Context: an optimization exercise on an open-source flow, tuned for small area, a short achievable clock period and few clock cycles. The choices shown serve that exercise and are no tape-out recipe.
Where RTL was checked, it was by simulation tests only, not by an equivalence proof against the original.
The series may have gaps, and a smaller design here may also do less where the tests do not look.
The RTL of runs 4 and 17 was laid out without a check of its function.

### config.mk
export PLATFORM = sky130hd
export DESIGN_NAME = processor
export DESIGN_NICKNAME = processor
export VERILOG_FILES = /design/flow/design.v
export SDC_FILE = /design/flow/constraint.sdc
export NUM_CORES = 4
export LEC_CHECK = 0
export CAP_MARGIN = 20
export CORE_MARGIN = 2
export CORE_UTILIZATION = 40
export SLEW_MARGIN = 20
### constraint.sdc
create_clock -name core_clock -period 6.0 [get_ports {clk}]
set_input_delay 1.2000 -clock core_clock [delete_from_list [all_inputs] [get_ports {clk}]]
set_output_delay 1.2000 -clock core_clock [all_outputs]
set_load 0.01 [all_outputs]
### design.v
module alu(output reg [7:0] y,
           input      [7:0] a,
           input      [7:0] b,
           input      [1:0] op
          );
    always @(*) begin
        case (op)
            2'b00:   y = a + b;
            2'b01:   y = ~(a & b);
            2'b10:   y = {7'b0, a < b};
            default: y = b;
        endcase
    end
endmodule
module shiftregs(output [7:0] data_out,
                 output [7:0] v0,        
                 input  [4:0] raddr,
                 input  [4:0] waddr,
                 input  [7:0] data_in,
                 input        enable,
                 input        clk,
                 input        rst
                );
    wire [7:0] q [0:31];
    wire [7:0] wd0  = rst ? 8'h00 : data_in;
    wire [7:0] wdsp = rst ? 8'hFF : data_in;
    genvar i;
    generate
        for (i = 0; i < 32; i = i + 1) begin : r
            reg [7:0] d;
            always @(posedge clk)
                if (rst | (enable & (waddr == i)))
                    d <= (i == 29) ? wdsp : wd0;
            assign q[i] = d;
        end
    endgenerate
    assign data_out = q[raddr];
    assign v0 = q[1];
endmodule
module processor(input            clk,
                 input            rst,         
                 output [7:0]     mem_addr,
                 output           mem_we,
                 output [7:0]     mem_wdata,
                 input  [7:0]     mem_rdata,   
                 output           halted,
                 output [7:0]     v0
                );
    reg  [7:0] ar;         
    reg        mv;         
    reg  [7:0] ir;         
    reg        xv;         
    reg  [7:0] acc;
    reg  [7:0] b;          
    reg  [4:0] rw;         
    reg  [1:0] opw;        
    reg        wv;         
    reg        we_q;
    reg  [7:0] wd_q;
    reg        d1;         
    reg        ld1, ld2;   
    reg        halt_q;
    wire [2:0] op = ir[7:5];
    wire [4:0] ri = ir[4:0];
    wire       ex = xv & ~halt_q;
    wire [7:0] rr, wres;
    wire       wen = wv & ~halt_q;
    shiftregs regfile(rr, v0, ri, rw, wres, wen, clk, rst);
    alu wb(wres, acc, b, opw);
    wire [7:0] rv = (wv & (rw == ri)) ? wres : rr;
    wire is_acm  = (op == 3'd0);
    wire is_acmi = (op == 3'd1);
    wire is_bnz  = (op == 3'd4);
    wire is_lw   = (op == 3'd7);
    wire is_sw   = (op == 3'd6);
    wire wr_op   = (op == 3'd2) | (op == 3'd3) | (op == 3'd5);
    wire taken = ex & is_bnz & (|acc);
    wire memop = ex & op[2] & op[1];
    wire [7:0] pcx1 = ar - 8'd1;    
    wire halt_set = wv & ~halt_q & (rw == 5'd31) & (|wres);
    assign mem_addr  = ar;
    assign mem_we    = we_q;
    assign mem_wdata = wd_q;
    assign halted    = halt_q;
    always @(posedge clk) begin
        ir   <= mem_rdata;
        wd_q <= rv;
        b    <= ld2 ? mem_rdata : (ex & (is_bnz | memop)) ? pcx1 : rv;
        opw  <= ld2 ? 2'b11 : {op[2], op[2] ^ op[0]};
        if (xv) rw <= ri;
        if (rst) begin
            ar     <= 8'd0;
            mv     <= 1'b0;
            xv     <= 1'b0;
            acc    <= 8'd0;
            wv     <= 1'b0;
            we_q   <= 1'b0;
            d1     <= 1'b0;
            ld1    <= 1'b0;
            ld2    <= 1'b0;
            halt_q <= 1'b0;
        end else begin
            ar     <= d1 ? b : taken ? rv : memop ? acc : ar + 8'd1;
            mv     <= ~(taken | memop | d1);
            xv     <= mv & ~(taken | memop);
            if (ex & is_acm)  acc <= rv;
            if (ex & is_acmi) acc <= {{3{ri[4]}}, ri};
            wv     <= (ex & (wr_op | taken)) | ld2;
            we_q   <= ex & is_sw & ~halt_set;
            d1     <= memop;
            ld1    <= memop & is_lw;
            ld2    <= ld1;
            halt_q <= halt_q | halt_set;
        end
    end
endmodule
### run.sh
#!/bin/bash
# synth_recipe.tcl (not shown) runs the flow's synth.tcl, then flattens the netlist and writes it again
# the make line also repeats each setting of config.mk as NAME=value (left out here)
make -C /OpenROAD-flow-scripts/flow DESIGN_CONFIG=/design/flow/config.mk WORK_HOME=/design/flow/orfs CLKGATE_MAP_FILE= SYNTH_SCRIPT=/design/flow/synth_recipe.tcl finish
==> run_1/placement_by_type.png <==
Scale bar: 50 µm. Fill, decap, tap and diode cells in gray.
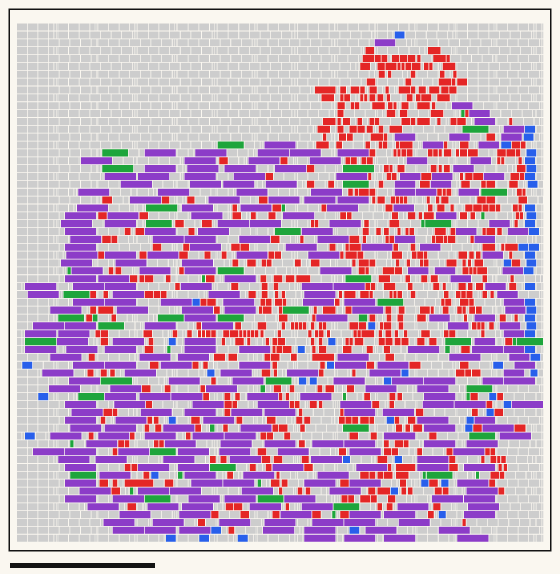
combinational and other logic -> red  # cells 667
flops -> purple  # cells 311
other buffers and delay cells -> blue  # cells 62
clock drivers and dummy loads -> green  # cells 58

==> run_1/io_fan.png <==
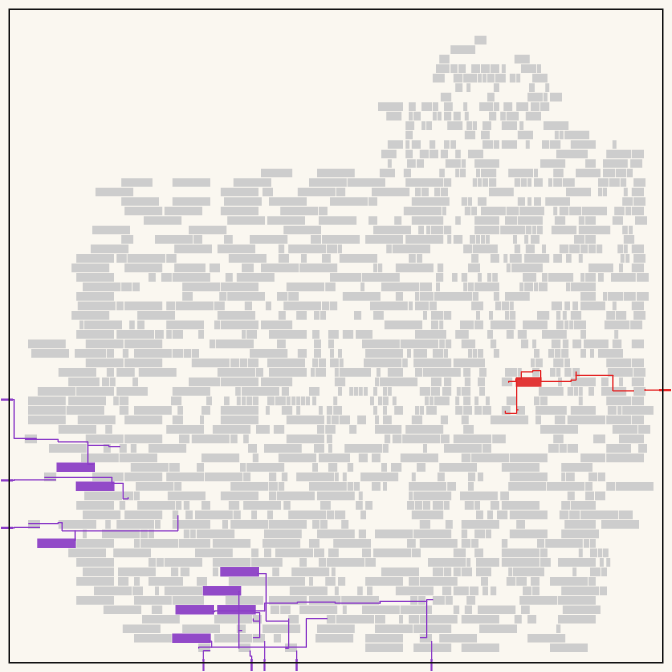
`v0` -> purple  # bits 8, direction output, edge 5 bottom, 3 left, end cells 8, buffers 8, wire 371 µm
`halted` -> red  # bits 1, direction output, edge right, end cells 1, buffers 1, wire 68.1 µm
I/O Pins: 36
PortBufs: 35

==> metrics.cfg, run 1 <==
[status]
status=complete, no violations

[yosys]
ys_ff_latch=311
async_reset_ff_share_pct=0
synth-simple-area-share_pct=14.4
synthDistinctLibCells=73
yosys.cell_count.top_type=edfxtp_1
synthMuxAreaShare_pct=0.871
synth_common_cells=edfxtp_1, nand2_1, nor2_1
synth_top_area_share_pct=58.7

[detailed_routing]
route.top_layer_used=met4
m1WireLength_um=18100
antenna_left=0
firstDrtPassIters=5
wl_met3_um=4920

[final_layout]
seq_area_um2=8840
drive_gt1_share_pct=9.56

[global_routing]
grt_max_degree=33

[clock_tree]
cts_tree=built
path_clk_slew_ns=0.06
cts_root_buf=clkbuf_16
clock-sinks=311

[worst_hold_path]
hold_path_class=register to register
worstHoldStart=ld1$_SDFF_PP0_

[sta]
finalSetupTns_ns=0
tightest_slew_ns=1.09
finalClockSkew_ns=0.0177
maxSlewViolCount=0

[run]
cap_violations=0

[floorplan]
die-height_um=187

[worst_setup_path]
rr_worst_depth=8

Testbench counts for the RTL of run 1, summed over its fixed seeds: cycles 33,942.
==> run_1/wires.png <==
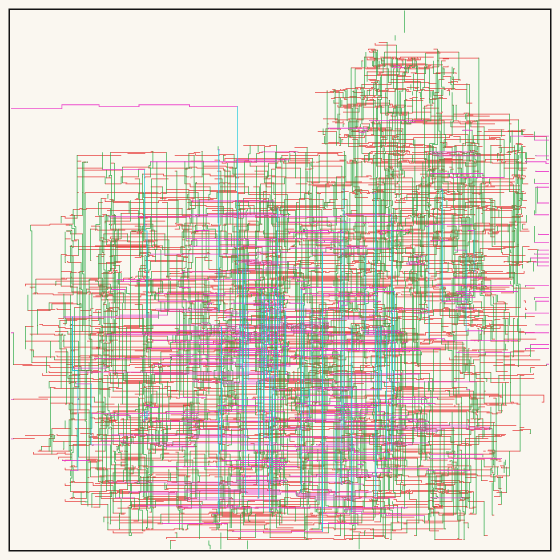
metal 2 -> green  # wire length 18900 µm
metal 3 -> magenta  # wire length 4920 µm
metal 4 -> cyan  # wire length 1860 µm
metal 1 -> red  # wire length 18100 µm
all-layer global routing usage: 24.6%
routed via count: 9702

[run 1: worst max-delay path by stage]
stage	startpoint	endpoint	slack, ns	cells after the start
after floorplan	b[4]$_DFF_P_	regfile.r[0].d[7]$_DFFE_PP_	3.08	7
after global placement	rst	regfile.r[10].d[5]$_DFFE_PP_	2.28	5
after detailed placement	rst	regfile.r[1].d[7]$_DFFE_PP_	2.28	6
after CTS	ir[2]$_DFF_P_	acc[0]$_SDFFE_PP0P_	2.49	8
after global routing	b[3]$_DFF_P_	we_q$_SDFF_PP0_	2.08	9
final	ir[3]$_DFF_P_	ar[6]$_SDFF_PP0_	2.39	8
[run 1: layout make-up]
class,instances,area share [%]
Multi-Input combinational cell,644,27.8
Clock buffer,40,5.29
Sequential cell,311,57.8
Tap cell,442,3.61
Clock inverter,18,1.37
Timing Repair Buffer,62,3.61
Inverter,23,0.564
[run 1: per-stage QoR]
stage	worst slack [ns]	hold WS [ns]
floorplan	3.08	0.403
global placement	2.28	0.419
detailed placement	2.28	0.436
CTS	2.49	0.454
global route	2.08	0.462
finish	2.39	0.451
==> inputs of run 2 (changes only) <==
--- a/config.mk
+++ b/config.mk
@@ -8,4 +8,5 @@
 export CAP_MARGIN = 20
 export CORE_MARGIN = 2
 export CORE_UTILIZATION = 40
+export SETUP_SLACK_MARGIN = 3.2
 export SLEW_MARGIN = 20
==> run_2/congestion.png <==
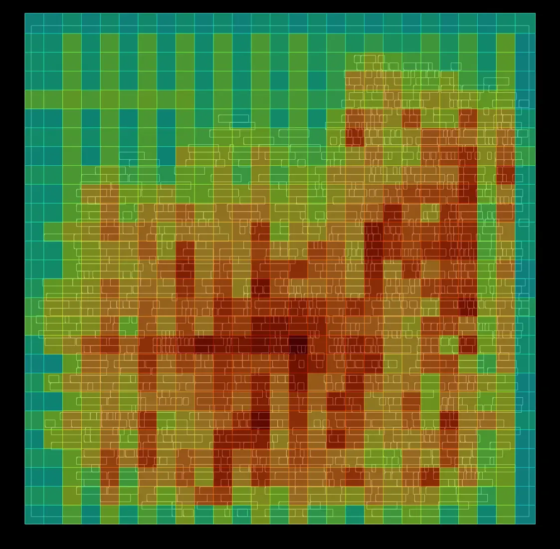
met3 usage: 5.40%
Final Util: 49.4%
met2 GRT Util: 38.0%
grt peak-use layer: met2

==> run 2 against run 1 <==
Still clean. Final area is 5.5% higher. Sequential share of layout area is 2.7 points lower. Non-clock buffer count is 42 higher. Clock-buffer cell count is 1 lower. Critical path type unchanged. Critical endpoint is now acc[0]$_SDFFE_PP0P_. Largest cell class unchanged.
==> metrics.cfg, run 2 <==
[yosys]
synth-simple-area-share_pct=14.4
ys_ff_latch=311
synth_edf_count=261
async_reset_ff_share_pct=0
synth_top_area_share_pct=58.7
synthMuxAreaShare_pct=0.871
synthDistinctLibCells=73
synth_largest_area_cell=edfxtp_1
yosys.cell_count.top_type=edfxtp_1
yosysWarnings=3
syn-num-nets=1070

[clock_tree]
cts_root_buf=clkbuf_16
cts_tree=built
path_clk_slew_ns=0.07
clock-sinks=311

[worst_setup_path]
rr_worst_depth=8
crit_end=acc[0]$_SDFFE_PP0P_
crit_start=ir[3]$_DFF_P_

[sta]
maxSlewViolCount=0
finalClockSkew_ns=0.0197
tightest_slew_ns=0.982
whs_ns=0.437

[worst_hold_path]
worstHoldStart=ld1$_SDFF_PP0_
hold_path_class=register to register

[floorplan]
die-height_um=187
die-area_um2=34900
initial_core_util_pct=40.9
io_pins=36

[run]
cap_violations=0

[global_routing]
grtUsageTotal_pct=25.2

[detailed_routing]
firstDrtPassIters=5
antenna_left=0

[final_layout]
drive_gt1_share_pct=20.1

[status]
status=complete, no violations

==> run_2/placement_by_type.png <==
Scale bar: 50 µm. Fill, decap, tap and diode cells in gray.
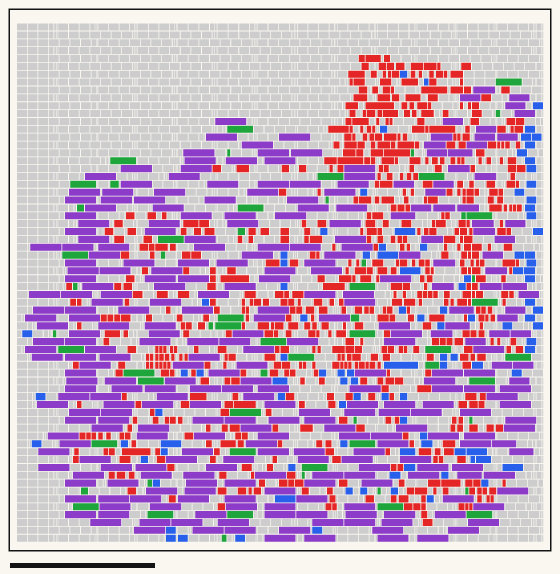
combinational and other logic -> red  # cells 670
flops -> purple  # cells 311
clock drivers and dummy loads -> green  # cells 58
other buffers and delay cells -> blue  # cells 104

==> run 2: cell type report <==
type	count	area, µm²
multi-input cells	646	4610
flip-flops and latches	311	8890
fillers	2916	16600
inverters	23	90.1
clock inverters	19	159
well taps	442	553
clock buffers	39	816
repair inverters	1	7.51
repair buffers	104	1020
==> run 2: layer usage <==
metal  vias up  part of all wire [%]  global-route usage, %
li1       4244                     -                      -
met1      4931                    41                   36.4
met2       676                    44                   38.0
met3       103                    12                   5.40
met4         0                   3.7                   8.00
met5         -                     0                  0.137
==> run 2: critical path, stage by stage (launching register included) <==
cell,delay [ns]
dfxtp_4,0.39
bufbuf_16,0.29
and3b_2,0.31
and3_1,0.22
a2111oi_1,0.38
nand4_1,0.22
or3_4,0.43
or2_1,0.25
a32o_1,0.25
==> run 2: metrics by stage <==
stage	worst slack, ns	utilization [%]
floorplan	3.27	-
global placement	2.39	43.6
detailed placement	2.37	43.6
CTS	3.04	47.8
global route	3.13	49.4
finish	3.16	49.4
==> inputs of run 3 (changes only) <==
--- a/config.mk
+++ b/config.mk
@@ -8,5 +8,8 @@
 export CAP_MARGIN = 20
 export CORE_MARGIN = 2
 export CORE_UTILIZATION = 40
+export CTS_BUF_LIST = sky130_fd_sc_hd__clkbuf_16
+export CTS_CLUSTER_DIAMETER = 100
+export CTS_CLUSTER_SIZE = 22
 export SETUP_SLACK_MARGIN = 3.2
 export SLEW_MARGIN = 20
==> run_3/congestion.png <==
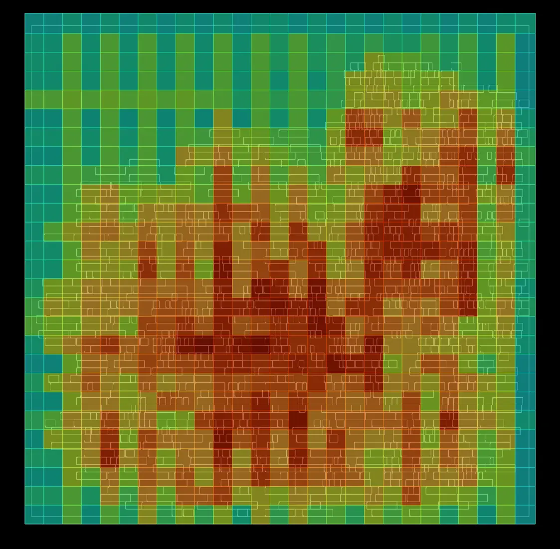
met3 usage: 6.49%
met2 GRT Util: 37.6%

==> run 3 against run 2 <==
Final area fell by 2.1%. Die area stayed put. Critical path depth rose by 1. Sequential share of layout area rose by 1.1 points. Clock-buffer cell count down 19. Largest cell class unchanged. Hold slack better by 0.0068 ns. Sequential cell count did not move.
==> metrics.cfg, run 3 <==
[status]
status=complete, no violations

[clock_tree]
path_clk_slew_ns=0.09
cts_root_buf=clkbuf_16

[sta]
setup_ws_ns=3.18
finalClockSkew_ns=0.0263
tightest_slew_ns=0.973
finalSetupTns_ns=0

[worst_setup_path]
cpPeakStageDelay_ns=0.47
cp_top_family=simple AND/OR/NAND/NOR gates
rr_worst_depth=9

[worst_hold_path]
hold_path_class=register to register

[yosys]
yosys.cell_count.top_type=edfxtp_1
async_reset_ff_share_pct=0
synth_common_cells=edfxtp_1, nand2_1, nor2_1
yosysWarnings=3
syn-num-nets=1070
ys_ff_latch=311

[placed_design]
dp_slack_ns=2.37

[final_layout]
largest_class=registers
multi_input_gates=647
nonClkBufAreaFrac_pct=7.19
drive_gt1_share_pct=19.1
fill_cells=2929

[detailed_routing]
vias=9925
firstDrtPassIters=6

[floorplan]
io_pins=36
die-area_um2=34900
die-height_um=187

[run]
cap_violations=0

[global_routing]
grt_max_degree=34

==> run_3/io_fan.png <==
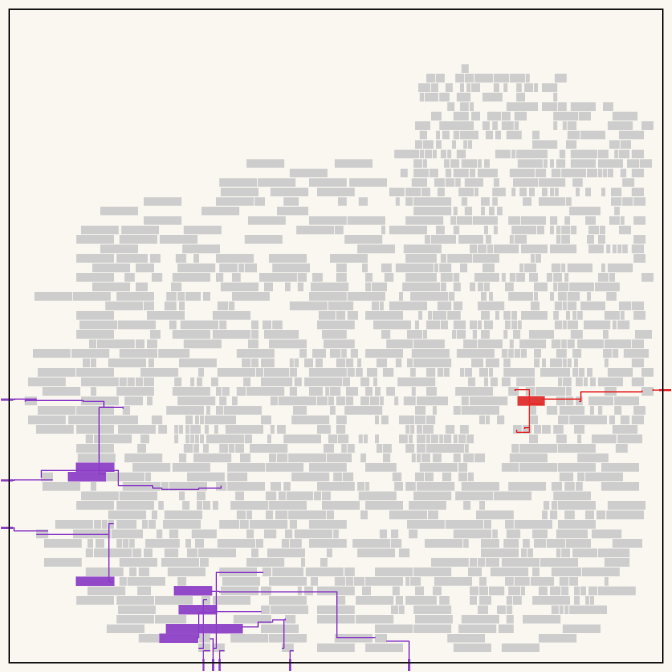
`v0` -> purple  # bits 8, direction output, edge 5 bottom, 3 left, end cells 8, buffers 8, wire 378 µm
`halted` -> red  # bits 1, direction output, edge right, end cells 1, buffers 1, wire 60.8 µm

## run 3: cell counts after synthesis
Identical to the previous run, type by type.
## run 3: metal layers
metal	up-vias	GRT usage [%]	routed length (µm)
li1	4211	-	-
met3	119	6.49	5670
met5	-	0	0
met4	0	8.67	1910
met2	700	37.6	19600
met1	4895	35.3	18100
## run 3: timing repair
| item | 4_1_cts | 5_1_grt |
|---|---|---|
| setup buffers | 15 | 34 |
| pin swaps | 12 | 13 |
| gates cloned | 3 | 2 |
| endpoints found under the setup margin | 271 | 239 |
| gates resized for setup | 79 | 50 |
## run 3: cells by family (layout without fill, tap and decap cells)
family / after synthesis / after routing / share of synthesized area (%)
flip-flops: 311 / 311 / 66.1
XOR/XNOR: 18 / 18 / 1.18
buffers and inverters: 86 / 163 / 2.76
multiplexers: 11 / 11 / 0.871
AO/OA/AOI/OAI: 231 / 231 / 12.8
adder cells (fa/ha/maj): 19 / 19 / 1.84
AND/OR/NAND/NOR: 365 / 368 / 14.4
==> inputs of run 4 (changes only) <==
--- a/design.v
+++ b/design.v
@@ -60,9 +60,15 @@
     reg        d1;         
     reg        ld1, ld2;   
     reg        halt_q;
+    reg  [7:0] pm, px;     
+    reg        mp, xp;     
+    reg        bv;         
+    reg  [7:0] btb_pc, btb_tgt;
+    reg        chk;        
     wire [2:0] op = ir[7:5];
     wire [4:0] ri = ir[4:0];
-    wire       ex = xv & ~halt_q;
+    wire       mis = chk & (wd_q != btb_tgt);
+    wire       ex = xv & ~halt_q & ~mis;
     wire [7:0] rr, wres;
     wire       wen = wv & ~halt_q;
     shiftregs regfile(rr, v0, ri, rw, wres, wen, clk, rst);
@@ -74,9 +80,13 @@
     wire is_lw   = (op == 3'd7);
     wire is_sw   = (op == 3'd6);
     wire wr_op   = (op == 3'd2) | (op == 3'd3) | (op == 3'd5);
-    wire taken = ex & is_bnz & (|acc);
+    wire anz   = |acc;
+    wire taken = ex & is_bnz & anz & ~xp;                  
+    wire ptake = ex & is_bnz & anz & xp;                   
     wire memop = ex & op[2] & op[1];
-    wire [7:0] pcx1 = ar - 8'd1;    
+    wire seqfx = ex & xp & ~(is_bnz & anz) & ~memop;       
+    wire [7:0] pcx1 = px + 8'd1;
+    wire hit   = bv & (ar == btb_pc);
     wire halt_set = wv & ~halt_q & (rw == 5'd31) & (|wres);
     assign mem_addr  = ar;
     assign mem_we    = we_q;
@@ -88,6 +98,16 @@
         b    <= ld2 ? mem_rdata : (ex & (is_bnz | memop)) ? pcx1 : rv;
         opw  <= ld2 ? 2'b11 : {op[2], op[2] ^ op[0]};
         if (xv) rw <= ri;
+        pm   <= ar;
+        px   <= pm;
+        mp   <= hit;
+        xp   <= mp;
+        if (taken) begin
+            btb_pc  <= px;
+            btb_tgt <= rv;
+        end else if (mis) begin
+            btb_tgt <= wd_q;
+        end
         if (rst) begin
             ar     <= 8'd0;
             mv     <= 1'b0;
@@ -99,13 +119,18 @@
             ld1    <= 1'b0;
             ld2    <= 1'b0;
             halt_q <= 1'b0;
+            bv     <= 1'b0;
+            chk    <= 1'b0;
         end else begin
-            ar     <= d1 ? b : taken ? rv : memop ? acc : ar + 8'd1;
-            mv     <= ~(taken | memop | d1);
-            xv     <= mv & ~(taken | memop);
+            ar     <= d1 ? b : mis ? wd_q : taken ? rv : seqfx ? pcx1 :
+                      memop ? acc : hit ? btb_tgt : ar + 8'd1;
+            mv     <= ~(mis | taken | seqfx | memop | d1);
+            xv     <= mv & ~(mis | taken | seqfx | memop);
+            if (taken) bv <= 1'b1;
+            chk    <= ptake;
             if (ex & is_acm)  acc <= rv;
             if (ex & is_acmi) acc <= {{3{ri[4]}}, ri};
-            wv     <= (ex & (wr_op | taken)) | ld2;
+            wv     <= (ex & (wr_op | (is_bnz & anz))) | ld2;
             we_q   <= ex & is_sw & ~halt_set;
             d1     <= memop;
             ld1    <= memop & is_lw;
--- a/config.mk
+++ b/config.mk
@@ -8,8 +8,5 @@
 export CAP_MARGIN = 20
 export CORE_MARGIN = 2
 export CORE_UTILIZATION = 40
-export CTS_BUF_LIST = sky130_fd_sc_hd__clkbuf_16
-export CTS_CLUSTER_DIAMETER = 100
-export CTS_CLUSTER_SIZE = 22
 export SETUP_SLACK_MARGIN = 3.2
 export SLEW_MARGIN = 20
==> run_4/placement_by_type.png <==
Scale bar: 50 µm. Fill, decap, tap and diode cells in gray.
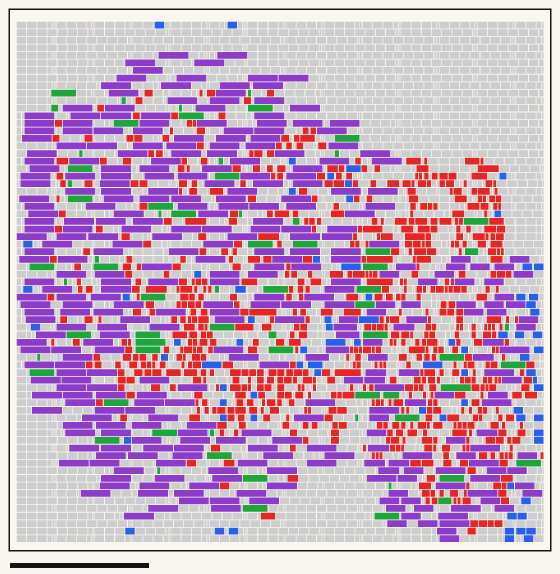
combinational and other logic -> red  # cells 696
clock drivers and dummy loads -> green  # cells 67
flops -> purple  # cells 347
other buffers and delay cells -> blue  # cells 77
# rows: 69
fin area: 17300 µm²
Final Util: 48.5%
Seq/total area: 56.4%
Core Region: 35700 µm²

==> run 4 against run 3 <==
Die area increased by 8.4%. Critical endpoint is now ar[4]$_SDFF_PP0_. Highest routed layer unchanged. Non-clock buffer count decreased by 36. Critical path depth rose by 1. Cell count grew 5.4%. Routed wire length rose by 3.0%. Synthesized area rose by 8.6%. Sequential share of layout area increased by 0.26 points. Register-to-register slack worse by 0.07 ns. Fmax down 2.4%. Utilization is 0.15 points higher.
==> metrics.cfg, run 4 <==
[floorplan]
initial_core_util_pct=40.7
die-area_um2=37800
io_pins=36
die-height_um=194

[yosys]
syn-num-nets=1127
synthDistinctLibCells=75
synth_common_cells=edfxtp_1, nor2_1, dfxtp_1
ys_ff_latch=347
async_reset_ff_share_pct=0
yosys.cell_count.top_type=edfxtp_1
synth_largest_area_cell=edfxtp_1

[status]
status=complete, no violations

[sta]
maxSlewViolCount=0
finalClockSkew_ns=0.0162
finalSetupTns_ns=0

[worst_hold_path]
worstHoldStart=pm[3]$_DFF_P_

[clock_tree]
path_clk_slew_ns=0.06
cts_tree=built
post_cts_buffers=1

[final_layout]
seq_area_um2=9750
multiInputGateArea_um2=4870

[worst_setup_path]
crit_end=ar[4]$_SDFF_PP0_
crit_start=ir[4]$_DFF_P_
rr_worst_depth=10

[detailed_routing]
firstDrtPassIters=6
antenna_left=0

[placed_design]
numPortBuffers=35

==> run_4/layer_met4.png <==
Scale bar: 50 µm. Cells faint in the background.
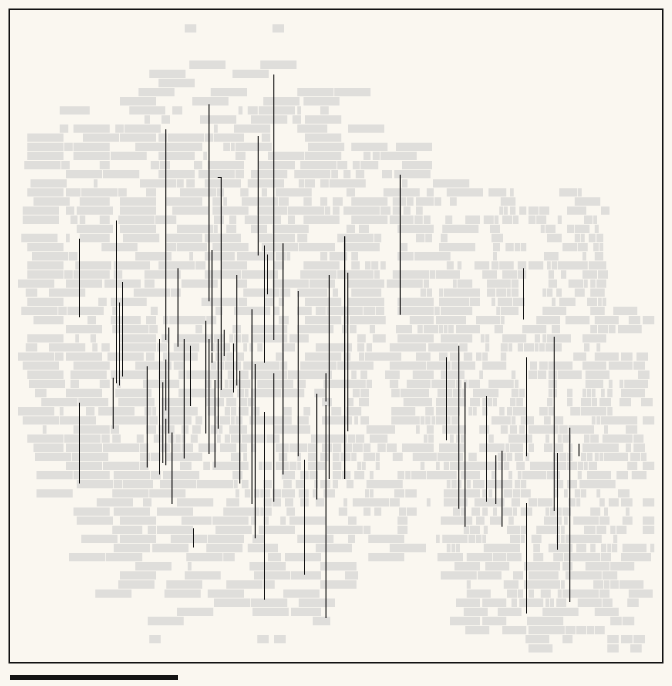
nets with wire on the layer = 52
share of all routed wire = 4.5%
longest straight run = 78.9 µm
main direction = vertical
routed via count: 10.2k
routed wire length: 46600 µm

## run 4: cell count changes in the layout (fill, tap and decap cells not counted), sizes merged, moves of 14 or more
cell	delta
nand3	-14
edfxtp	+16
clkbuf	+29
a22oi	+23
xor2	+14
buf	-33
dfxtp	+20
and3	-20
o21ai	-14
## run 4: cell type report
type	instances	area share, %
inverter	30	0.666
multi-input combinational	666	28.2
tap	461	3.34
clock inverter	16	0.927
sequential	347	56.4
clock buffer	51	6.17
timing repair buffer	77	4.29
## run 4: critical path, cell delays in order (launching register included)
cell       delay (ns)
dfxtp_4          0.40
buf_8            0.18
nor2b_2          0.11
buf_4            0.22
and3_1           0.22
a2111oi_4        0.38
nand4_1          0.23
nor4_4           0.46
o22ai_4          0.18
a221oi_2         0.26
o21ai_1          0.10
## run 4: kinds of logic after synthesis
logic type / share of synthesized area (%)
compound gates: 13.1
buf+inv: 2.59
simple gates: 12.1
xor+xnor: 2.29
fa+ha+maj: 1.69
flops: 67.0
mux: 1.26
## run 4: metal layers
metal	track usage, %	part of all wire [%]	vias to the layer above
li1	-	-	4405
met1	31.4	40	5089
met2	39.0	46	575
met3	5.22	9.2	138
met4	10.1	4.5	0
met5	0	0	-
==> inputs of run 5 (changes only) <==
--- a/design.v
+++ b/design.v
@@ -14,7 +14,8 @@
 endmodule
 module shiftregs(output [7:0] data_out,
                  output [7:0] v0,        
-                 input  [4:0] raddr,
+                 input  [3:0] rsel_hi,   
+                 input  [7:0] rsel_lo,   
                  input  [4:0] waddr,
                  input  [7:0] data_in,
                  input        enable,
@@ -34,7 +35,14 @@
             assign q[i] = d;
         end
     endgenerate
-    assign data_out = q[raddr];
+    reg [7:0] rd;
+    integer k;
+    always @(*) begin
+        rd = 8'h00;
+        for (k = 0; k < 32; k = k + 1)
+            rd = rd | ({8{rsel_hi[k / 8] & rsel_lo[k % 8]}} & q[k]);
+    end
+    assign data_out = rd;
     assign v0 = q[1];
 endmodule
 module processor(input            clk,
@@ -49,6 +57,8 @@
     reg  [7:0] ar;         
     reg        mv;         
     reg  [7:0] ir;         
+    reg  [3:0] sel_hi;     
+    reg  [7:0] sel_lo;     
     reg        xv;         
     reg  [7:0] acc;
     reg  [7:0] b;          
@@ -60,10 +70,10 @@
     reg        d1;         
     reg        ld1, ld2;   
     reg        halt_q;
-    reg  [7:0] pm, px;     
+    reg  [7:0] pm;         
     reg        mp, xp;     
     reg        bv;         
-    reg  [7:0] btb_pc, btb_tgt;
+    reg  [7:0] btb_nx, btb_tgt;    
     reg        chk;        
     wire [2:0] op = ir[7:5];
     wire [4:0] ri = ir[4:0];
@@ -71,7 +81,7 @@
     wire       ex = xv & ~halt_q & ~mis;
     wire [7:0] rr, wres;
     wire       wen = wv & ~halt_q;
-    shiftregs regfile(rr, v0, ri, rw, wres, wen, clk, rst);
+    shiftregs regfile(rr, v0, sel_hi, sel_lo, rw, wres, wen, clk, rst);
     alu wb(wres, acc, b, opw);
     wire [7:0] rv = (wv & (rw == ri)) ? wres : rr;
     wire is_acm  = (op == 3'd0);
@@ -85,8 +95,9 @@
     wire ptake = ex & is_bnz & anz & xp;                   
     wire memop = ex & op[2] & op[1];
     wire seqfx = ex & xp & ~(is_bnz & anz) & ~memop;       
-    wire [7:0] pcx1 = px + 8'd1;
-    wire hit   = bv & (ar == btb_pc);
+    wire [7:0] pcx1 = xp ? btb_nx : pm;
+    wire [7:0] ar1  = ar + 8'd1;
+    wire hit   = bv & (ar1 == btb_nx);
     wire halt_set = wv & ~halt_q & (rw == 5'd31) & (|wres);
     assign mem_addr  = ar;
     assign mem_we    = we_q;
@@ -94,16 +105,17 @@
     assign halted    = halt_q;
     always @(posedge clk) begin
         ir   <= mem_rdata;
+        sel_hi <= 4'b0001 << mem_rdata[4:3];
+        sel_lo <= 8'b0000_0001 << mem_rdata[2:0];
         wd_q <= rv;
         b    <= ld2 ? mem_rdata : (ex & (is_bnz | memop)) ? pcx1 : rv;
         opw  <= ld2 ? 2'b11 : {op[2], op[2] ^ op[0]};
         if (xv) rw <= ri;
         pm   <= ar;
-        px   <= pm;
         mp   <= hit;
         xp   <= mp;
         if (taken) begin
-            btb_pc  <= px;
+            btb_nx  <= pm;
             btb_tgt <= rv;
         end else if (mis) begin
             btb_tgt <= wd_q;
@@ -123,7 +135,7 @@
             chk    <= 1'b0;
         end else begin
             ar     <= d1 ? b : mis ? wd_q : taken ? rv : seqfx ? pcx1 :
-                      memop ? acc : hit ? btb_tgt : ar + 8'd1;
+                      memop ? acc : hit ? btb_tgt : ar1;
             mv     <= ~(mis | taken | seqfx | memop | d1);
             xv     <= mv & ~(mis | taken | seqfx | memop);
             if (taken) bv <= 1'b1;
--- a/config.mk
+++ b/config.mk
@@ -5,8 +5,12 @@
 export SDC_FILE = /design/flow/constraint.sdc
 export NUM_CORES = 4
 export LEC_CHECK = 0
+export ABC_AREA = 1
 export CAP_MARGIN = 20
 export CORE_MARGIN = 2
 export CORE_UTILIZATION = 40
+export CTS_BUF_LIST = sky130_fd_sc_hd__clkbuf_16
+export CTS_CLUSTER_DIAMETER = 100
+export CTS_CLUSTER_SIZE = 22
 export SETUP_SLACK_MARGIN = 3.2
 export SLEW_MARGIN = 20
==> run_5/congestion.png <==
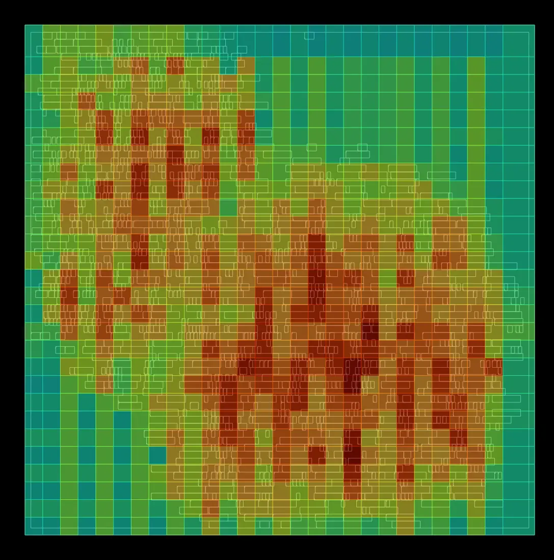
Final Util: 44.9%
met3 usage: 3.63%
met2 GRT Util: 38.0%
GR Util met1: 33.8%
WL/cell: 22.5 µm

==> run 5 against run 4 <==
First-iteration DRC count decreased by 6.2%. Routed wire length increased by 0.89%. Largest cell class unchanged. Via count increased by 9.4%. Global-route usage decreased by 0.13 points. Still clean. Critical path type unchanged.
==> metrics.cfg, run 5 <==
[worst_setup_path]
rr_worst_depth=6
cp_top_family=simple AND/OR/NAND/NOR gates
cp_slowest_cell=nor2_4
crit_start=b[0]$_DFF_P_

[yosys]
synthDistinctLibCells=45
yosysWarnings=3
synth_common_cells=nand2_1, edfxtp_1, inv_1
synth_largest_area_cell=edfxtp_1
synth_edf_count=277

[clock_tree]
post_cts_buffers=0
cts_root_buf=clkbuf_16
path_clk_slew_ns=0.10
clock-sinks=351

[final_layout]
drive_gt1_share_pct=8.04
seq_area_um2=9820
multiInputGateArea_um2=4460

[status]
status=complete, no violations

[detailed_routing]
antenna_left=0
firstDrtPassIters=6

[floorplan]
die-area_um2=39500
coreArea_um2=37500
placementRows=71

[placed_design]
numPortBuffers=35

[sta]
finalSetupTns_ns=0
finalClockSkew_ns=0.0253

[worst_hold_path]
worstHoldStart=mp$_DFF_P_

Testbench counts for the RTL of run 5, summed over its fixed seeds: cycles 30,572.
==> run_5/layer_met4.png <==
Scale bar: 50 µm. Cells faint in the background.
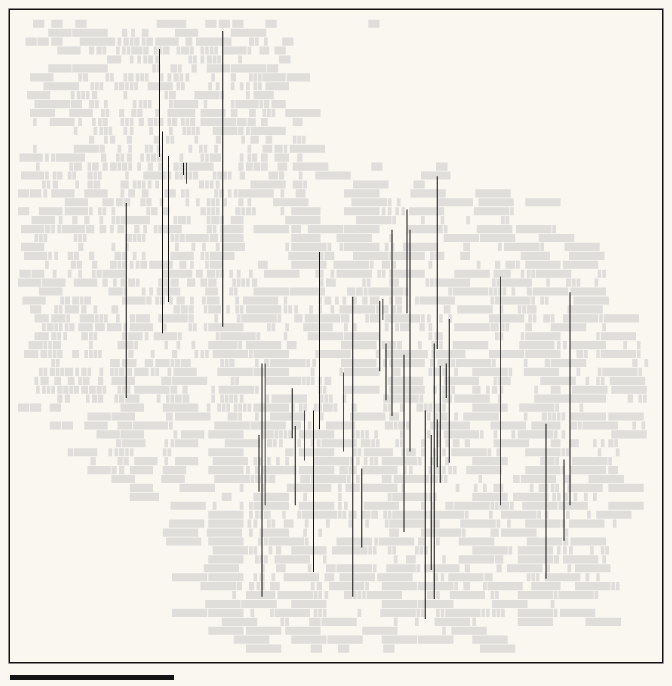
wire length on this layer = 1520 µm
main direction = vertical
nets with wire on the layer = 31
longest straight run = 91.1 µm
share of all routed wire = 3.2%
routed via count: 11.2k
routed wire length: 47000 µm

run 5: cell types whose count changed after synthesis, sizes merged, moves of 23 or more:
cell	delta
nand2	+374
inv	+216
nor2	+58
o21ai	+54
a22oi	-47
a32oi	-39
and3	-23
run 5: cells by family after synthesis:
logic type                 synth area share, %
DFF                                       64.6
muxes                                   0.0660
adders and majority gates                 1.54
xor gates and xnor gates                 0.578
buffers and inverters                     6.80
and+or+nand+nor                           19.2
AOI/OAI and AO/OA                         7.21
run 5: layer usage:
layer  share of wire [%]  vias to the layer above
met3                 8.9                       84
li1                    -                     5150
met1                  42                     5367
met5                   0                        -
met2                  46                      563
met4                 3.2                        0
run 5: final cells by class:
type	instances	area share, %
clock buffer	19	2.83
sequential	351	58.3
multi-input combinational	901	26.5
inverter	247	5.51
timing repair buffer	47	2.65
tap	511	3.80
clock inverter	15	0.364
run 5: through the flow:
step                      hold slack, ns  utilization, %  worst slack (ns)  instance area, µm²
after floorplan                    0.310               -              3.29               15200
after global placement             0.312            43.1              2.66               16100
after detailed placement           0.321            43.1              2.59               16100
after CTS                          0.336            44.5              3.20               16700
after global routing               0.345            44.9              3.05               16800
final                              0.336            44.9              3.05               16800
==> inputs of run 6 (changes only) <==
--- a/config.mk
+++ b/config.mk
@@ -5,12 +5,11 @@
 export SDC_FILE = /design/flow/constraint.sdc
 export NUM_CORES = 4
 export LEC_CHECK = 0
-export ABC_AREA = 1
 export CAP_MARGIN = 20
 export CORE_MARGIN = 2
 export CORE_UTILIZATION = 40
 export CTS_BUF_LIST = sky130_fd_sc_hd__clkbuf_16
 export CTS_CLUSTER_DIAMETER = 100
 export CTS_CLUSTER_SIZE = 22
-export SETUP_SLACK_MARGIN = 3.2
+export SETUP_SLACK_MARGIN = 3.5
 export SLEW_MARGIN = 20
==> run_6/congestion.png <==
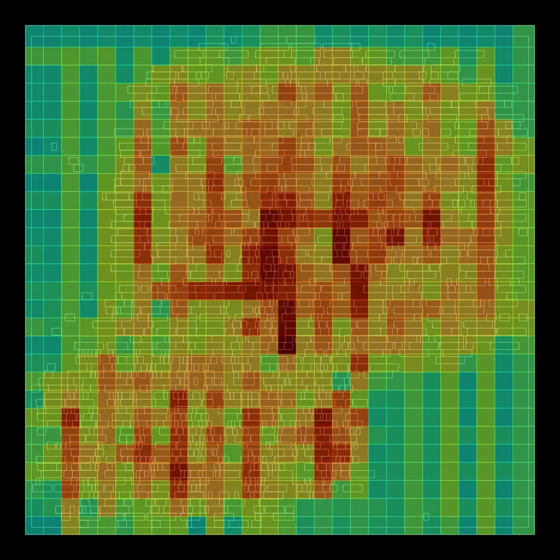
GR Util met1: 32.7%
met3 usage: 4.67%
all-layer global routing usage: 22.9%
WL/cell: 27.2 µm
met2 GRT Util: 34.9%

==> run 6 against run 5 <==
Via count shrank 10%. Clock-buffer cell count did not move. Routed wire length is 5.7% lower. Synthesized area is 4.2% lower. Utilization increased by 3.1 points. Critical path depth rose by 6. Cell count is 22% lower. Clock skew shrank 0.0054 ns. Global-route usage shrank 1.0 points. Fmax is 11% higher. Critical path type unchanged. Largest cell class unchanged. Highest routed layer is now met5.
==> metrics.cfg, run 6 <==
[yosys]
synth_edf_count=277
synth_largest_area_cell=edfxtp_1
synth-simple-area-share_pct=9.26
yosysWarnings=3
synth_common_cells=edfxtp_1, a22oi_1, dfxtp_1
synth_top_family_by_area=compound AO/OA/AOI/OAI gates
synth_adder_area_share_pct=1.60
synthDistinctLibCells=78
syn-num-nets=1119
synth_compound_area_share_pct=15.3

[placed_design]
place_area_um2=15400
dp_slack_ns=2.54
numPortBuffers=35

[final_layout]
fin_area_um2=17100
utilization_pct=48.0
drive_gt1_share_pct=21.8
fill_cells=3106

[floorplan]
io_pins=36
initial_core_util_pct=40.7
coreArea_um2=35700
placementRows=69
die-area_um2=37900

[clock_tree]
cts_tree=built
path_clk_slew_ns=0.10
clock-sinks=351

[worst_setup_path]
crit_end=ar[6]$_SDFF_PP0_
path_depth=12
critPathBufInv=2
crit_top_cell=buf_6
worstPathCellList=ha_4, fa_2, nor2b_4, o21a_1, a2111oi_4, xor2_1, a21oi_2, buf_6, buf_6, a21oi_4, nand2_2, a31oi_2

[sta]
whs_ns=0.336
maxSlewViolCount=0
finalSetupTns_ns=0
tightest_slew_ns=0.784

[status]
status=complete, no violations

[detailed_routing]
firstDrtPassIters=7
antenna_left=0

[global_routing]
grt_max_degree=77

[run]
cap_violations=0

[worst_hold_path]
hold_path_class=register to register

==> run_6/layer_met4.png <==
Scale bar: 50 µm. Cells faint in the background.
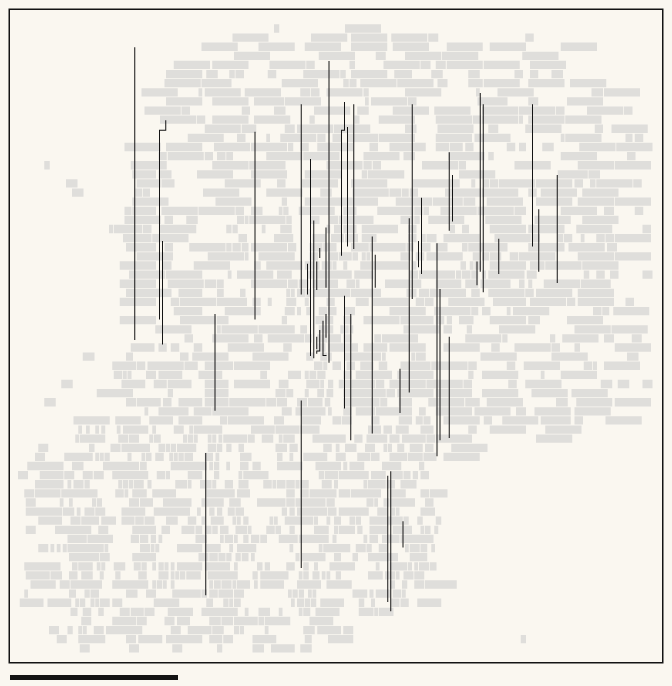
nets with wire on the layer = 37
share of all routed wire = 3.5%
longest straight run = 89.8 µm
main direction = vertical
routed wire length: 44400 µm
routed via count: 10.0k

## run 6: changes by cell type after synthesis, moves of 31 or more
cell,change
inv_1,-181
a22oi_1,+74
inv_2,-31
nand2_1,-360
nor2_1,-57
a21oi_1,+31
nand3_1,-32
o21ai_0,-41
## run 6: what timing repair did
| action | in CTS | in global routing |
|---|---|---|
| setup buffers | 26 | 22 |
| pin swaps | 33 | 28 |
| endpoints found under the setup margin | 330 | 211 |
| gates cloned | 4 | 1 |
| gates resized for setup | 173 | 53 |
| hold buffers | 0 | 0 |
## run 6: per-layer routing
layer,vias up,part of all wire [%],track usage [%]
met5,-,0.036,0
met4,2,3.5,7.58
met3,101,9.4,4.67
met2,494,44,34.9
met1,5058,43,32.7
li1,4363,-,-
## run 6: cell type report
cell class                 count  area share (%)
clock buffer                  19            2.78
clock inverter                15           0.358
inverter                      35           0.848
multi-input combinational    643            28.8
sequential                   351            57.7
tap                          461            3.37
timing repair buffer         109            6.19
==> inputs of run 7 (changes only) <==
--- a/config.mk
+++ b/config.mk
@@ -11,5 +11,5 @@
 export CTS_BUF_LIST = sky130_fd_sc_hd__clkbuf_16
 export CTS_CLUSTER_DIAMETER = 100
 export CTS_CLUSTER_SIZE = 22
-export SETUP_SLACK_MARGIN = 3.5
+export SETUP_SLACK_MARGIN = 3.8
 export SLEW_MARGIN = 20
==> run_7/layer_met4.png <==
Scale bar: 50 µm. Cells faint in the background.
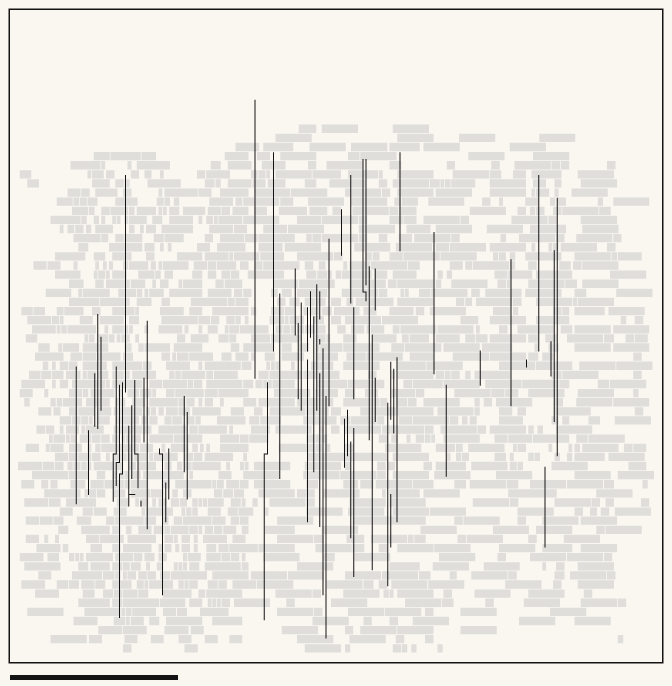
main direction = vertical
share of all routed wire = 4.7%
nets with wire on the layer = 55
longest straight run = 83.0 µm

==> run 7 against run 6 <==
Still clean on timing, DRC and antenna. Register-to-register slack better by 0.06 ns. Worst setup slack better by 0.056 ns. Die area is the same. Via count is 7.1% higher. Non-clock buffer count grew 108. Final area is 11% higher. Synthesized area unchanged. Cell count up 7.2%. Synthesized cell count stayed put. Highest routed layer unchanged.
==> metrics.cfg, run 7 <==
[status]
status=complete, no violations

[yosys]
synth_top_area_share_pct=57.3
synth_edf_count=277
async_reset_ff_share_pct=0
ys_ff_latch=351
synth_common_cells=edfxtp_1, a22oi_1, dfxtp_1

[global_routing]
met3_usage_pct=4.77
busiest_layer=met2

[floorplan]
initial_core_util_pct=40.7

[worst_setup_path]
crit_top_cell=a2111oi_4
cp_slowest_cell=dfxtp_4

[final_layout]
largest_class=registers
seq_area_um2=9920
multi_input_gates=650
inverters=37
clock_buffers=19

[placed_design]
place_area_um2=15500

[sta]
finalSetupTns_ns=0
finalClockSkew_ns=0.0125

[clock_tree]
cts_root_buf=clkbuf_16
path_clk_slew_ns=0.10

[detailed_routing]
wl_met3_um=4760

[run]
cap_violations=0

==> run_7/wires.png <==
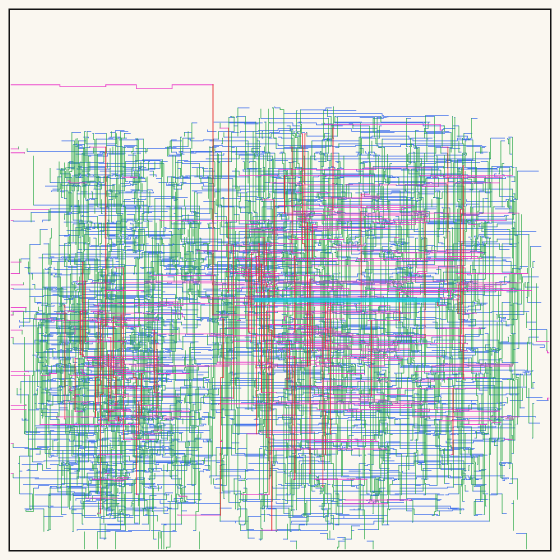
metal 5 -> cyan  # wire length 65.3 µm
metal 3 -> magenta  # wire length 4760 µm
metal 4 -> red  # wire length 2300 µm
metal 2 -> green  # wire length 23.0 mm
metal 1 -> blue  # wire length 19000 µm
all-layer global routing usage: 24.7%
routed via count: 10.7k
routed wire length: 49100 µm
WL/cell: 28.1 µm

## run 7: cell counts after synthesis
No cell type changed its count.
## run 7: what timing repair did
item | 4_1_cts | 5_1_grt
gates resized for setup | 358 | 103
buffers inserted | 100 | 58
cloned | 10 | 7
setup endpoints to repair | 597 | 341
pin swaps | 63 | 55
endpoints found under the hold margin | 0 | 0
## run 7: path summary, 6_finish.rpt
check / end / slack [ns] / depth (start not counted)
min: xp$_DFF_P_ / 0.35 / 0
max: we_q$_SDFF_PP0_ / 3.39 / 10
max reg2reg: we_q$_SDFF_PP0_ / 3.39 / 10
min reg2reg: xp$_DFF_P_ / 0.35 / 0
## run 7: cells by family (layout without fill, tap and decap cells)
| logic type | count (synthesis) | count (layout) | share of synthesized area, % |
|---|---|---|---|
| AOI/OAI and AO/OA | 301 | 301 | 15.3 |
| xor gates and xnor gates | 31 | 31 | 1.96 |
| adders and majority gates | 18 | 18 | 1.60 |
| buffers and inverters | 98 | 288 | 2.95 |
| DFF | 351 | 351 | 67.5 |
| muxes | 20 | 20 | 1.49 |
| and+or+nand+nor | 272 | 280 | 9.26 |
==> inputs of run 8 (changes only) <==
--- a/config.mk
+++ b/config.mk
@@ -11,5 +11,5 @@
 export CTS_BUF_LIST = sky130_fd_sc_hd__clkbuf_16
 export CTS_CLUSTER_DIAMETER = 100
 export CTS_CLUSTER_SIZE = 22
-export SETUP_SLACK_MARGIN = 3.8
+export SETUP_SLACK_MARGIN = 3.2
 export SLEW_MARGIN = 20
==> run_8/congestion.png <==
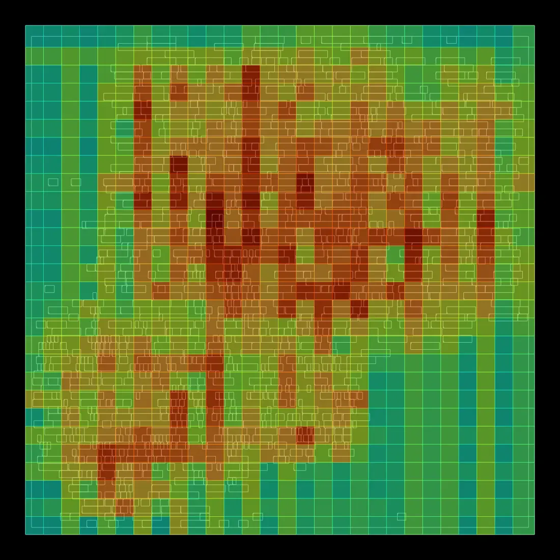
GR Util met1: 31.6%
all-layer global routing usage: 22.3%

==> run 8 against run 7 <==
Routed wire length shrank 13%. First-iteration DRC count shrank 9.9%. Synthesized cell count is the same. Hold slack lost 0.011 ns. Still clean. Highest routed layer is now met4.
==> metrics.cfg, run 8 <==
[floorplan]
die-height_um=195
io_pins=36
initial_core_util_pct=40.7
die-area_um2=37900
placementRows=69

[worst_setup_path]
critPathBufInv=1
crit_start=ar[2]$_SDFF_PP0_
worstPathCellList=clkdlybuf4s50_1
crit_end=mem_addr[2]
path_depth=1
rr_worst_depth=8
rr_endpoint=regfile.r[24].d[6]$_DFFE_PP_
cp_slowest_cell=clkdlybuf4s50_1
r2r_slack_ns=3.26
cpPeakStageDelay_ns=0.58

[worst_hold_path]
min_path_cells=0
worst_hold_path.endpoint=xp$_DFF_P_
worstHoldStart=mp$_DFF_P_

[yosys]
synthDistinctLibCells=78
synth_edf_count=277
async_reset_ff_share_pct=0
synth_top_area_share_pct=57.3
ys_ff_latch=351
yosys.cell_count.top_type=edfxtp_1
yosysWarnings=3
syn-num-nets=1119
synth_largest_area_cell=edfxtp_1
synth_common_cells=edfxtp_1, a22oi_1, dfxtp_1

[clock_tree]
path_clk_slew_ns=0.09
cts_root_buf=clkbuf_16

[placed_design]
place_area_um2=15400
dp_slack_ns=2.56

[sta]
whs_ns=0.335
setup_ws_ns=3.24

[final_layout]
drive_gt1_share_pct=13.0
fill_cells=3237
utilization_pct=45.6

[status]
status=complete, no violations

[global_routing]
grt_max_degree=44

[detailed_routing]
antenna_left=0

[run]
cap_violations=0

==> run_8/wires.png <==
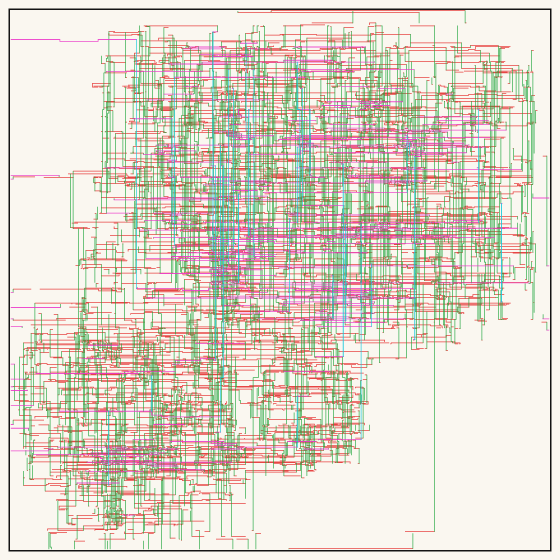
metal 3 -> magenta  # wire length 4380 µm
metal 1 -> red  # wire length 18000 µm
metal 2 -> green  # wire length 18900 µm
metal 4 -> cyan  # wire length 1400 µm
routed wire length: 42600 µm
routed via count: 9657
WL/cell: 26.8 µm

run 8: timing repair:
item | in CTS | in global routing
endpoints found under the hold margin | 0 | 0
setup buffers | 3 | 4
gates resized for setup | 35 | 34
gates cloned | 1 | 0
hold buffers | 0 | 0
pin swaps | 9 | 6
endpoints found under the setup margin | 205 | 241
run 8: layout make-up:
cell class                      instances  area [µm²]  area share (%)
Tap cell                              461         577            3.55
Clock inverter                         15        61.3           0.377
Clock buffer                           19         475            2.92
Inverter                               35         139           0.854
Multi-Input combinational cell        643        4570            28.1
Timing Repair Buffer                   66         608            3.74
Sequential cell                       351        9830            60.5
run 8: layer usage:
layer / share of wire, % / track usage, % / vias to the layer above
met5: 0 / 0 / -
met2: 44 / 33.8 / 511
met3: 10 / 5.24 / 69
li1: - / - / 4281
met1: 42 / 31.6 / 4796
met4: 3.3 / 7.44 / 0
run 8: kinds of logic (layout without fill, tap and decap cells):
kind of cell    after synthesis  after routing  share of synthesized area, %
fa+ha+maj                    18             18                          1.60
compound gates              301            301                          15.3
mux                          20             20                          1.49
xor+xnor                     31             31                          1.96
buf+inv                      98            135                          2.95
flops                       351            351                          67.5
simple gates                272            273                          9.26
==> inputs of run 9 (changes only) <==
--- a/config.mk
+++ b/config.mk
@@ -7,9 +7,10 @@
 export LEC_CHECK = 0
 export CAP_MARGIN = 20
 export CORE_MARGIN = 2
-export CORE_UTILIZATION = 40
+export CORE_UTILIZATION = 60
 export CTS_BUF_LIST = sky130_fd_sc_hd__clkbuf_16
 export CTS_CLUSTER_DIAMETER = 100
 export CTS_CLUSTER_SIZE = 22
+export PLACE_DENSITY = 0.7
 export SETUP_SLACK_MARGIN = 3.2
 export SLEW_MARGIN = 20
==> run_9/placement_by_type.png <==
Scale bar: 50 µm. Fill, decap, tap and diode cells in gray.
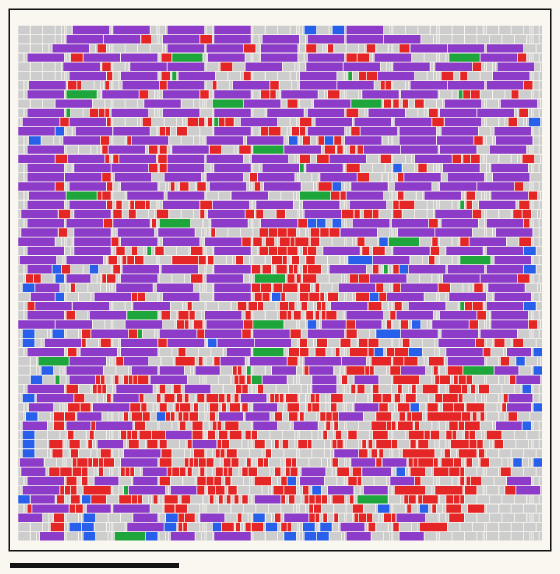
combinational and other logic -> red  # cells 679
flops -> purple  # cells 351
other buffers and delay cells -> blue  # cells 73
clock drivers and dummy loads -> green  # cells 34

==> run 9 against run 8 <==
Still clean on timing, DRC and antenna. Via count rose by 3.2%. Clock skew rose by 0.00080 ns. Critical path type is now register to register. Critical endpoint is now we_q$_SDFF_PP0_.
==> metrics.cfg, run 9 <==
[status]
status=complete, no violations

[yosys]
yosys.cell_count.top_type=edfxtp_1
async_reset_ff_share_pct=0
synth_largest_area_cell=edfxtp_1
ys_ff_latch=351
synthDistinctLibCells=78
yosysWarnings=3
synth_common_cells=edfxtp_1, a22oi_1, dfxtp_1
syn-num-nets=1119

[worst_setup_path]
cpPeakStageDelay_ns=0.41
critPathBufInv=0
worstPathCellList=ha_4, fa_2, nor2b_1, o21bai_1, a2111oi_1, nor3b_2, and4_1, and3_4, nand3_1, a2111oi_2
cp_top_family=simple AND/OR/NAND/NOR gates

[clock_tree]
ctsResizeCount=29
path_clk_slew_ns=0.10
ctsHoldBuffers=0
clock-sinks=351

[sta]
finalClockSkew_ns=0.0162
tightest_slew_ns=1.14
whs_ns=0.338
maxSlewViolCount=0

[floorplan]
die-height_um=160
die-area_um2=25500
placementRows=56
coreArea_um2=23600
initial_core_util_pct=61.5

[detailed_routing]
firstDrtPassIters=6
route.top_layer_used=met4
antenna_left=0

[global_routing]
busiest_layer=met1
met3_usage_pct=7.79
grt_max_degree=45
gr-usage-met1_pct=50.6
met2_usage_pct=46.3

[final_layout]
multiInputGateArea_um2=4510
seq_area_um2=9820
fin_area_um2=16100

[run]
cap_violations=0

[placed_design]
place_area_um2=15200
dp_slack_ns=2.58
numPortBuffers=35

==> run_9/wires.png <==
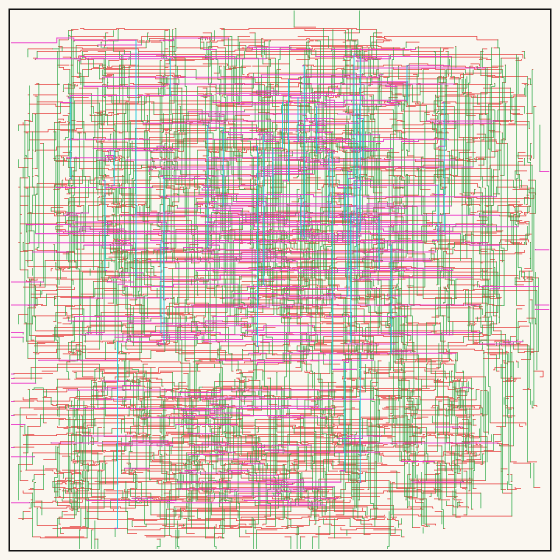
metal 4 -> cyan  # wire length 1090 µm
metal 2 -> green  # wire length 17600 µm
metal 1 -> red  # wire length 17100 µm
metal 3 -> magenta  # wire length 5690 µm
routed via count: 9965
WL/cell: 28.5 µm
routed wire length: 41500 µm
all-layer global routing usage: 32.5%

[run 9: cell counts after synthesis]
No cell type changed its count.
[run 9: logic make-up after synthesis]
group	count (synthesis)	synth area share (%)
flops	351	67.5
buf+inv	98	2.95
xor+xnor	31	1.96
fa+ha+maj	18	1.60
simple gates	272	9.26
compound gates	301	15.3
mux	20	1.49
[run 9: worst paths after layout]
check	to	cells after the start	startpoint	slack (ns)
setup reg to reg	we_q$_SDFF_PP0_	10	b[0]$_DFF_P_	3.21
hold reg to reg	xp$_DFF_P_	0	mp$_DFF_P_	0.34
hold / removal	xp$_DFF_P_	0	mp$_DFF_P_	0.34
setup / recovery	we_q$_SDFF_PP0_	10	b[0]$_DFF_P_	3.21
[run 9: worst register-to-register path, cell delays in order (launching register included)]
cell and delay [ns]:
dfxtp_4 0.37, ha_4 0.18, fa_2 0.35, nor2b_1 0.16
o21bai_1 0.18, a2111oi_1 0.12, nor3b_2 0.41, and4_1 0.25
and3_4 0.19, nand3_1 0.09, a2111oi_2 0.39
[run 9: final cells by class]
cell class	instances	share of cell area, %
timing repair buffer	73	4.12
sequential	351	61.1
multi-input combinational	644	28.1
tap	319	2.48
clock inverter	15	0.381
clock buffer	19	2.96
inverter	35	0.864
==> inputs of run 10 (changes only) <==
--- a/design.v
+++ b/design.v
@@ -75,30 +75,42 @@
     reg        bv;         
     reg  [7:0] btb_nx, btb_tgt;    
     reg        chk;        
+    reg  [7:0] wq;         
+    reg  [4:0] rw2;        
+    reg        rv2;        
+    reg        fwdb;       
+    reg        accfix;     
     wire [2:0] op = ir[7:5];
     wire [4:0] ri = ir[4:0];
     wire       mis = chk & (wd_q != btb_tgt);
-    wire       ex = xv & ~halt_q & ~mis;
+    wire       ex0 = xv & ~halt_q & ~mis;
     wire [7:0] rr, wres;
-    wire       wen = wv & ~halt_q;
-    shiftregs regfile(rr, v0, sel_hi, sel_lo, rw, wres, wen, clk, rst);
-    alu wb(wres, acc, b, opw);
-    wire [7:0] rv = (wv & (rw == ri)) ? wres : rr;
+    wire       wen = rv2 & ~halt_q;
+    shiftregs regfile(rr, v0, sel_hi, sel_lo, rw2, wq, wen, clk, rst);
+    wire [7:0] acc_e = accfix ? wq : acc;
+    wire [7:0] b_e   = fwdb ? wq : b;
+    alu wb(wres, acc_e, b_e, opw);
+    wire [7:0] rv  = (rv2 & (rw2 == ri)) ? wq : rr;
+    wire       whz = wv & (rw == ri);        
+    wire       p31 = (wv & (rw == 5'd31)) | (rv2 & (rw2 == 5'd31));
     wire is_acm  = (op == 3'd0);
     wire is_acmi = (op == 3'd1);
     wire is_bnz  = (op == 3'd4);
     wire is_lw   = (op == 3'd7);
     wire is_sw   = (op == 3'd6);
     wire wr_op   = (op == 3'd2) | (op == 3'd3) | (op == 3'd5);
-    wire anz   = |acc;
+    wire rp    = ex0 & ((whz & (is_bnz | is_sw)) | (is_sw & p31));    
+    wire ex    = ex0 & ~rp;
+    wire anz   = |acc_e;
     wire taken = ex & is_bnz & anz & ~xp;                  
     wire ptake = ex & is_bnz & anz & xp;                   
     wire memop = ex & op[2] & op[1];
     wire seqfx = ex & xp & ~(is_bnz & anz) & ~memop;       
     wire [7:0] pcx1 = xp ? btb_nx : pm;
+    wire [7:0] pcx  = pcx1 - 8'd1;
     wire [7:0] ar1  = ar + 8'd1;
     wire hit   = bv & (ar1 == btb_nx);
-    wire halt_set = wv & ~halt_q & (rw == 5'd31) & (|wres);
+    wire halt_set = rv2 & ~halt_q & (rw2 == 5'd31) & (|wq);
     assign mem_addr  = ar;
     assign mem_we    = we_q;
     assign mem_wdata = wd_q;
@@ -111,6 +123,9 @@
         b    <= ld2 ? mem_rdata : (ex & (is_bnz | memop)) ? pcx1 : rv;
         opw  <= ld2 ? 2'b11 : {op[2], op[2] ^ op[0]};
         if (xv) rw <= ri;
+        wq   <= wres;
+        rw2  <= rw;
+        fwdb <= whz & xv & wr_op;
         pm   <= ar;
         mp   <= hit;
         xp   <= mp;
@@ -131,19 +146,23 @@
             ld1    <= 1'b0;
             ld2    <= 1'b0;
             halt_q <= 1'b0;
+            rv2    <= 1'b0;
+            accfix <= 1'b0;
             bv     <= 1'b0;
             chk    <= 1'b0;
         end else begin
-            ar     <= d1 ? b : mis ? wd_q : taken ? rv : seqfx ? pcx1 :
-                      memop ? acc : hit ? btb_tgt : ar1;
-            mv     <= ~(mis | taken | seqfx | memop | d1);
-            xv     <= mv & ~(mis | taken | seqfx | memop);
+            ar     <= d1 ? b : mis ? wd_q : rp ? pcx : taken ? rv : seqfx ? pcx1 :
+                      memop ? acc_e : hit ? btb_tgt : ar1;
+            mv     <= ~(mis | rp | taken | seqfx | memop | d1);
+            xv     <= mv & ~(mis | rp | taken | seqfx | memop);
             if (taken) bv <= 1'b1;
             chk    <= ptake;
-            if (ex & is_acm)  acc <= rv;
-            if (ex & is_acmi) acc <= {{3{ri[4]}}, ri};
+            acc    <= (ex & is_acm)  ? rv :
+                      (ex & is_acmi) ? {{3{ri[4]}}, ri} : acc_e;
+            accfix <= ex & is_acm & whz;
+            rv2    <= wv;
             wv     <= (ex & (wr_op | (is_bnz & anz))) | ld2;
-            we_q   <= ex & is_sw & ~halt_set;
+            we_q   <= ex & is_sw;
             d1     <= memop;
             ld1    <= memop & is_lw;
             ld2    <= ld1;
--- a/config.mk
+++ b/config.mk
@@ -7,10 +7,9 @@
 export LEC_CHECK = 0
 export CAP_MARGIN = 20
 export CORE_MARGIN = 2
-export CORE_UTILIZATION = 60
+export CORE_UTILIZATION = 40
 export CTS_BUF_LIST = sky130_fd_sc_hd__clkbuf_16
 export CTS_CLUSTER_DIAMETER = 100
 export CTS_CLUSTER_SIZE = 22
-export PLACE_DENSITY = 0.7
 export SETUP_SLACK_MARGIN = 3.2
 export SLEW_MARGIN = 20
==> run_10/congestion.png <==
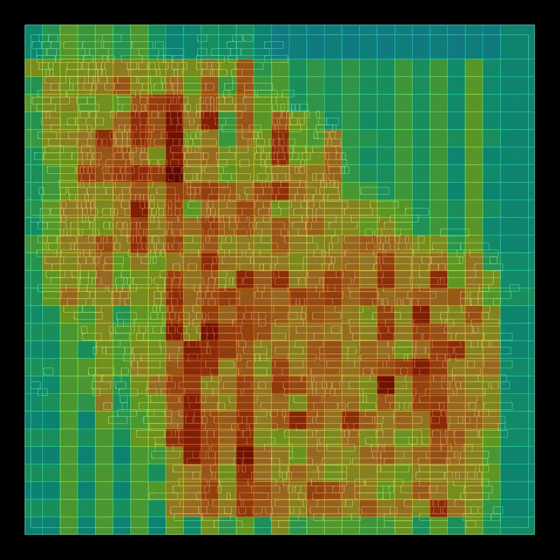
GR Util met1: 34.0%
met3 usage: 4.51%

==> run 10 against run 9 <==
Die area rose by 56%. Synthesized cell count is 5.1% higher. Largest cell class unchanged. Via count is 2.2% higher. Still clean. Register-to-register slack better by 0.04 ns.
==> metrics.cfg, run 10 <==
[status]
status=complete, no violations

[floorplan]
io_pins=36
initial_core_util_pct=40.6
die-area_um2=39900
die-height_um=200
placementRows=71
coreArea_um2=37700

[global_routing]
busiest_layer=met1
met2_usage_pct=33.9
grt_max_degree=49

[clock_tree]
cts_root_buf=clkbuf_16
ctsHoldBuffers=0
cts_tree=built
path_clk_slew_ns=0.09
clock-sinks=367

[placed_design]
dp_slack_ns=2.83
numPortBuffers=35
place_area_um2=16200

[yosys]
syn-num-nets=1176
synth_common_cells=edfxtp_1, dfxtp_1, nand2_1
synth_adder_area_share_pct=1.60
synth_compound_area_share_pct=15.1
async_reset_ff_share_pct=0
synthMuxAreaShare_pct=2.97
synth-xor-area-share_pct=2.79
yosysWarnings=3
synth_top_area_share_pct=54.3
yosys.cell_count.top_type=edfxtp_1

[worst_hold_path]
hold_path_class=register to register

[detailed_routing]
m1WireLength_um=19500
route.top_layer_used=met4
wl_met3_um=4470
antenna_left=0
vias=10200
wl_um=45400

[worst_setup_path]
crit_end=v0[0]
cp_slowest_cell=clkdlybuf4s50_1
crit_start=regfile.r[1].d[0]$_DFFE_PP_
rr_endpoint=btb_tgt[6]$_DFFE_PP_
worstPathCellList=clkdlybuf4s50_1
cp_top_family=buffers and inverters
r2r_slack_ns=3.25
cpPeakStageDelay_ns=0.57

[sta]
setup_ws_ns=3.24
tightest_slew_ns=1.05
maxSlewViolCount=0
finalClockSkew_ns=0.0276
whs_ns=0.333

[run]
cap_violations=0

[final_layout]
drive_gt1_share_pct=13.0
fin_area_um2=17100

Testbench counts for the RTL of run 10, summed over its fixed seeds: cycles 30,636.
==> run_10/wires.png <==
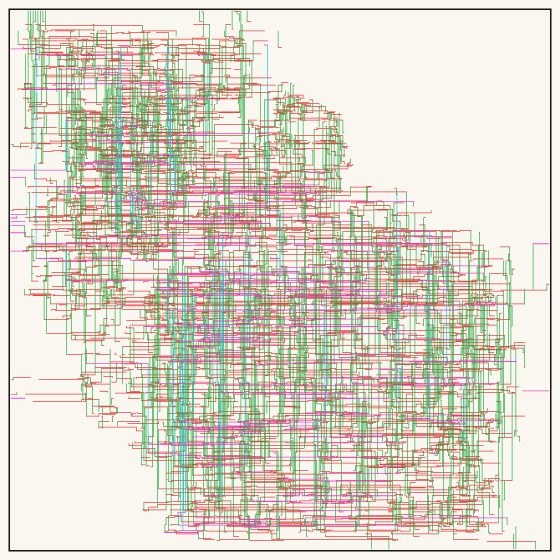
metal 4 -> cyan  # wire length 1480 µm
metal 2 -> green  # wire length 20000 µm
metal 3 -> magenta  # wire length 4470 µm
metal 1 -> red  # wire length 19500 µm

## run 10: cell count changes in the layout (fill, tap and decap cells not counted), moves of 10 or more
cell / previous run / this run
or2_2: 2 / 12
o21ai_0: 23 / 35
mux2_2: 3 / 18
nor3_1: 24 / 8
dfxtp_1: 60 / 72
a22o_1: 15 / 27
xnor2_1: 6 / 19
## run 10: repair_timing
action / 4_1_cts / 5_1_grt
hold endpoints to repair: 0 / 0
pin swaps: 2 / 9
setup endpoints to repair: 30 / 45
gates resized for setup: 15 / 27
cloned: 0 / 0
buffers inserted: 3 / 11
## run 10: how the worst min path moves through the flow
stage	from	endpoint	cells after the start
6_report	mp$_DFF_P_	xp$_DFF_P_	0
5_1_grt	mp$_DFF_P_	xp$_DFF_P_	0
4_1_cts	mp$_DFF_P_	xp$_DFF_P_	0
3_5_place_dp	mp$_DFF_P_	xp$_DFF_P_	0
3_3_place_gp	mp$_DFF_P_	xp$_DFF_P_	0
2_1_floorplan	mp$_DFF_P_	xp$_DFF_P_	0
## run 10: area by class of cell
class	count	area (µm²)
fillers	3428	20600
flip-flops and latches	367	10200
multi-input cells	683	4940
well taps	511	639
repair buffers	68	607
clock buffers	21	526
inverters	27	104
clock inverters	16	88.8
==> inputs of run 11 (changes only) <==
--- a/config.mk
+++ b/config.mk
@@ -11,5 +11,5 @@
 export CTS_BUF_LIST = sky130_fd_sc_hd__clkbuf_16
 export CTS_CLUSTER_DIAMETER = 100
 export CTS_CLUSTER_SIZE = 22
-export SETUP_SLACK_MARGIN = 3.2
+export SETUP_SLACK_MARGIN = 3.7
 export SLEW_MARGIN = 20
==> run_11/layer_met4.png <==
Scale bar: 50 µm. Cells faint in the background.
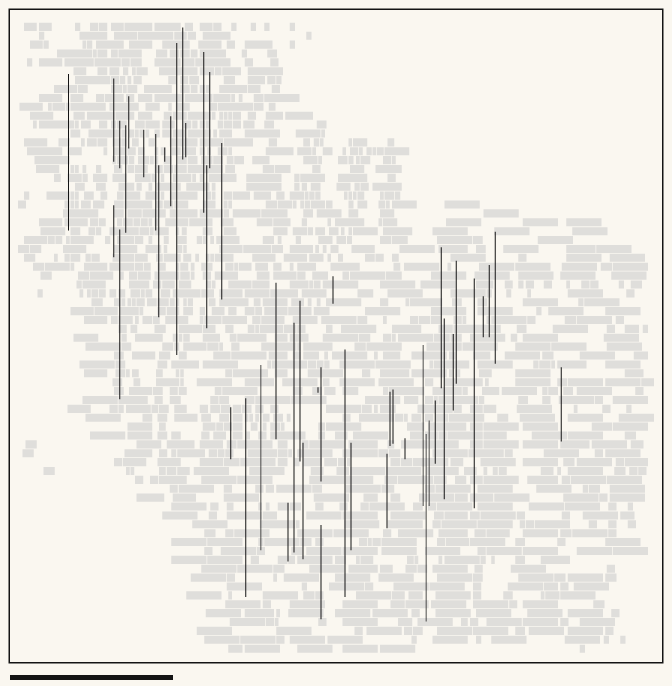
routed via count: 10.9k
routed wire length: 48300 µm

==> run 11 against run 10 <==
Via count rose by 6.7%. Highest routed layer unchanged. Clock skew is 0.0059 ns higher. Hold slack worse by 0.0038 ns. Global-route usage rose by 0.60 points. Critical endpoint is now btb_tgt[0]$_DFFE_PP_.
==> metrics.cfg, run 11 <==
[status]
status=complete, no violations

[worst_setup_path]
worstPathCellList=buf_12, a222oi_1, nand3_1, a222oi_1, a41oi_2, buf_6, mux2_4
cp_slowest_cell=a222oi_1
cpPeakStageDelay_ns=0.60
crit_top_cell=a222oi_1
cp_top_family=compound AO/OA/AOI/OAI gates
critPathBufInv=2

[detailed_routing]
route.met2.wl_um=21900
wl_met3_um=5190
firstDrtPassIters=5
m1WireLength_um=19400

[clock_tree]
ctsResizeCount=312
cts_root_buf=clkbuf_16
cts_inserted_buffers=20
path_clk_slew_ns=0.10
ctsHoldBuffers=0
clock-sinks=367

[sta]
maxSlewViolCount=0
finalSetupTns_ns=0
setup_ws_ns=3.41

[final_layout]
fin_area_um2=19100
multi_input_gates=687
clock_buffers=22
utilization_pct=50.7
nFlopsAndLatches=367
inverters=27
sh_seq_area_pct=53.6
fill_cells=3238
seq_area_um2=10200
clk_share_pct=3.17
buffers=176
largest_class=registers
nonClkBufAreaFrac_pct=9.10
drive_gt1_share_pct=33.6
multiInputGateArea_um2=5760

[yosys]
synth_edf_count=277
yosys.cell_count.top_type=edfxtp_1
synth_common_cells=edfxtp_1, dfxtp_1, nand2_1
yosysWarnings=3
async_reset_ff_share_pct=0
ys_ff_latch=367
synth_largest_area_cell=edfxtp_1

[floorplan]
coreArea_um2=37700
die-area_um2=39900
die-height_um=200
initial_core_util_pct=40.6
placementRows=71
nWellTaps=511

[placed_design]
place_area_um2=16200
dp_slack_ns=2.79
numPortBuffers=35

[worst_hold_path]
hold_path_class=register to register

[global_routing]
grt_max_degree=55
met2_usage_pct=36.2
busiest_layer=met2
met3_usage_pct=5.72

==> run_11/wires.png <==
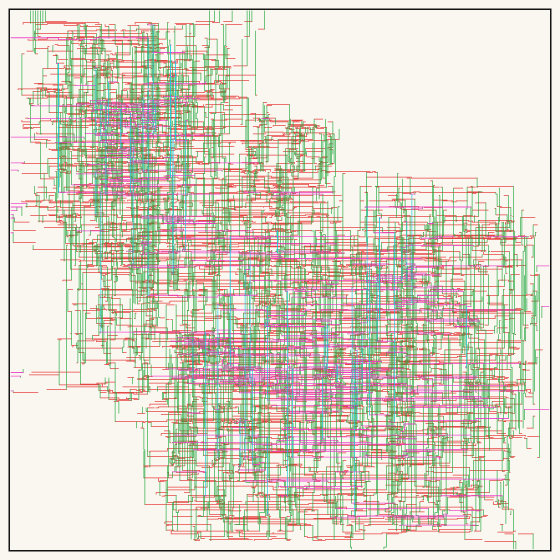
WL/cell: 26.8 µm
all-layer global routing usage: 23.5%

[run 11: cell counts after synthesis]
Identical to the previous run, type by type.
[run 11: cell families (layout without fill, tap and decap cells)]
group,after synthesis,count (layout),synth area share (%)
buffers and inverters,97,239,2.70
AO/OA/AOI/OAI,310,310,15.1
flip-flops,367,367,66.1
AND/OR/NAND/NOR,267,271,8.79
XOR/XNOR,44,44,2.79
multiplexers,43,43,2.97
adder cells (fa/ha/maj),19,19,1.60
[run 11: final timing paths]
| kind | end | start | slack (ns) | cells past startpoint |
|---|---|---|---|---|
| min reg2reg | xp$_DFF_P_ | mp$_DFF_P_ | 0.33 | 0 |
| max reg2reg | btb_tgt[0]$_DFFE_PP_ | sel_lo[3]$_SDFF_PP0_ | 3.41 | 7 |
| max | btb_tgt[0]$_DFFE_PP_ | sel_lo[3]$_SDFF_PP0_ | 3.41 | 7 |
| min | xp$_DFF_P_ | mp$_DFF_P_ | 0.33 | 0 |
==> inputs of run 12 (changes only) <==
--- a/config.mk
+++ b/config.mk
@@ -11,5 +11,5 @@
 export CTS_BUF_LIST = sky130_fd_sc_hd__clkbuf_16
 export CTS_CLUSTER_DIAMETER = 100
 export CTS_CLUSTER_SIZE = 22
-export SETUP_SLACK_MARGIN = 3.7
+export SETUP_SLACK_MARGIN = 3.5
 export SLEW_MARGIN = 20
==> run_12/placement_by_type.png <==
Scale bar: 50 µm. Fill, decap, tap and diode cells in gray.
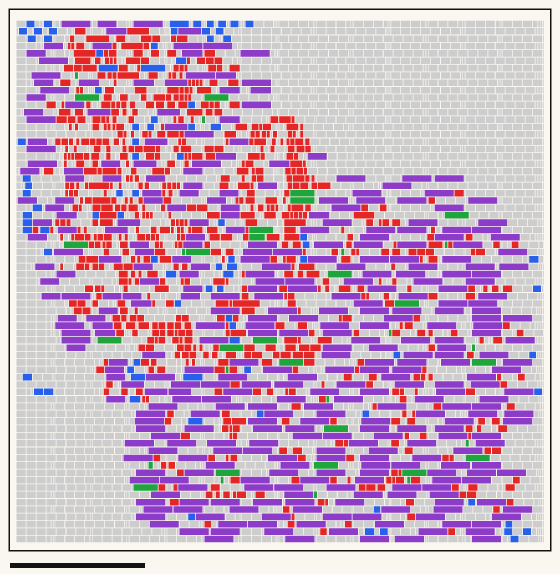
flops -> purple  # cells 367
clock drivers and dummy loads -> green  # cells 36
combinational and other logic -> red  # cells 710
other buffers and delay cells -> blue  # cells 89
# rows: 71
Seq/total area: 58.3%

==> run 12 against run 11 <==
Global-route usage shrank 1.4 points. Utilization is 4.3 points lower. Final area down 8.5%. First-iteration DRC count down 7.6%.
==> metrics.cfg, run 12 <==
[status]
status=complete, no violations

[clock_tree]
path_clk_slew_ns=0.09
cts_inserted_buffers=20
cts_tree=built
ctsHoldBuffers=0

[final_layout]
seq_area_um2=10200
nonClkBufAreaFrac_pct=4.69
drive_gt1_share_pct=17.9
clock_buffers=21
multi_input_area_share_pct=29.3
fin_area_um2=17500
inverters=27
fill_cells=3391
nFlopsAndLatches=367
clk_share_pct=3.41

[sta]
tightest_slew_ns=1.11
finalClockSkew_ns=0.0249
setup_ws_ns=3.37
maxSlewViolCount=0

[worst_hold_path]
min_path_cells=0
hold_path_class=register to register
worst_hold_path.endpoint=xp$_DFF_P_

[floorplan]
die-area_um2=39900
die-height_um=200
io_pins=36
nWellTaps=511
coreArea_um2=37700

[yosys]
yosys.cell_count.top_type=edfxtp_1
synth-xor-area-share_pct=2.79
synth_edf_count=277
synth_compound_area_share_pct=15.1
synthMuxAreaShare_pct=2.97
syn-num-nets=1176
synth_common_cells=edfxtp_1, dfxtp_1, nand2_1
synth_adder_area_share_pct=1.60
synth_top_area_share_pct=54.3

[worst_setup_path]
crit_start=sel_lo[3]$_SDFF_PP0_
rr_endpoint=btb_tgt[0]$_DFFE_PP_
crit_end=btb_tgt[0]$_DFFE_PP_
rr_worst_depth=7

[run]
cap_violations=0

[global_routing]
grt_max_degree=54

[placed_design]
dp_slack_ns=2.86
place_area_um2=16100

[detailed_routing]
antenna_left=0
wl_um=44300
wl_per_cell_um=25.9

==> run_12/wires.png <==
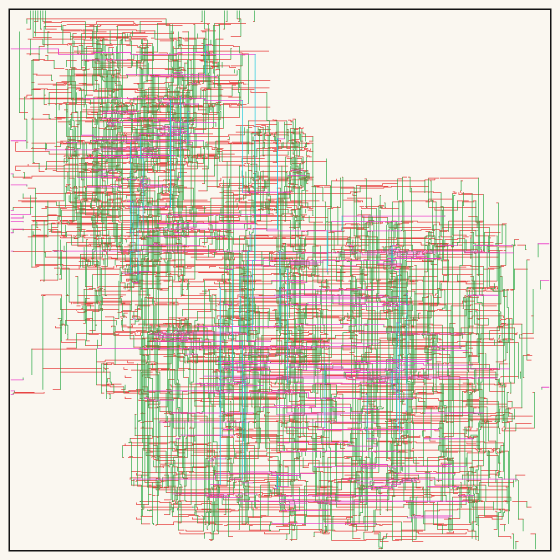
metal 4 -> cyan  # wire length 937 µm
metal 3 -> magenta  # wire length 3960 µm
metal 1 -> red  # wire length 19000 µm
metal 2 -> green  # wire length 20.5 mm

==> run 12: changes by cell type in the layout (fill, tap and decap cells not counted), moves of 13 or more <==
cell,delta
buf_12,-13
buf_2,-22
buf_4,-51
buf_6,-23
dfxtp_4,-14
dlygate4sd2_1,+24
==> run 12: stage by stage <==
step | std cells | util (%) | hold WS (ns)
2_1_floorplan | 1147 | - | 0.310
3_3_place_gp | 1638 | 42.8 | 0.311
3_5_place_dp | 1638 | 42.9 | 0.318
4_1_cts | 1692 | 45.4 | 0.335
5_1_grt | 1713 | 46.4 | 0.345
6_report | 1713 | 46.4 | 0.333
==> run 12: metal layers <==
metal	global-route usage (%)	vias up	part of all wire, %
li1	-	4489	-
met1	31.7	5068	43
met2	34.7	504	46
met3	4.37	63	8.9
met4	5.49	0	2.1
met5	0	-	0
==> run 12: critical path, stage by stage (launching register included) <==
cell and delay [ns]:
dfxtp_4 0.37, buf_12 0.14, a222oi_1 0.36, nand3_2 0.19, a222oi_1 0.66, a41oi_2 0.20
buf_6 0.19, mux2_4 0.25
==> inputs of run 13 (changes only) <==
--- a/config.mk
+++ b/config.mk
@@ -7,9 +7,10 @@
 export LEC_CHECK = 0
 export CAP_MARGIN = 20
 export CORE_MARGIN = 2
-export CORE_UTILIZATION = 40
+export CORE_UTILIZATION = 60
 export CTS_BUF_LIST = sky130_fd_sc_hd__clkbuf_16
 export CTS_CLUSTER_DIAMETER = 100
 export CTS_CLUSTER_SIZE = 22
+export PLACE_DENSITY = 0.7
 export SETUP_SLACK_MARGIN = 3.5
 export SLEW_MARGIN = 20
==> run_13/congestion.png <==
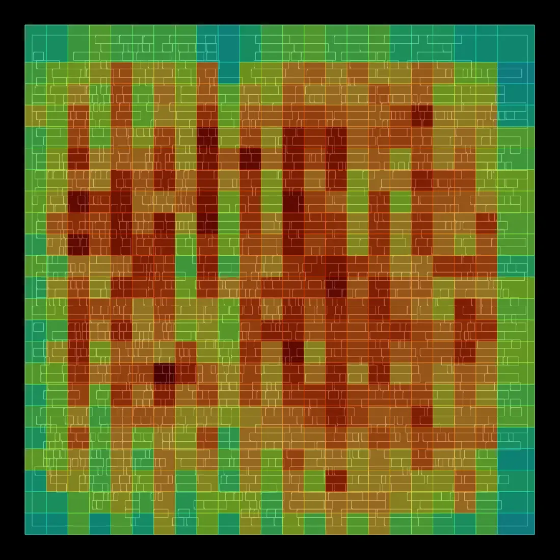
all-layer global routing usage: 32.8%
WL/cell: 28.8 µm
GR Util met1: 43.5%

==> run 13 against run 12 <==
Register-to-register slack improved by 0.11 ns. Largest cell class unchanged. Clock-buffer cell count did not move. Highest routed layer unchanged. Cell count fell by 10%.
==> metrics.cfg, run 13 <==
[worst_setup_path]
cpPeakStageDelay_ns=0.48
path_depth=8
cp_slowest_cell=a222oi_1
crit_end=btb_tgt[6]$_DFFE_PP_
crit-reg2reg-launch=sel_hi[1]$_SDFF_PP0_
cp_top_family=compound AO/OA/AOI/OAI gates

[worst_hold_path]
worst_hold_path.endpoint=xp$_DFF_P_
worstHoldStart=mp$_DFF_P_
hold_path_class=register to register

[final_layout]
fin_area_um2=17400
utilization_pct=69.1
fill_cells=1801
fin_cells=1542

[placed_design]
dp_slack_ns=2.89
place_area_um2=16000
numPortBuffers=35
dp.cells=1465

[yosys]
synth_largest_area_cell=edfxtp_1
async_reset_ff_share_pct=0
syn-num-nets=1176
yosys.cell_count.top_type=edfxtp_1
synth_edf_count=277
ys_ff_latch=367

[run]
cap_violations=0

[status]
status=complete, no violations

[sta]
whs_ns=0.339
maxSlewViolCount=0

[clock_tree]
cts_inserted_buffers=20
cts_tree=built

==> run_13/wires.png <==
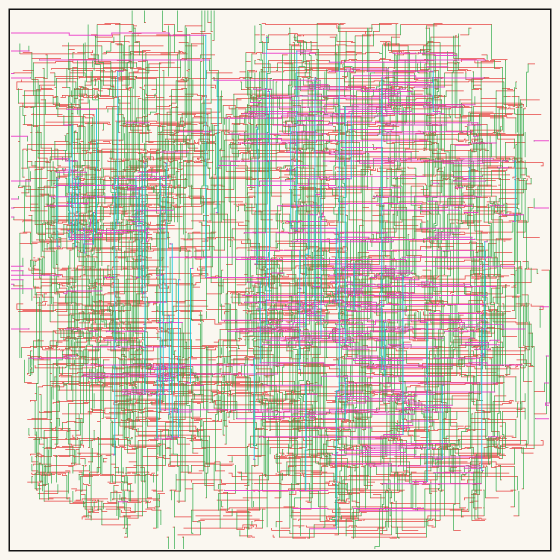
routed via count: 10.6k
routed wire length: 44300 µm

-- run 13: cell counts after synthesis --
No cell type changed its count.
-- run 13: final cells by class --
| cell class | count | area share (%) |
|---|---|---|
| clock buffer | 21 | 3.03 |
| sequential | 367 | 58.7 |
| tap | 330 | 2.38 |
| timing repair buffer | 99 | 5.36 |
| multi-input combinational | 683 | 29.5 |
| clock inverter | 15 | 0.353 |
| inverter | 27 | 0.613 |
-- run 13: routing by layer --
layer	GRT usage, %	wire, µm	vias up
met2	53.8	21300	746
li1	-	-	4522
met1	43.5	16400	5163
met3	5.53	4620	120
met4	14.4	2070	0
met5	0	0	-
-- run 13: repair_timing --
action / in CTS / in global routing
gates resized for setup: 89 / 60
gates cloned: 0 / 3
endpoints found under the setup margin: 149 / 60
pin swaps: 8 / 21
setup buffers: 14 / 24
-- run 13: kinds of logic after synthesis --
logic type,count (synthesis),share of synthesized area [%]
AO/OA/AOI/OAI,310,15.1
adder cells (fa/ha/maj),19,1.60
flip-flops,367,66.1
multiplexers,43,2.97
AND/OR/NAND/NOR,267,8.79
XOR/XNOR,44,2.79
buffers and inverters,97,2.70
==> inputs of run 14 (changes only) <==
--- a/config.mk
+++ b/config.mk
@@ -12,5 +12,5 @@
 export CTS_CLUSTER_DIAMETER = 100
 export CTS_CLUSTER_SIZE = 22
 export PLACE_DENSITY = 0.7
-export SETUP_SLACK_MARGIN = 3.5
+export SETUP_SLACK_MARGIN = 3.3
 export SLEW_MARGIN = 20
==> run_14/placement_by_type.png <==
Scale bar: 50 µm. Fill, decap, tap and diode cells in gray.
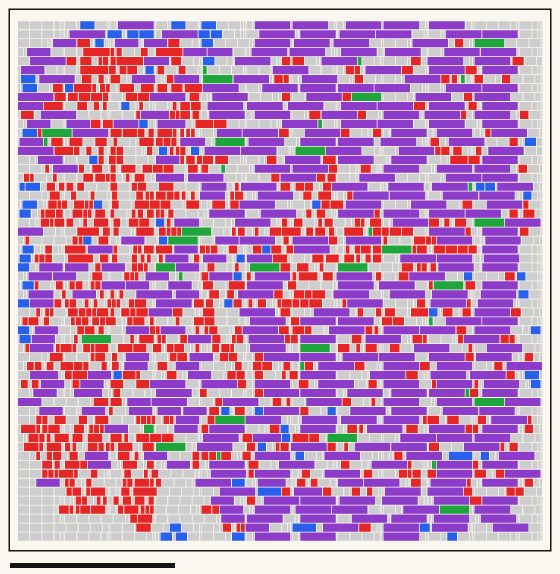
combinational and other logic -> red  # cells 710
other buffers and delay cells -> blue  # cells 71
flops -> purple  # cells 367
clock drivers and dummy loads -> green  # cells 36
fin area: 16900 µm²
# rows: 58

==> run 14 against run 13 <==
Utilization is 1.9 points lower. Final area fell by 2.7%. Clock-buffer cell count shrank 1. Cell count decreased by 1.8%. Highest routed layer unchanged. Non-clock buffer count decreased by 28. Sequential cell count stayed put. Fmax decreased by 9.4%. Die area unchanged. Via count down 3.1%. Register-to-register slack got worse by 0.26 ns. Clock skew grew 0.0047 ns.
==> metrics.cfg, run 14 <==
[yosys]
async_reset_ff_share_pct=0
synth_adder_area_share_pct=1.60
synth_compound_area_share_pct=15.1
synth-xor-area-share_pct=2.79
yosysWarnings=3
synthMuxAreaShare_pct=2.97
synth_common_cells=edfxtp_1, dfxtp_1, nand2_1
ys_ff_latch=367
synth-simple-area-share_pct=8.79
synth_largest_area_cell=edfxtp_1

[clock_tree]
cts_inserted_buffers=20
clock-sinks=367
path_clk_slew_ns=0.09
cts_tree=built

[global_routing]
grt_max_degree=40
met2_usage_pct=52.1

[sta]
maxSlewViolCount=0
tightest_slew_ns=1.08
finalClockSkew_ns=0.0259
finalSetupTns_ns=0

[worst_setup_path]
cp_top_family=compound AO/OA/AOI/OAI gates
worstPathCellList=buf_12, a222oi_1, nand3_1, a222oi_1, a31oi_2, mux2_4
rr_worst_depth=6
critPathBufInv=1
crit_top_cell=a222oi_1
rr_endpoint=btb_tgt[2]$_DFFE_PP_
path_depth=6
crit-reg2reg-launch=sel_lo[2]$_SDFF_PP0_
cp_slowest_cell=a222oi_1

[worst_hold_path]
hold_path_class=register to register

[floorplan]
die-height_um=164
io_pins=36
die-area_um2=26800

[detailed_routing]
m1WireLength_um=15900
antenna_left=0
route.top_layer_used=met4
route.met2.wl_um=20300

[placed_design]
numPortBuffers=35
place_area_um2=15900

[status]
status=complete, no violations

[final_layout]
drive_gt1_share_pct=14.0

==> run_14/layer_met4.png <==
Scale bar: 50 µm. Cells faint in the background.
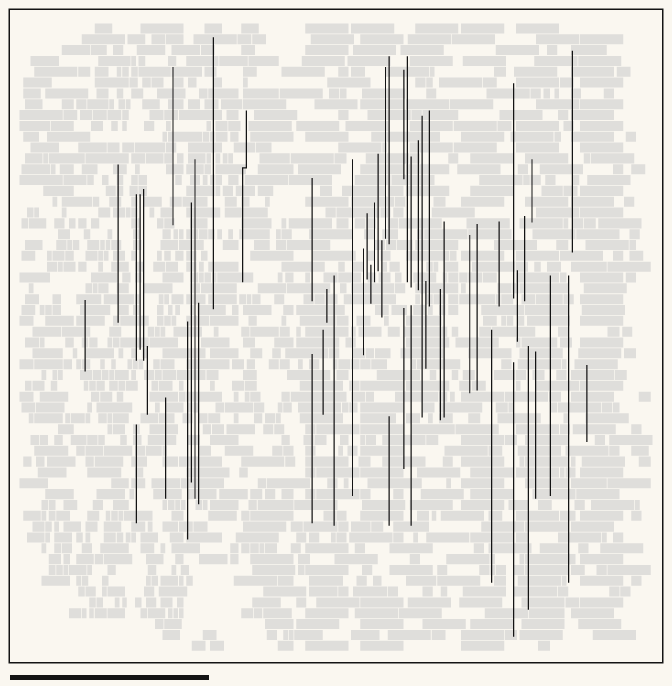
routed wire length: 42100 µm
routed via count: 10.2k

==> run 14: repair_timing <==
action	CTS	global route
resized for setup	42	47
gates cloned	0	0
pin swaps	8	10
setup endpoints to repair	69	70
endpoints found under the hold margin	0	0
buffers inserted	10	8
==> run 14: per-stage QoR <==
stage          setup slack (ns)  hold slack (ns)  utilization [%]  cells
3_5_place_dp               2.80            0.319             63.4   1460
2_1_floorplan              3.27            0.310                -   1147
6_report                   3.22            0.330             67.3   1514
3_3_place_gp               2.87            0.312             63.4   1460
5_1_grt                    3.28            0.338             67.3   1514
4_1_cts                    3.30            0.333             66.3   1506
==> run 14: layout make-up <==
class | instances | area, µm² | area share [%]
flip-flops and latches | 367 | 10200 | 60.2
clock inverters | 16 | 77.6 | 0.459
multi-input cells | 683 | 4940 | 29.2
well taps | 330 | 413 | 2.44
repair buffers | 71 | 681 | 4.03
inverters | 27 | 106 | 0.630
clock buffers | 20 | 500 | 2.96
==> inputs of run 15 (changes only) <==
--- a/config.mk
+++ b/config.mk
@@ -10,7 +10,7 @@
 export CORE_UTILIZATION = 60
 export CTS_BUF_LIST = sky130_fd_sc_hd__clkbuf_16
 export CTS_CLUSTER_DIAMETER = 100
-export CTS_CLUSTER_SIZE = 22
+export CTS_CLUSTER_SIZE = 28
 export PLACE_DENSITY = 0.7
-export SETUP_SLACK_MARGIN = 3.3
+export SETUP_SLACK_MARGIN = 3.4
 export SLEW_MARGIN = 20
==> run_15/layer_met4.png <==
Scale bar: 50 µm. Cells faint in the background.
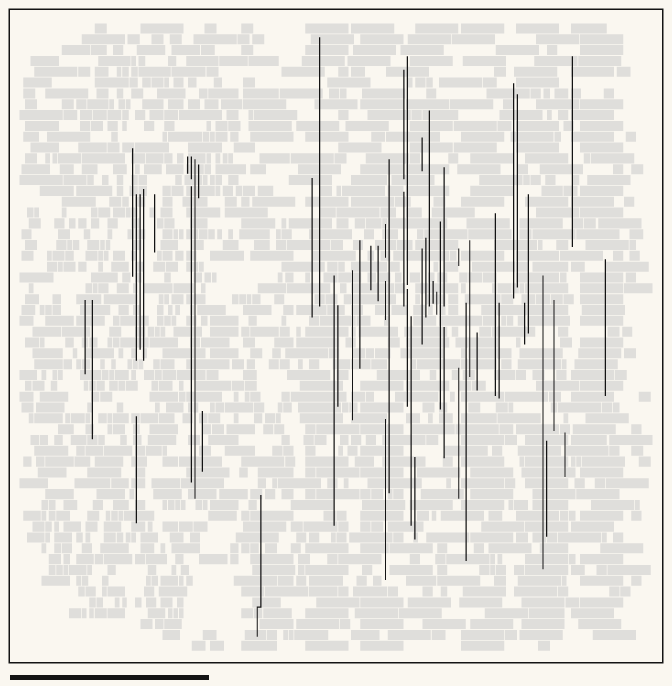
longest straight run = 85.0 µm
wire length on this layer = 1930 µm

==> run 15 against run 14 <==
Largest cell class unchanged. Via count is 1.3% higher. Fmax rose by 3.8%. Final area rose by 1.4%. Clock-buffer cell count is 3 lower. Synthesized area unchanged. Highest routed layer unchanged. Utilization increased by 0.97 points. Critical path type unchanged. Global-route usage up 0.13 points.
==> metrics.cfg, run 15 <==
[final_layout]
drive_gt1_share_pct=17.2
nonClkBufAreaFrac_pct=5.32
buffers=97
sh_seq_area_pct=59.6
nFlopsAndLatches=367
multiInputGateArea_um2=5000

[floorplan]
initial_core_util_pct=61.0
placementRows=58

[global_routing]
grtUsageTotal_pct=32.1
met2_usage_pct=53.8
grt_max_degree=40
gr-usage-met1_pct=43.1

[run]
cap_violations=0

[sta]
whs_ns=0.333
setup_ws_ns=3.32
finalClockSkew_ns=0.0240

[yosys]
async_reset_ff_share_pct=0
yosysWarnings=3
yosys.cell_count.top_type=edfxtp_1
ys_ff_latch=367
synth_largest_area_cell=edfxtp_1

[clock_tree]
cts_tree=built

[worst_setup_path]
cpPeakStageDelay_ns=0.68

[placed_design]
dp_slack_ns=2.80

[status]
status=complete, no violations

[detailed_routing]
route.top_layer_used=met4

==> run_15/wires.png <==
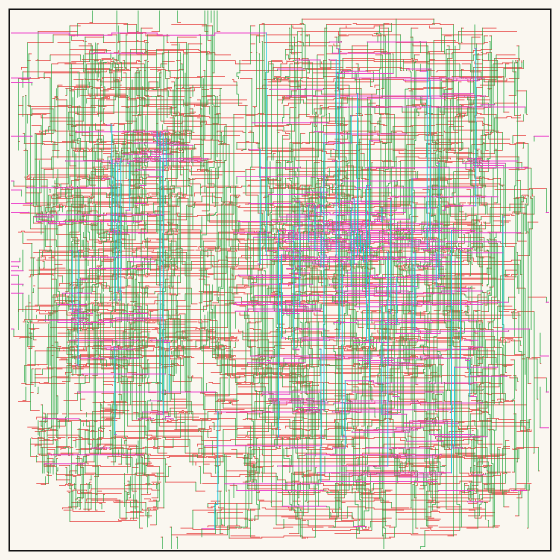
WL/cell: 28.2 µm
routed wire length: 43300 µm

## run 15: cell families (layout without fill, tap and decap cells)
logic type,after synthesis,count (layout),synth area share [%]
xor gates and xnor gates,44,44,2.79
adders and majority gates,19,19,1.60
muxes,43,43,2.97
and+or+nand+nor,267,267,8.79
buffers and inverters,97,154,2.70
AOI/OAI and AO/OA,310,310,15.1
DFF,367,367,66.1
## run 15: final timing paths
kind | slack, ns | endpoint | cells past startpoint | start
max | 3.32 | btb_tgt[2]$_DFFE_PP_ | 7 | sel_lo[2]$_SDFF_PP0_
min | 0.33 | xp$_DFF_P_ | 0 | mp$_DFF_P_
max reg2reg | 3.32 | btb_tgt[2]$_DFFE_PP_ | 7 | sel_lo[2]$_SDFF_PP0_
min reg2reg | 0.33 | xp$_DFF_P_ | 0 | mp$_DFF_P_
## run 15: critical path, delay by kind of cell, from the launching register on
family | cells | cell delay (ns)
DFF | 1 | 0.36
AOI/OAI and AO/OA | 3 | 1.24
and+or+nand+nor | 1 | 0.19
muxes | 1 | 0.33
buffers and inverters | 2 | 0.32
==> inputs of run 16 (changes only) <==
==> flow/run.sh (new file) <==
#!/bin/bash
set -euo pipefail
export BUFFER_PORTS_ARGS="-buffer_cell sky130_fd_sc_hd__buf_2"
bash standard.sh > standard_flow.log 2>&1
==> standard.sh (new file) <==
#!/bin/bash
# synth_recipe.tcl (not shown) runs the flow's synth.tcl, then flattens the netlist and writes it again
# the make line also repeats each setting of config.mk as NAME=value (left out here)
make -C /OpenROAD-flow-scripts/flow DESIGN_CONFIG=/design/flow/config.mk WORK_HOME=/design/flow/orfs CLKGATE_MAP_FILE= SYNTH_SCRIPT=/design/flow/synth_recipe.tcl "${@:-finish}"
--- a/config.mk
+++ b/config.mk
@@ -10,7 +10,7 @@
 export CORE_UTILIZATION = 60
 export CTS_BUF_LIST = sky130_fd_sc_hd__clkbuf_16
 export CTS_CLUSTER_DIAMETER = 100
-export CTS_CLUSTER_SIZE = 28
+export CTS_CLUSTER_SIZE = 22
 export PLACE_DENSITY = 0.7
-export SETUP_SLACK_MARGIN = 3.4
+export SETUP_SLACK_MARGIN = 3.5
 export SLEW_MARGIN = 20
removed: run.sh
==> run_16/congestion.png <==
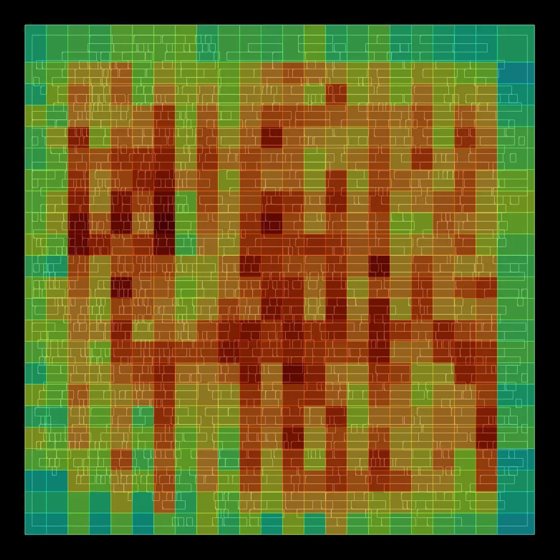
WL/cell: 28.3 µm
all-layer global routing usage: 32.5%
Final Util: 68.2%

==> run 16 against run 15 <==
Via count grew 0.55%. Synthesized cell count unchanged. Clock-buffer cell count up 4. Hold slack got worse by 0.00087 ns. Routed wire length is 0.71% higher. Synthesized area stayed put. Sequential share of layout area decreased by 0.29 points. Utilization about the same. Fmax grew 5.5%.
==> metrics.cfg, run 16 <==
[detailed_routing]
m1WireLength_um=16000
firstDrtPassIters=7
route.top_layer_used=met4
vias=10400
antenna_left=0
route.met2.wl_um=20900

[sta]
tightest_slew_ns=1.09
maxSlewViolCount=0
whs_ns=0.332

[floorplan]
die-height_um=164
initial_core_util_pct=61.0
coreArea_um2=25100
placementRows=58
die-area_um2=26800
io_pins=36

[run]
cap_violations=0

[yosys]
async_reset_ff_share_pct=0
synth_common_cells=edfxtp_1, dfxtp_1, nand2_1
yosysWarnings=3
synthDistinctLibCells=69
yosys.cell_count.top_type=edfxtp_1
syn-num-nets=1176
synth_edf_count=277
synth_largest_area_cell=edfxtp_1

[worst_hold_path]
hold_path_class=register to register
min_path_cells=0

[clock_tree]
post_cts_buffers=14
cts_tree=built
ctsHoldBuffers=0
ctsResizeCount=41
clock-sinks=367
cts_root_buf=clkbuf_16

[worst_setup_path]
cpPeakStageDelay_ns=0.43
cp_slowest_cell=a222oi_1
rr_worst_depth=7

[placed_design]
numPortBuffers=35
dp.cells=1469
place_area_um2=15800
dp_slack_ns=2.86

[final_layout]
drive_gt1_share_pct=19.1
fin_cells=1540
fin_area_um2=17100

[status]
status=complete, no violations

[global_routing]
grt_max_degree=52
met3_usage_pct=5.03
met2_usage_pct=53.1

==> run_16/io_fan.png <==
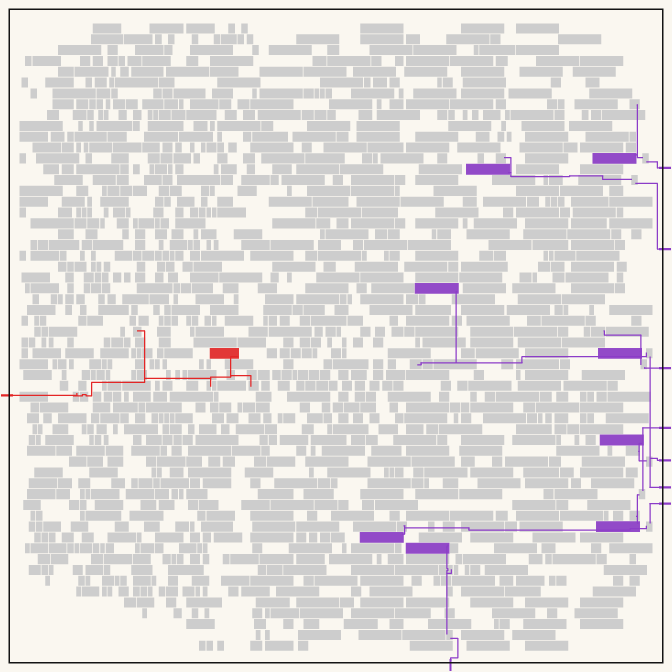

run 16: path summary, 6_finish.rpt:
check	slack (ns)	end	from
hold / removal	0.33	xp$_DFF_P_	mp$_DFF_P_
hold reg to reg	0.33	xp$_DFF_P_	mp$_DFF_P_
setup / recovery	3.46	btb_tgt[0]$_DFFE_PP_	sel_lo[1]$_SDFF_PP0_
setup reg to reg	3.46	btb_tgt[0]$_DFFE_PP_	sel_lo[1]$_SDFF_PP0_
run 16: layout make-up:
| type | instances | area [µm²] |
|---|---|---|
| multi-input combinational | 683 | 5110 |
| clock buffer | 21 | 526 |
| tap | 330 | 413 |
| clock inverter | 15 | 61.3 |
| inverter | 27 | 109 |
| sequential | 367 | 10200 |
| fill | 1874 | 7980 |
| timing repair buffer | 97 | 753 |
run 16: cell families after synthesis:
logic type,after synthesis,share of synthesized area (%)
AO/OA/AOI/OAI,310,15.1
XOR/XNOR,44,2.79
adder cells (fa/ha/maj),19,1.60
buffers and inverters,97,2.70
flip-flops,367,66.1
multiplexers,43,2.97
AND/OR/NAND/NOR,267,8.79
==> inputs of run 17 (changes only) <==
--- a/design.v
+++ b/design.v
@@ -14,8 +14,7 @@
 endmodule
 module shiftregs(output [7:0] data_out,
                  output [7:0] v0,        
-                 input  [3:0] rsel_hi,   
-                 input  [7:0] rsel_lo,   
+                 input  [4:0] raddr,
                  input  [4:0] waddr,
                  input  [7:0] data_in,
                  input        enable,
@@ -35,14 +34,7 @@
             assign q[i] = d;
         end
     endgenerate
-    reg [7:0] rd;
-    integer k;
-    always @(*) begin
-        rd = 8'h00;
-        for (k = 0; k < 32; k = k + 1)
-            rd = rd | ({8{rsel_hi[k / 8] & rsel_lo[k % 8]}} & q[k]);
-    end
-    assign data_out = rd;
+    assign data_out = q[raddr];
     assign v0 = q[1];
 endmodule
 module processor(input            clk,
@@ -57,8 +49,6 @@
     reg  [7:0] ar;         
     reg        mv;         
     reg  [7:0] ir;         
-    reg  [3:0] sel_hi;     
-    reg  [7:0] sel_lo;     
     reg        xv;         
     reg  [7:0] acc;
     reg  [7:0] b;          
@@ -86,7 +76,7 @@
     wire       ex0 = xv & ~halt_q & ~mis;
     wire [7:0] rr, wres;
     wire       wen = rv2 & ~halt_q;
-    shiftregs regfile(rr, v0, sel_hi, sel_lo, rw2, wq, wen, clk, rst);
+    shiftregs regfile(rr, v0, ri, rw2, wq, wen, clk, rst);
     wire [7:0] acc_e = accfix ? wq : acc;
     wire [7:0] b_e   = fwdb ? wq : b;
     alu wb(wres, acc_e, b_e, opw);
@@ -117,8 +107,6 @@
     assign halted    = halt_q;
     always @(posedge clk) begin
         ir   <= mem_rdata;
-        sel_hi <= 4'b0001 << mem_rdata[4:3];
-        sel_lo <= 8'b0000_0001 << mem_rdata[2:0];
         wd_q <= rv;
         b    <= ld2 ? mem_rdata : (ex & (is_bnz | memop)) ? pcx1 : rv;
         opw  <= ld2 ? 2'b11 : {op[2], op[2] ^ op[0]};
==> run.sh (new file) <==
#!/bin/bash
# synth_recipe.tcl (not shown) runs the flow's synth.tcl, then flattens the netlist and writes it again
# the make line also repeats each setting of config.mk as NAME=value (left out here)
make -C /OpenROAD-flow-scripts/flow DESIGN_CONFIG=/design/flow/config.mk WORK_HOME=/design/flow/orfs CLKGATE_MAP_FILE= SYNTH_SCRIPT=/design/flow/synth_recipe.tcl finish
removed: flow/run.sh
removed: standard.sh
==> run_17/placement_by_type.png <==
Scale bar: 50 µm. Fill, decap, tap and diode cells in gray.
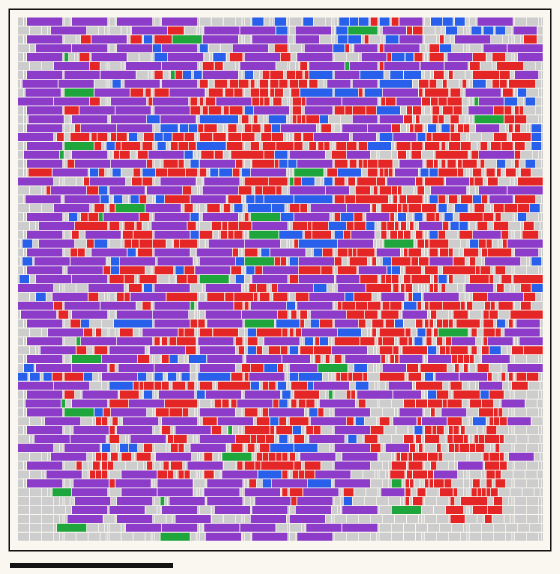
Seq/total area: 50.1%
Final Util: 76.8%

==> run 17 against run 16 <==
Still clean on timing, DRC and antenna. First-iteration DRC count increased by 27%. Synthesized cell count increased by 8.5%. Hold slack improved by 0.0060 ns. Routed wire length grew 33%. Worst setup slack got worse by 0.27 ns. Sequential share of layout area down 9.1 points. Clock skew up 0.011 ns. Register-to-register slack worse by 0.27 ns. Clock-buffer cell count did not move. Utilization up 8.6 points. Critical endpoint is now b[4]$_DFF_P_. Highest routed layer unchanged.
==> metrics.cfg, run 17 <==
[status]
status=complete, no violations

[clock_tree]
ctsHoldBuffers=0
ctsResizeCount=251
path_clk_slew_ns=0.10

[yosys]
synth_largest_area_cell=edfxtp_1
yosysWarnings=3
yosys.cell_count.top_type=edfxtp_1

[detailed_routing]
vias=12600
wl_um=57900
firstDrtPassIters=9
antenna_left=0
m1WireLength_um=19000

[worst_setup_path]
worstPathCellList=buf_12, buf_16, and3_4, o21ai_4, nand4_1, or4_4, or3_4, a22oi_4, buf_12, a211oi_2, a21o_1
path_depth=11
cpPeakStageDelay_ns=0.56
rr_worst_depth=11
r2r_slack_ns=3.20

[worst_hold_path]
hold_path_class=register to register

[run]
cap_violations=0

[sta]
finalSetupTns_ns=0

[floorplan]
placementRows=59
die-area_um2=27400

[global_routing]
met3_usage_pct=8.84

[placed_design]
numPortBuffers=35

==> run_17/io_fan.png <==
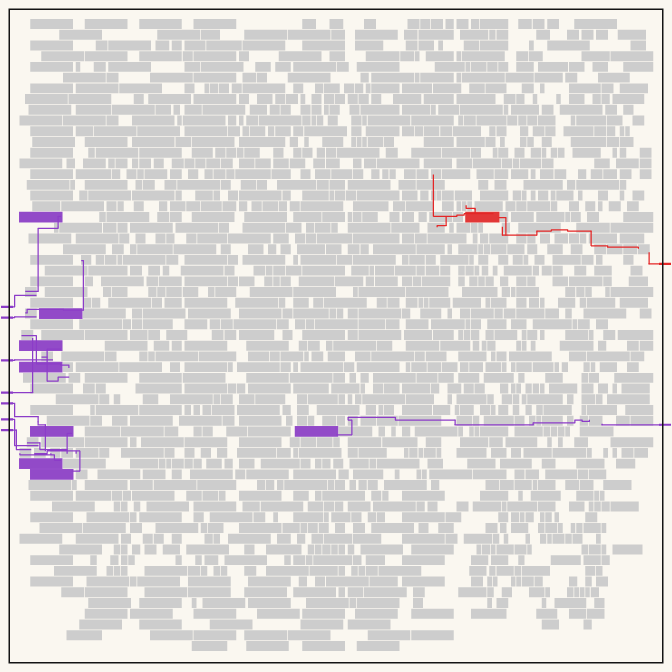

-- run 17: changes by cell type in the layout (fill, tap and decap cells not counted), sizes merged, moves of 27 or more --
cell   previous run  this run
a32oi             1        33
buf              95       169
a22oi            67        16
nand3            27        86
and3              4        31
-- run 17: layout make-up --
cell class	count	area, µm²	area share (%)
Clock buffer	21	526	2.65
Sequential cell	355	9950	50.1
Multi-Input combinational cell	778	6590	33.2
Clock inverter	15	73.8	0.372
Tap cell	335	419	2.11
Inverter	32	133	0.668
Timing Repair Buffer	210	2160	10.9
-- run 17: cells by family after synthesis --
group	synth area share, %
AOI/OAI and AO/OA	11.8
xor gates and xnor gates	2.84
adders and majority gates	1.57
buffers and inverters	2.91
DFF	63.2
muxes	3.67
and+or+nand+nor	13.9
-- run 17: per-stage QoR --
step           std cells  instance area, µm²  util (%)  setup WS (ns)
4_1_cts             1704               18800      72.6           3.25
6_report            1746               19800      76.8           3.20
3_3_place_gp        1562               16300      63.2           2.28
3_5_place_dp        1562               16300      63.2           2.19
5_1_grt             1746               19800      76.8           3.15
2_1_floorplan       1244               15700         -           3.27
==> inputs of run 18 (changes only) <==
--- a/design.v
+++ b/design.v
@@ -14,7 +14,7 @@
 endmodule
 module shiftregs(output [7:0] data_out,
                  output [7:0] v0,        
-                 input  [4:0] raddr,
+                 input  [31:0] rsel,     
                  input  [4:0] waddr,
                  input  [7:0] data_in,
                  input        enable,
@@ -34,7 +34,14 @@
             assign q[i] = d;
         end
     endgenerate
-    assign data_out = q[raddr];
+    reg [7:0] rd;
+    integer k;
+    always @(*) begin
+        rd = 8'h00;
+        for (k = 0; k < 32; k = k + 1)
+            rd = rd | ({8{rsel[k]}} & q[k]);
+    end
+    assign data_out = rd;
     assign v0 = q[1];
 endmodule
 module processor(input            clk,
@@ -49,6 +56,7 @@
     reg  [7:0] ar;         
     reg        mv;         
     reg  [7:0] ir;         
+    reg  [31:0] sel;       
     reg        xv;         
     reg  [7:0] acc;
     reg  [7:0] b;          
@@ -76,7 +84,7 @@
     wire       ex0 = xv & ~halt_q & ~mis;
     wire [7:0] rr, wres;
     wire       wen = rv2 & ~halt_q;
-    shiftregs regfile(rr, v0, ri, rw2, wq, wen, clk, rst);
+    shiftregs regfile(rr, v0, sel, rw2, wq, wen, clk, rst);
     wire [7:0] acc_e = accfix ? wq : acc;
     wire [7:0] b_e   = fwdb ? wq : b;
     alu wb(wres, acc_e, b_e, opw);
@@ -107,6 +115,7 @@
     assign halted    = halt_q;
     always @(posedge clk) begin
         ir   <= mem_rdata;
+        sel  <= 32'd1 << mem_rdata[4:0];
         wd_q <= rv;
         b    <= ld2 ? mem_rdata : (ex & (is_bnz | memop)) ? pcx1 : rv;
         opw  <= ld2 ? 2'b11 : {op[2], op[2] ^ op[0]};
--- a/config.mk
+++ b/config.mk
@@ -12,5 +12,5 @@
 export CTS_CLUSTER_DIAMETER = 100
 export CTS_CLUSTER_SIZE = 22
 export PLACE_DENSITY = 0.7
-export SETUP_SLACK_MARGIN = 3.5
+export SETUP_SLACK_MARGIN = 3.7
 export SLEW_MARGIN = 20
==> run_18/placement_by_type.png <==
Scale bar: 50 µm. Fill, decap, tap and diode cells in gray.
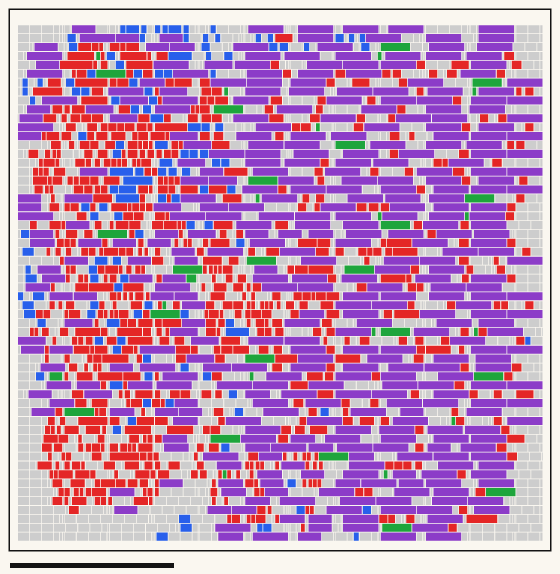
combinational and other logic -> red  # cells 700
flops -> purple  # cells 387
clock drivers and dummy loads -> green  # cells 38
other buffers and delay cells -> blue  # cells 132

==> run 18 against run 17 <==
Critical endpoint is now ar[6]$_SDFF_PP0_. Worst setup slack improved by 0.35 ns. Still clean. Sequential cell count rose by 32. Routed wire length fell by 19%. Clock skew fell by 0.0076 ns. Global-route usage fell by 5.9 points. Synthesized cell count fell by 6.8%.
==> metrics.cfg, run 18 <==
[placed_design]
dp_slack_ns=3.00
dp.cells=1462
place_area_um2=16100

[yosys]
ys_ff_latch=387
synth_edf_count=277
synth_common_cells=edfxtp_1, dfxtp_1, a22oi_1, nor2_1, clkbuf_1
synth_top_area_share_pct=53.5
async_reset_ff_share_pct=0
synthDistinctLibCells=62
syn-num-nets=1188

[global_routing]
grt_max_degree=50
grtUsageTotal_pct=34.8
busiest_layer=met2

[sta]
whs_ns=0.332
finalClockSkew_ns=0.0238
tightest_slew_ns=0.745
finalSetupTns_ns=0

[final_layout]
largest_class=registers
inverters=35
clk_share_pct=3.33
multi_input_gates=665
fin_area_um2=18100
buffers=132
multiInputGateArea_um2=5240
seq_area_um2=10600
nFlopsAndLatches=387
drive_gt1_share_pct=26.6
sh_seq_area_pct=58.8

[worst_setup_path]
crit_end=ar[6]$_SDFF_PP0_
critPathBufInv=2
crit-reg2reg-launch=ar[0]$_SDFF_PP0_
cp_top_family=compound AO/OA/AOI/OAI gates
cp_slowest_cell=dfxtp_4
worstPathCellList=ha_4, xor2_4, or2_4, a2111oi_4, nand4_1, buf_6, buf_4, mux2i_1, o22ai_1, o211ai_1, a211oi_2
crit_start=ar[0]$_SDFF_PP0_

[clock_tree]
ctsHoldBuffers=0
cts_root_buf=clkbuf_16

[worst_hold_path]
hold_path_class=register to register
min_path_cells=0
worstHoldStart=mp$_DFF_P_
worst_hold_path.endpoint=xp$_DFF_P_

[floorplan]
placementRows=58
coreArea_um2=25300
die-area_um2=27200
die-height_um=165
initial_core_util_pct=61.4

[detailed_routing]
firstDrtPassIters=5
vias=10600
antenna_left=0
wl_um=47100
wl_met3_um=4150

[status]
status=complete, no violations

Testbench counts for the RTL of run 18, summed over its fixed seeds: cycles 30,636.
==> run_18/congestion.png <==
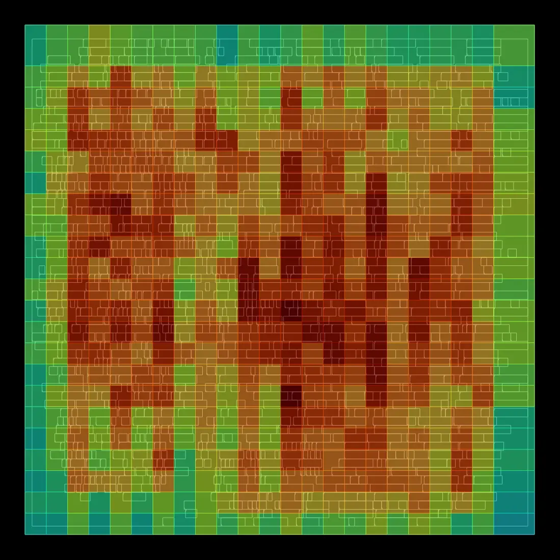
Final Util: 71.4%
WL/cell: 29.7 µm

## run 18: cell count changes after synthesis, moves of 13 or more
cell,delta
a221oi_1,+26
a22oi_1,+79
a32oi_1,-33
and3_1,-27
dfxtp_1,+32
mux2_2,-13
nand3_1,-62
nor2_1,+15
## run 18: cell families (layout without fill, tap and decap cells)
logic type,count (synthesis),after routing,synth area share (%)
multiplexers,41,41,2.75
AND/OR/NAND/NOR,277,277,9.23
adder cells (fa/ha/maj),19,19,1.58
XOR/XNOR,44,44,2.83
buffers and inverters,107,205,2.83
flip-flops,387,387,67.6
AO/OA/AOI/OAI,284,284,13.1
## run 18: timing repair
action	in CTS	in global routing
pin swaps	12	44
gates cloned	0	2
buffers inserted	50	35
setup endpoints to repair	253	131
gates resized for setup	225	76

==> screenshots <==
Port wiring.
Plate I
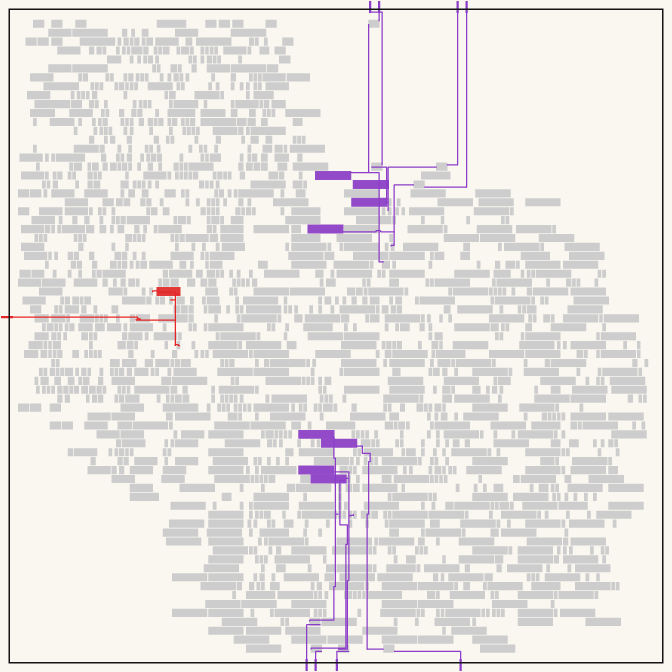
Plate II
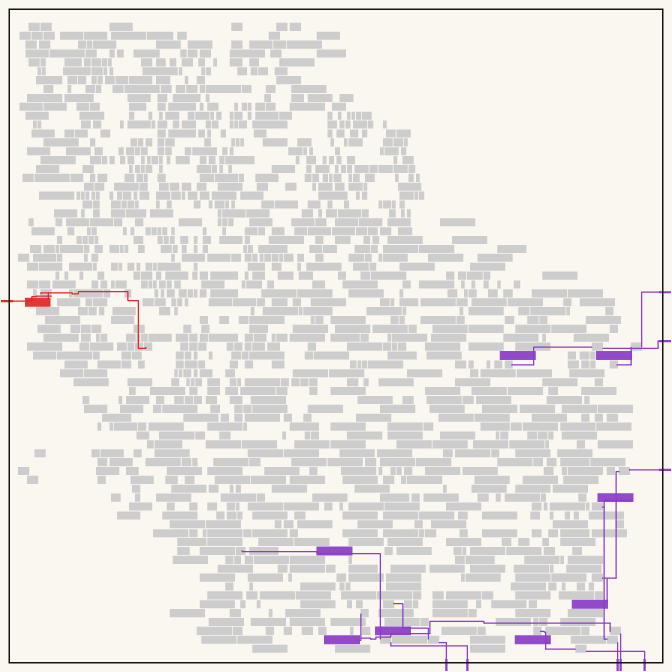
Plate III
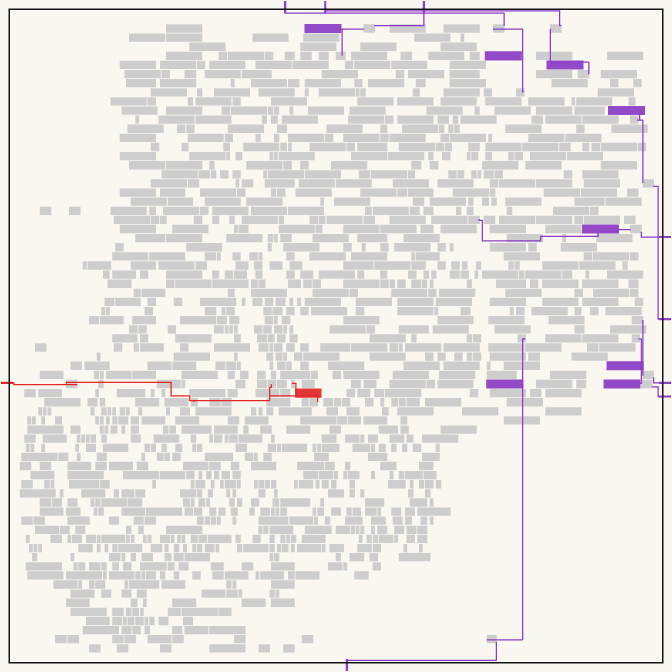
Plate IV
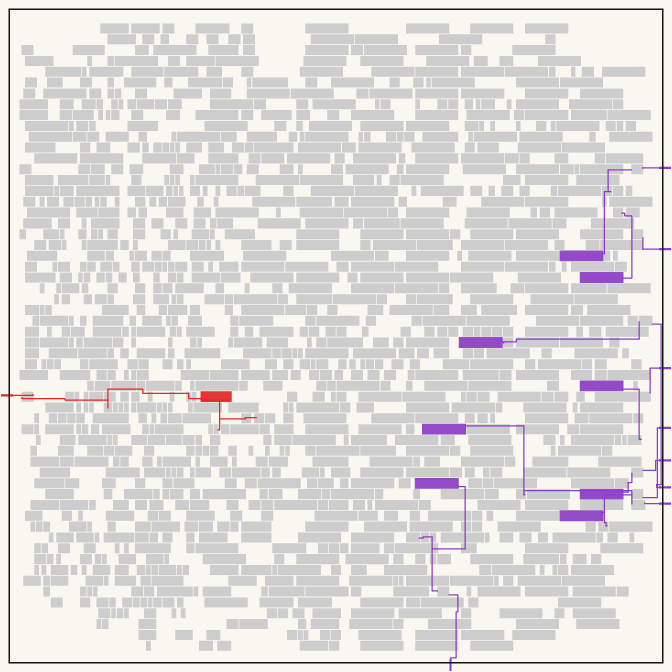
Plate V
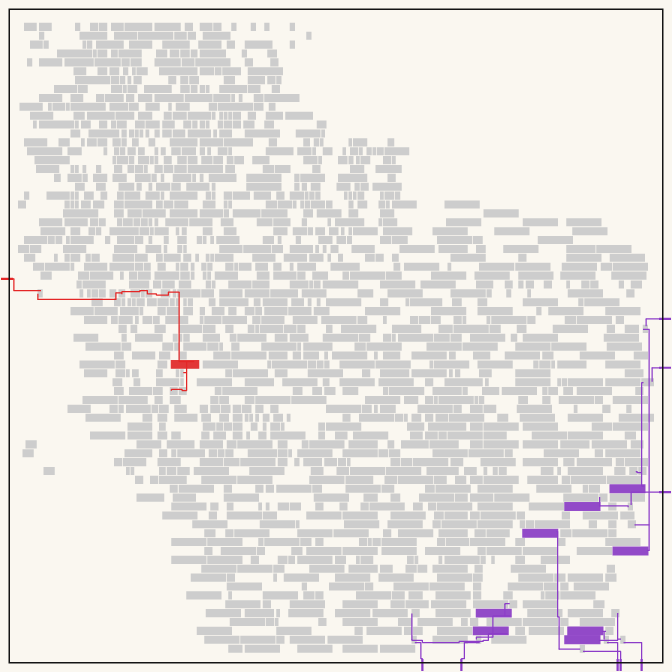
Plate VI
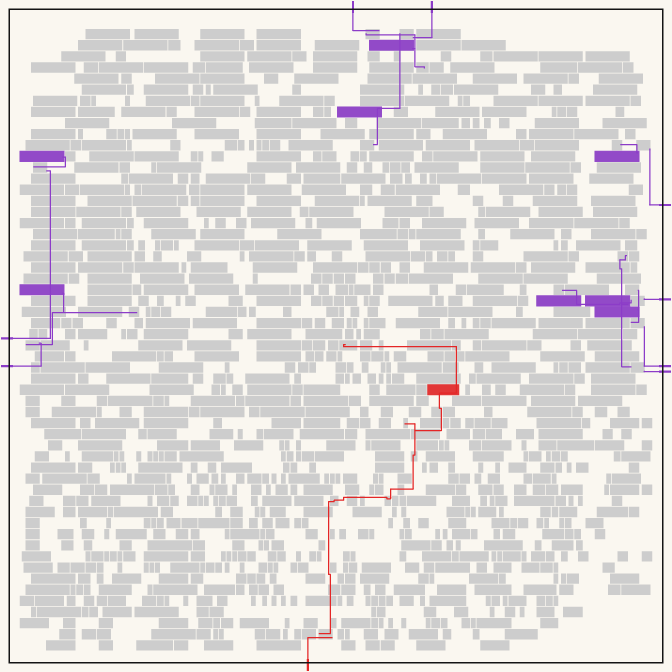
- Plate II = run 10
- Plate VI = run 9
- Plate V = run 11
- Plate IV = run 13
- Plate III = run 8
- Plate I = run 5
Of these, most cells: Plate I


==> layout pictures side by side <==
Metal 4.
Scale bar: 50 µm. Cells faint in the background.
panel A
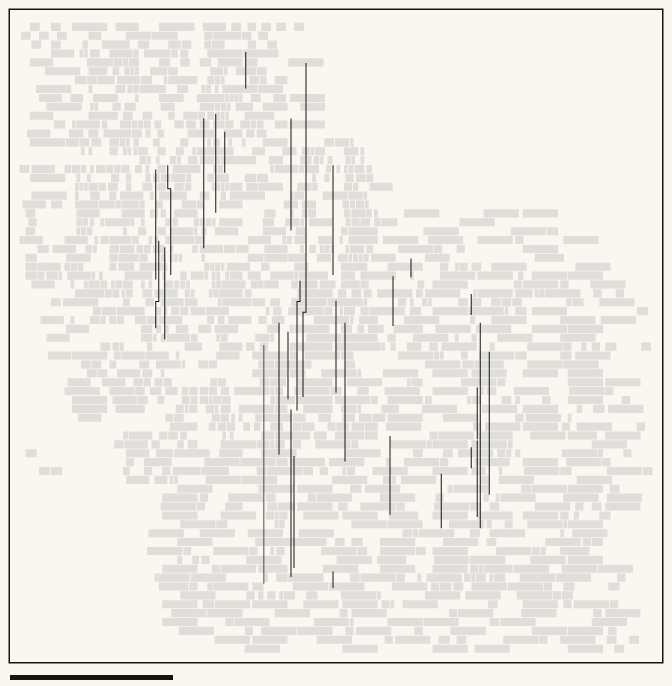
panel B
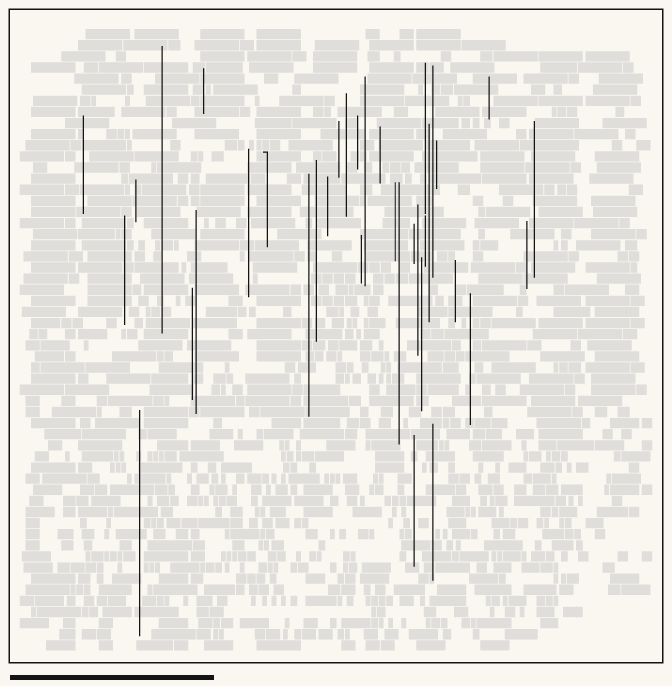
panel C
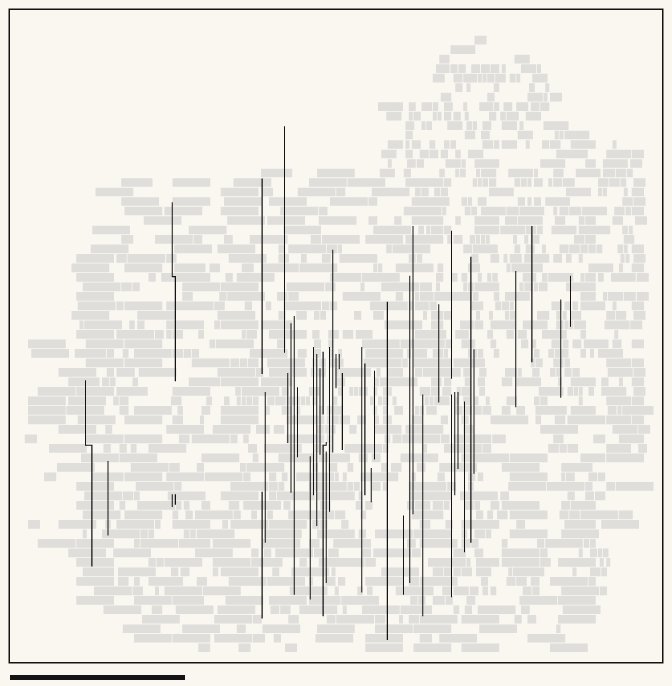
panel D
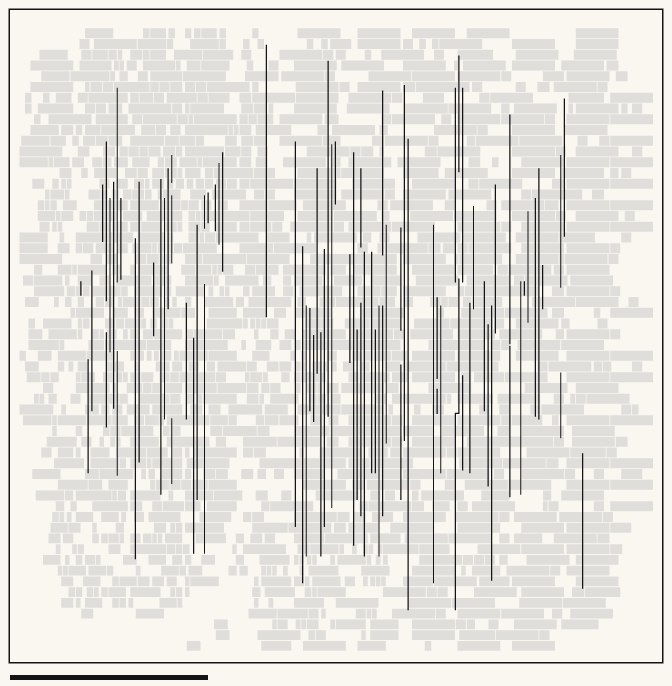
run 18 -> panel D
run 1 -> panel C
run 12 -> panel A
run 9 -> panel B

Key to panel B:
main direction = vertical
share of all routed wire = 2.6%

==> static timing again, ports no longer ideal <==
How much do the figures lean on ideal ports? The routed layouts below were timed once more, with nothing changed but the port constraints. Step 1 (the two cells are an assumption about what drives the block):
set clk [get_ports {clk}]
set_driving_cell -lib_cell sky130_fd_sc_hd__clkbuf_16 $clk
set_driving_cell -lib_cell sky130_fd_sc_hd__buf_2 [delete_from_list [all_inputs] $clk]
Step 2 moves the port delays by t, midway between the first and last clock arrival at a register: inputs arrive t later, outputs are due t later. That takes back most of the time a late clock gives input paths. Slacks: ideal / step 1 / step 2; pairs: ideal / step 1.
| run | t (ns) | setup WS [ns] | hold slack, ns | clock arrival spread, ns | slew at the worst register clock pin (ns) |
|---|---|---|---|---|---|
| run 1 | 0.609 | 2.389 / 2.389 / 2.192 | 0.451 / 0.451 / 0.451 | 0.018 / 0.018 | 0.07 / 0.07 |
| run 2 | 0.625 | 3.158 / 3.158 / 2.677 | 0.437 / 0.437 / 0.437 | 0.019 / 0.020 | 0.07 / 0.07 |
| run 3 | 0.570 | 3.182 / 3.182 / 2.732 | 0.443 / 0.443 / 0.443 | 0.027 / 0.027 | 0.10 / 0.10 |
| run 4 | 0.587 | 3.111 / 3.111 / 2.823 | 0.323 / 0.323 / 0.323 | 0.017 / 0.017 | 0.07 / 0.07 |
| run 5 | 0.588 | 3.049 / 3.049 / 2.742 | 0.336 / 0.336 / 0.336 | 0.028 / 0.028 | 0.10 / 0.10 |
| run 6 | 0.579 | 3.335 / 3.335 / 3.105 | 0.336 / 0.336 / 0.336 | 0.026 / 0.026 | 0.10 / 0.10 |
| run 7 | 0.575 | 3.391 / 3.391 / 3.297 | 0.346 / 0.346 / 0.346 | 0.018 / 0.018 | 0.10 / 0.10 |
| run 8 | 0.583 | 3.243 / 3.188 / 2.880 | 0.335 / 0.335 / 0.335 | 0.015 / 0.015 | 0.10 / 0.10 |
| run 9 | 0.579 | 3.215 / 3.182 / 2.902 | 0.338 / 0.338 / 0.338 | 0.020 / 0.020 | 0.10 / 0.10 |
| run 10 | 0.577 | 3.239 / 3.188 / 2.891 | 0.333 / 0.333 / 0.333 | 0.028 / 0.027 | 0.10 / 0.10 |
| run 11 | 0.588 | 3.407 / 3.407 / 3.179 | 0.329 / 0.329 / 0.329 | 0.034 / 0.034 | 0.10 / 0.10 |
| run 12 | 0.590 | 3.372 / 3.372 / 3.061 | 0.333 / 0.333 / 0.333 | 0.027 / 0.028 | 0.10 / 0.10 |
| run 13 | 0.571 | 3.486 / 3.483 / 2.974 | 0.339 / 0.339 / 0.339 | 0.022 / 0.021 | 0.09 / 0.09 |
| run 14 | 0.579 | 3.224 / 3.224 / 2.814 | 0.330 / 0.330 / 0.330 | 0.028 / 0.027 | 0.09 / 0.09 |
| run 15 | 0.566 | 3.325 / 3.325 / 3.003 | 0.333 / 0.333 / 0.333 | 0.028 / 0.027 | 0.11 / 0.11 |
| run 16 | 0.568 | 3.465 / 3.465 / 3.089 | 0.332 / 0.332 / 0.332 | 0.021 / 0.021 | 0.09 / 0.09 |
| run 17 | 0.582 | 3.199 / 3.199 / 2.964 | 0.338 / 0.338 / 0.338 | 0.032 / 0.032 | 0.10 / 0.10 |
| run 18 | 0.583 | 3.549 / 3.549 / 3.213 | 0.332 / 0.332 / 0.332 | 0.023 / 0.023 | 0.10 / 0.10 |
After both steps every run listed still meets setup and hold. The setup slack of run 13, which loses most, moves by -0.003 ns with the drivers and by -0.512 ns with both steps.
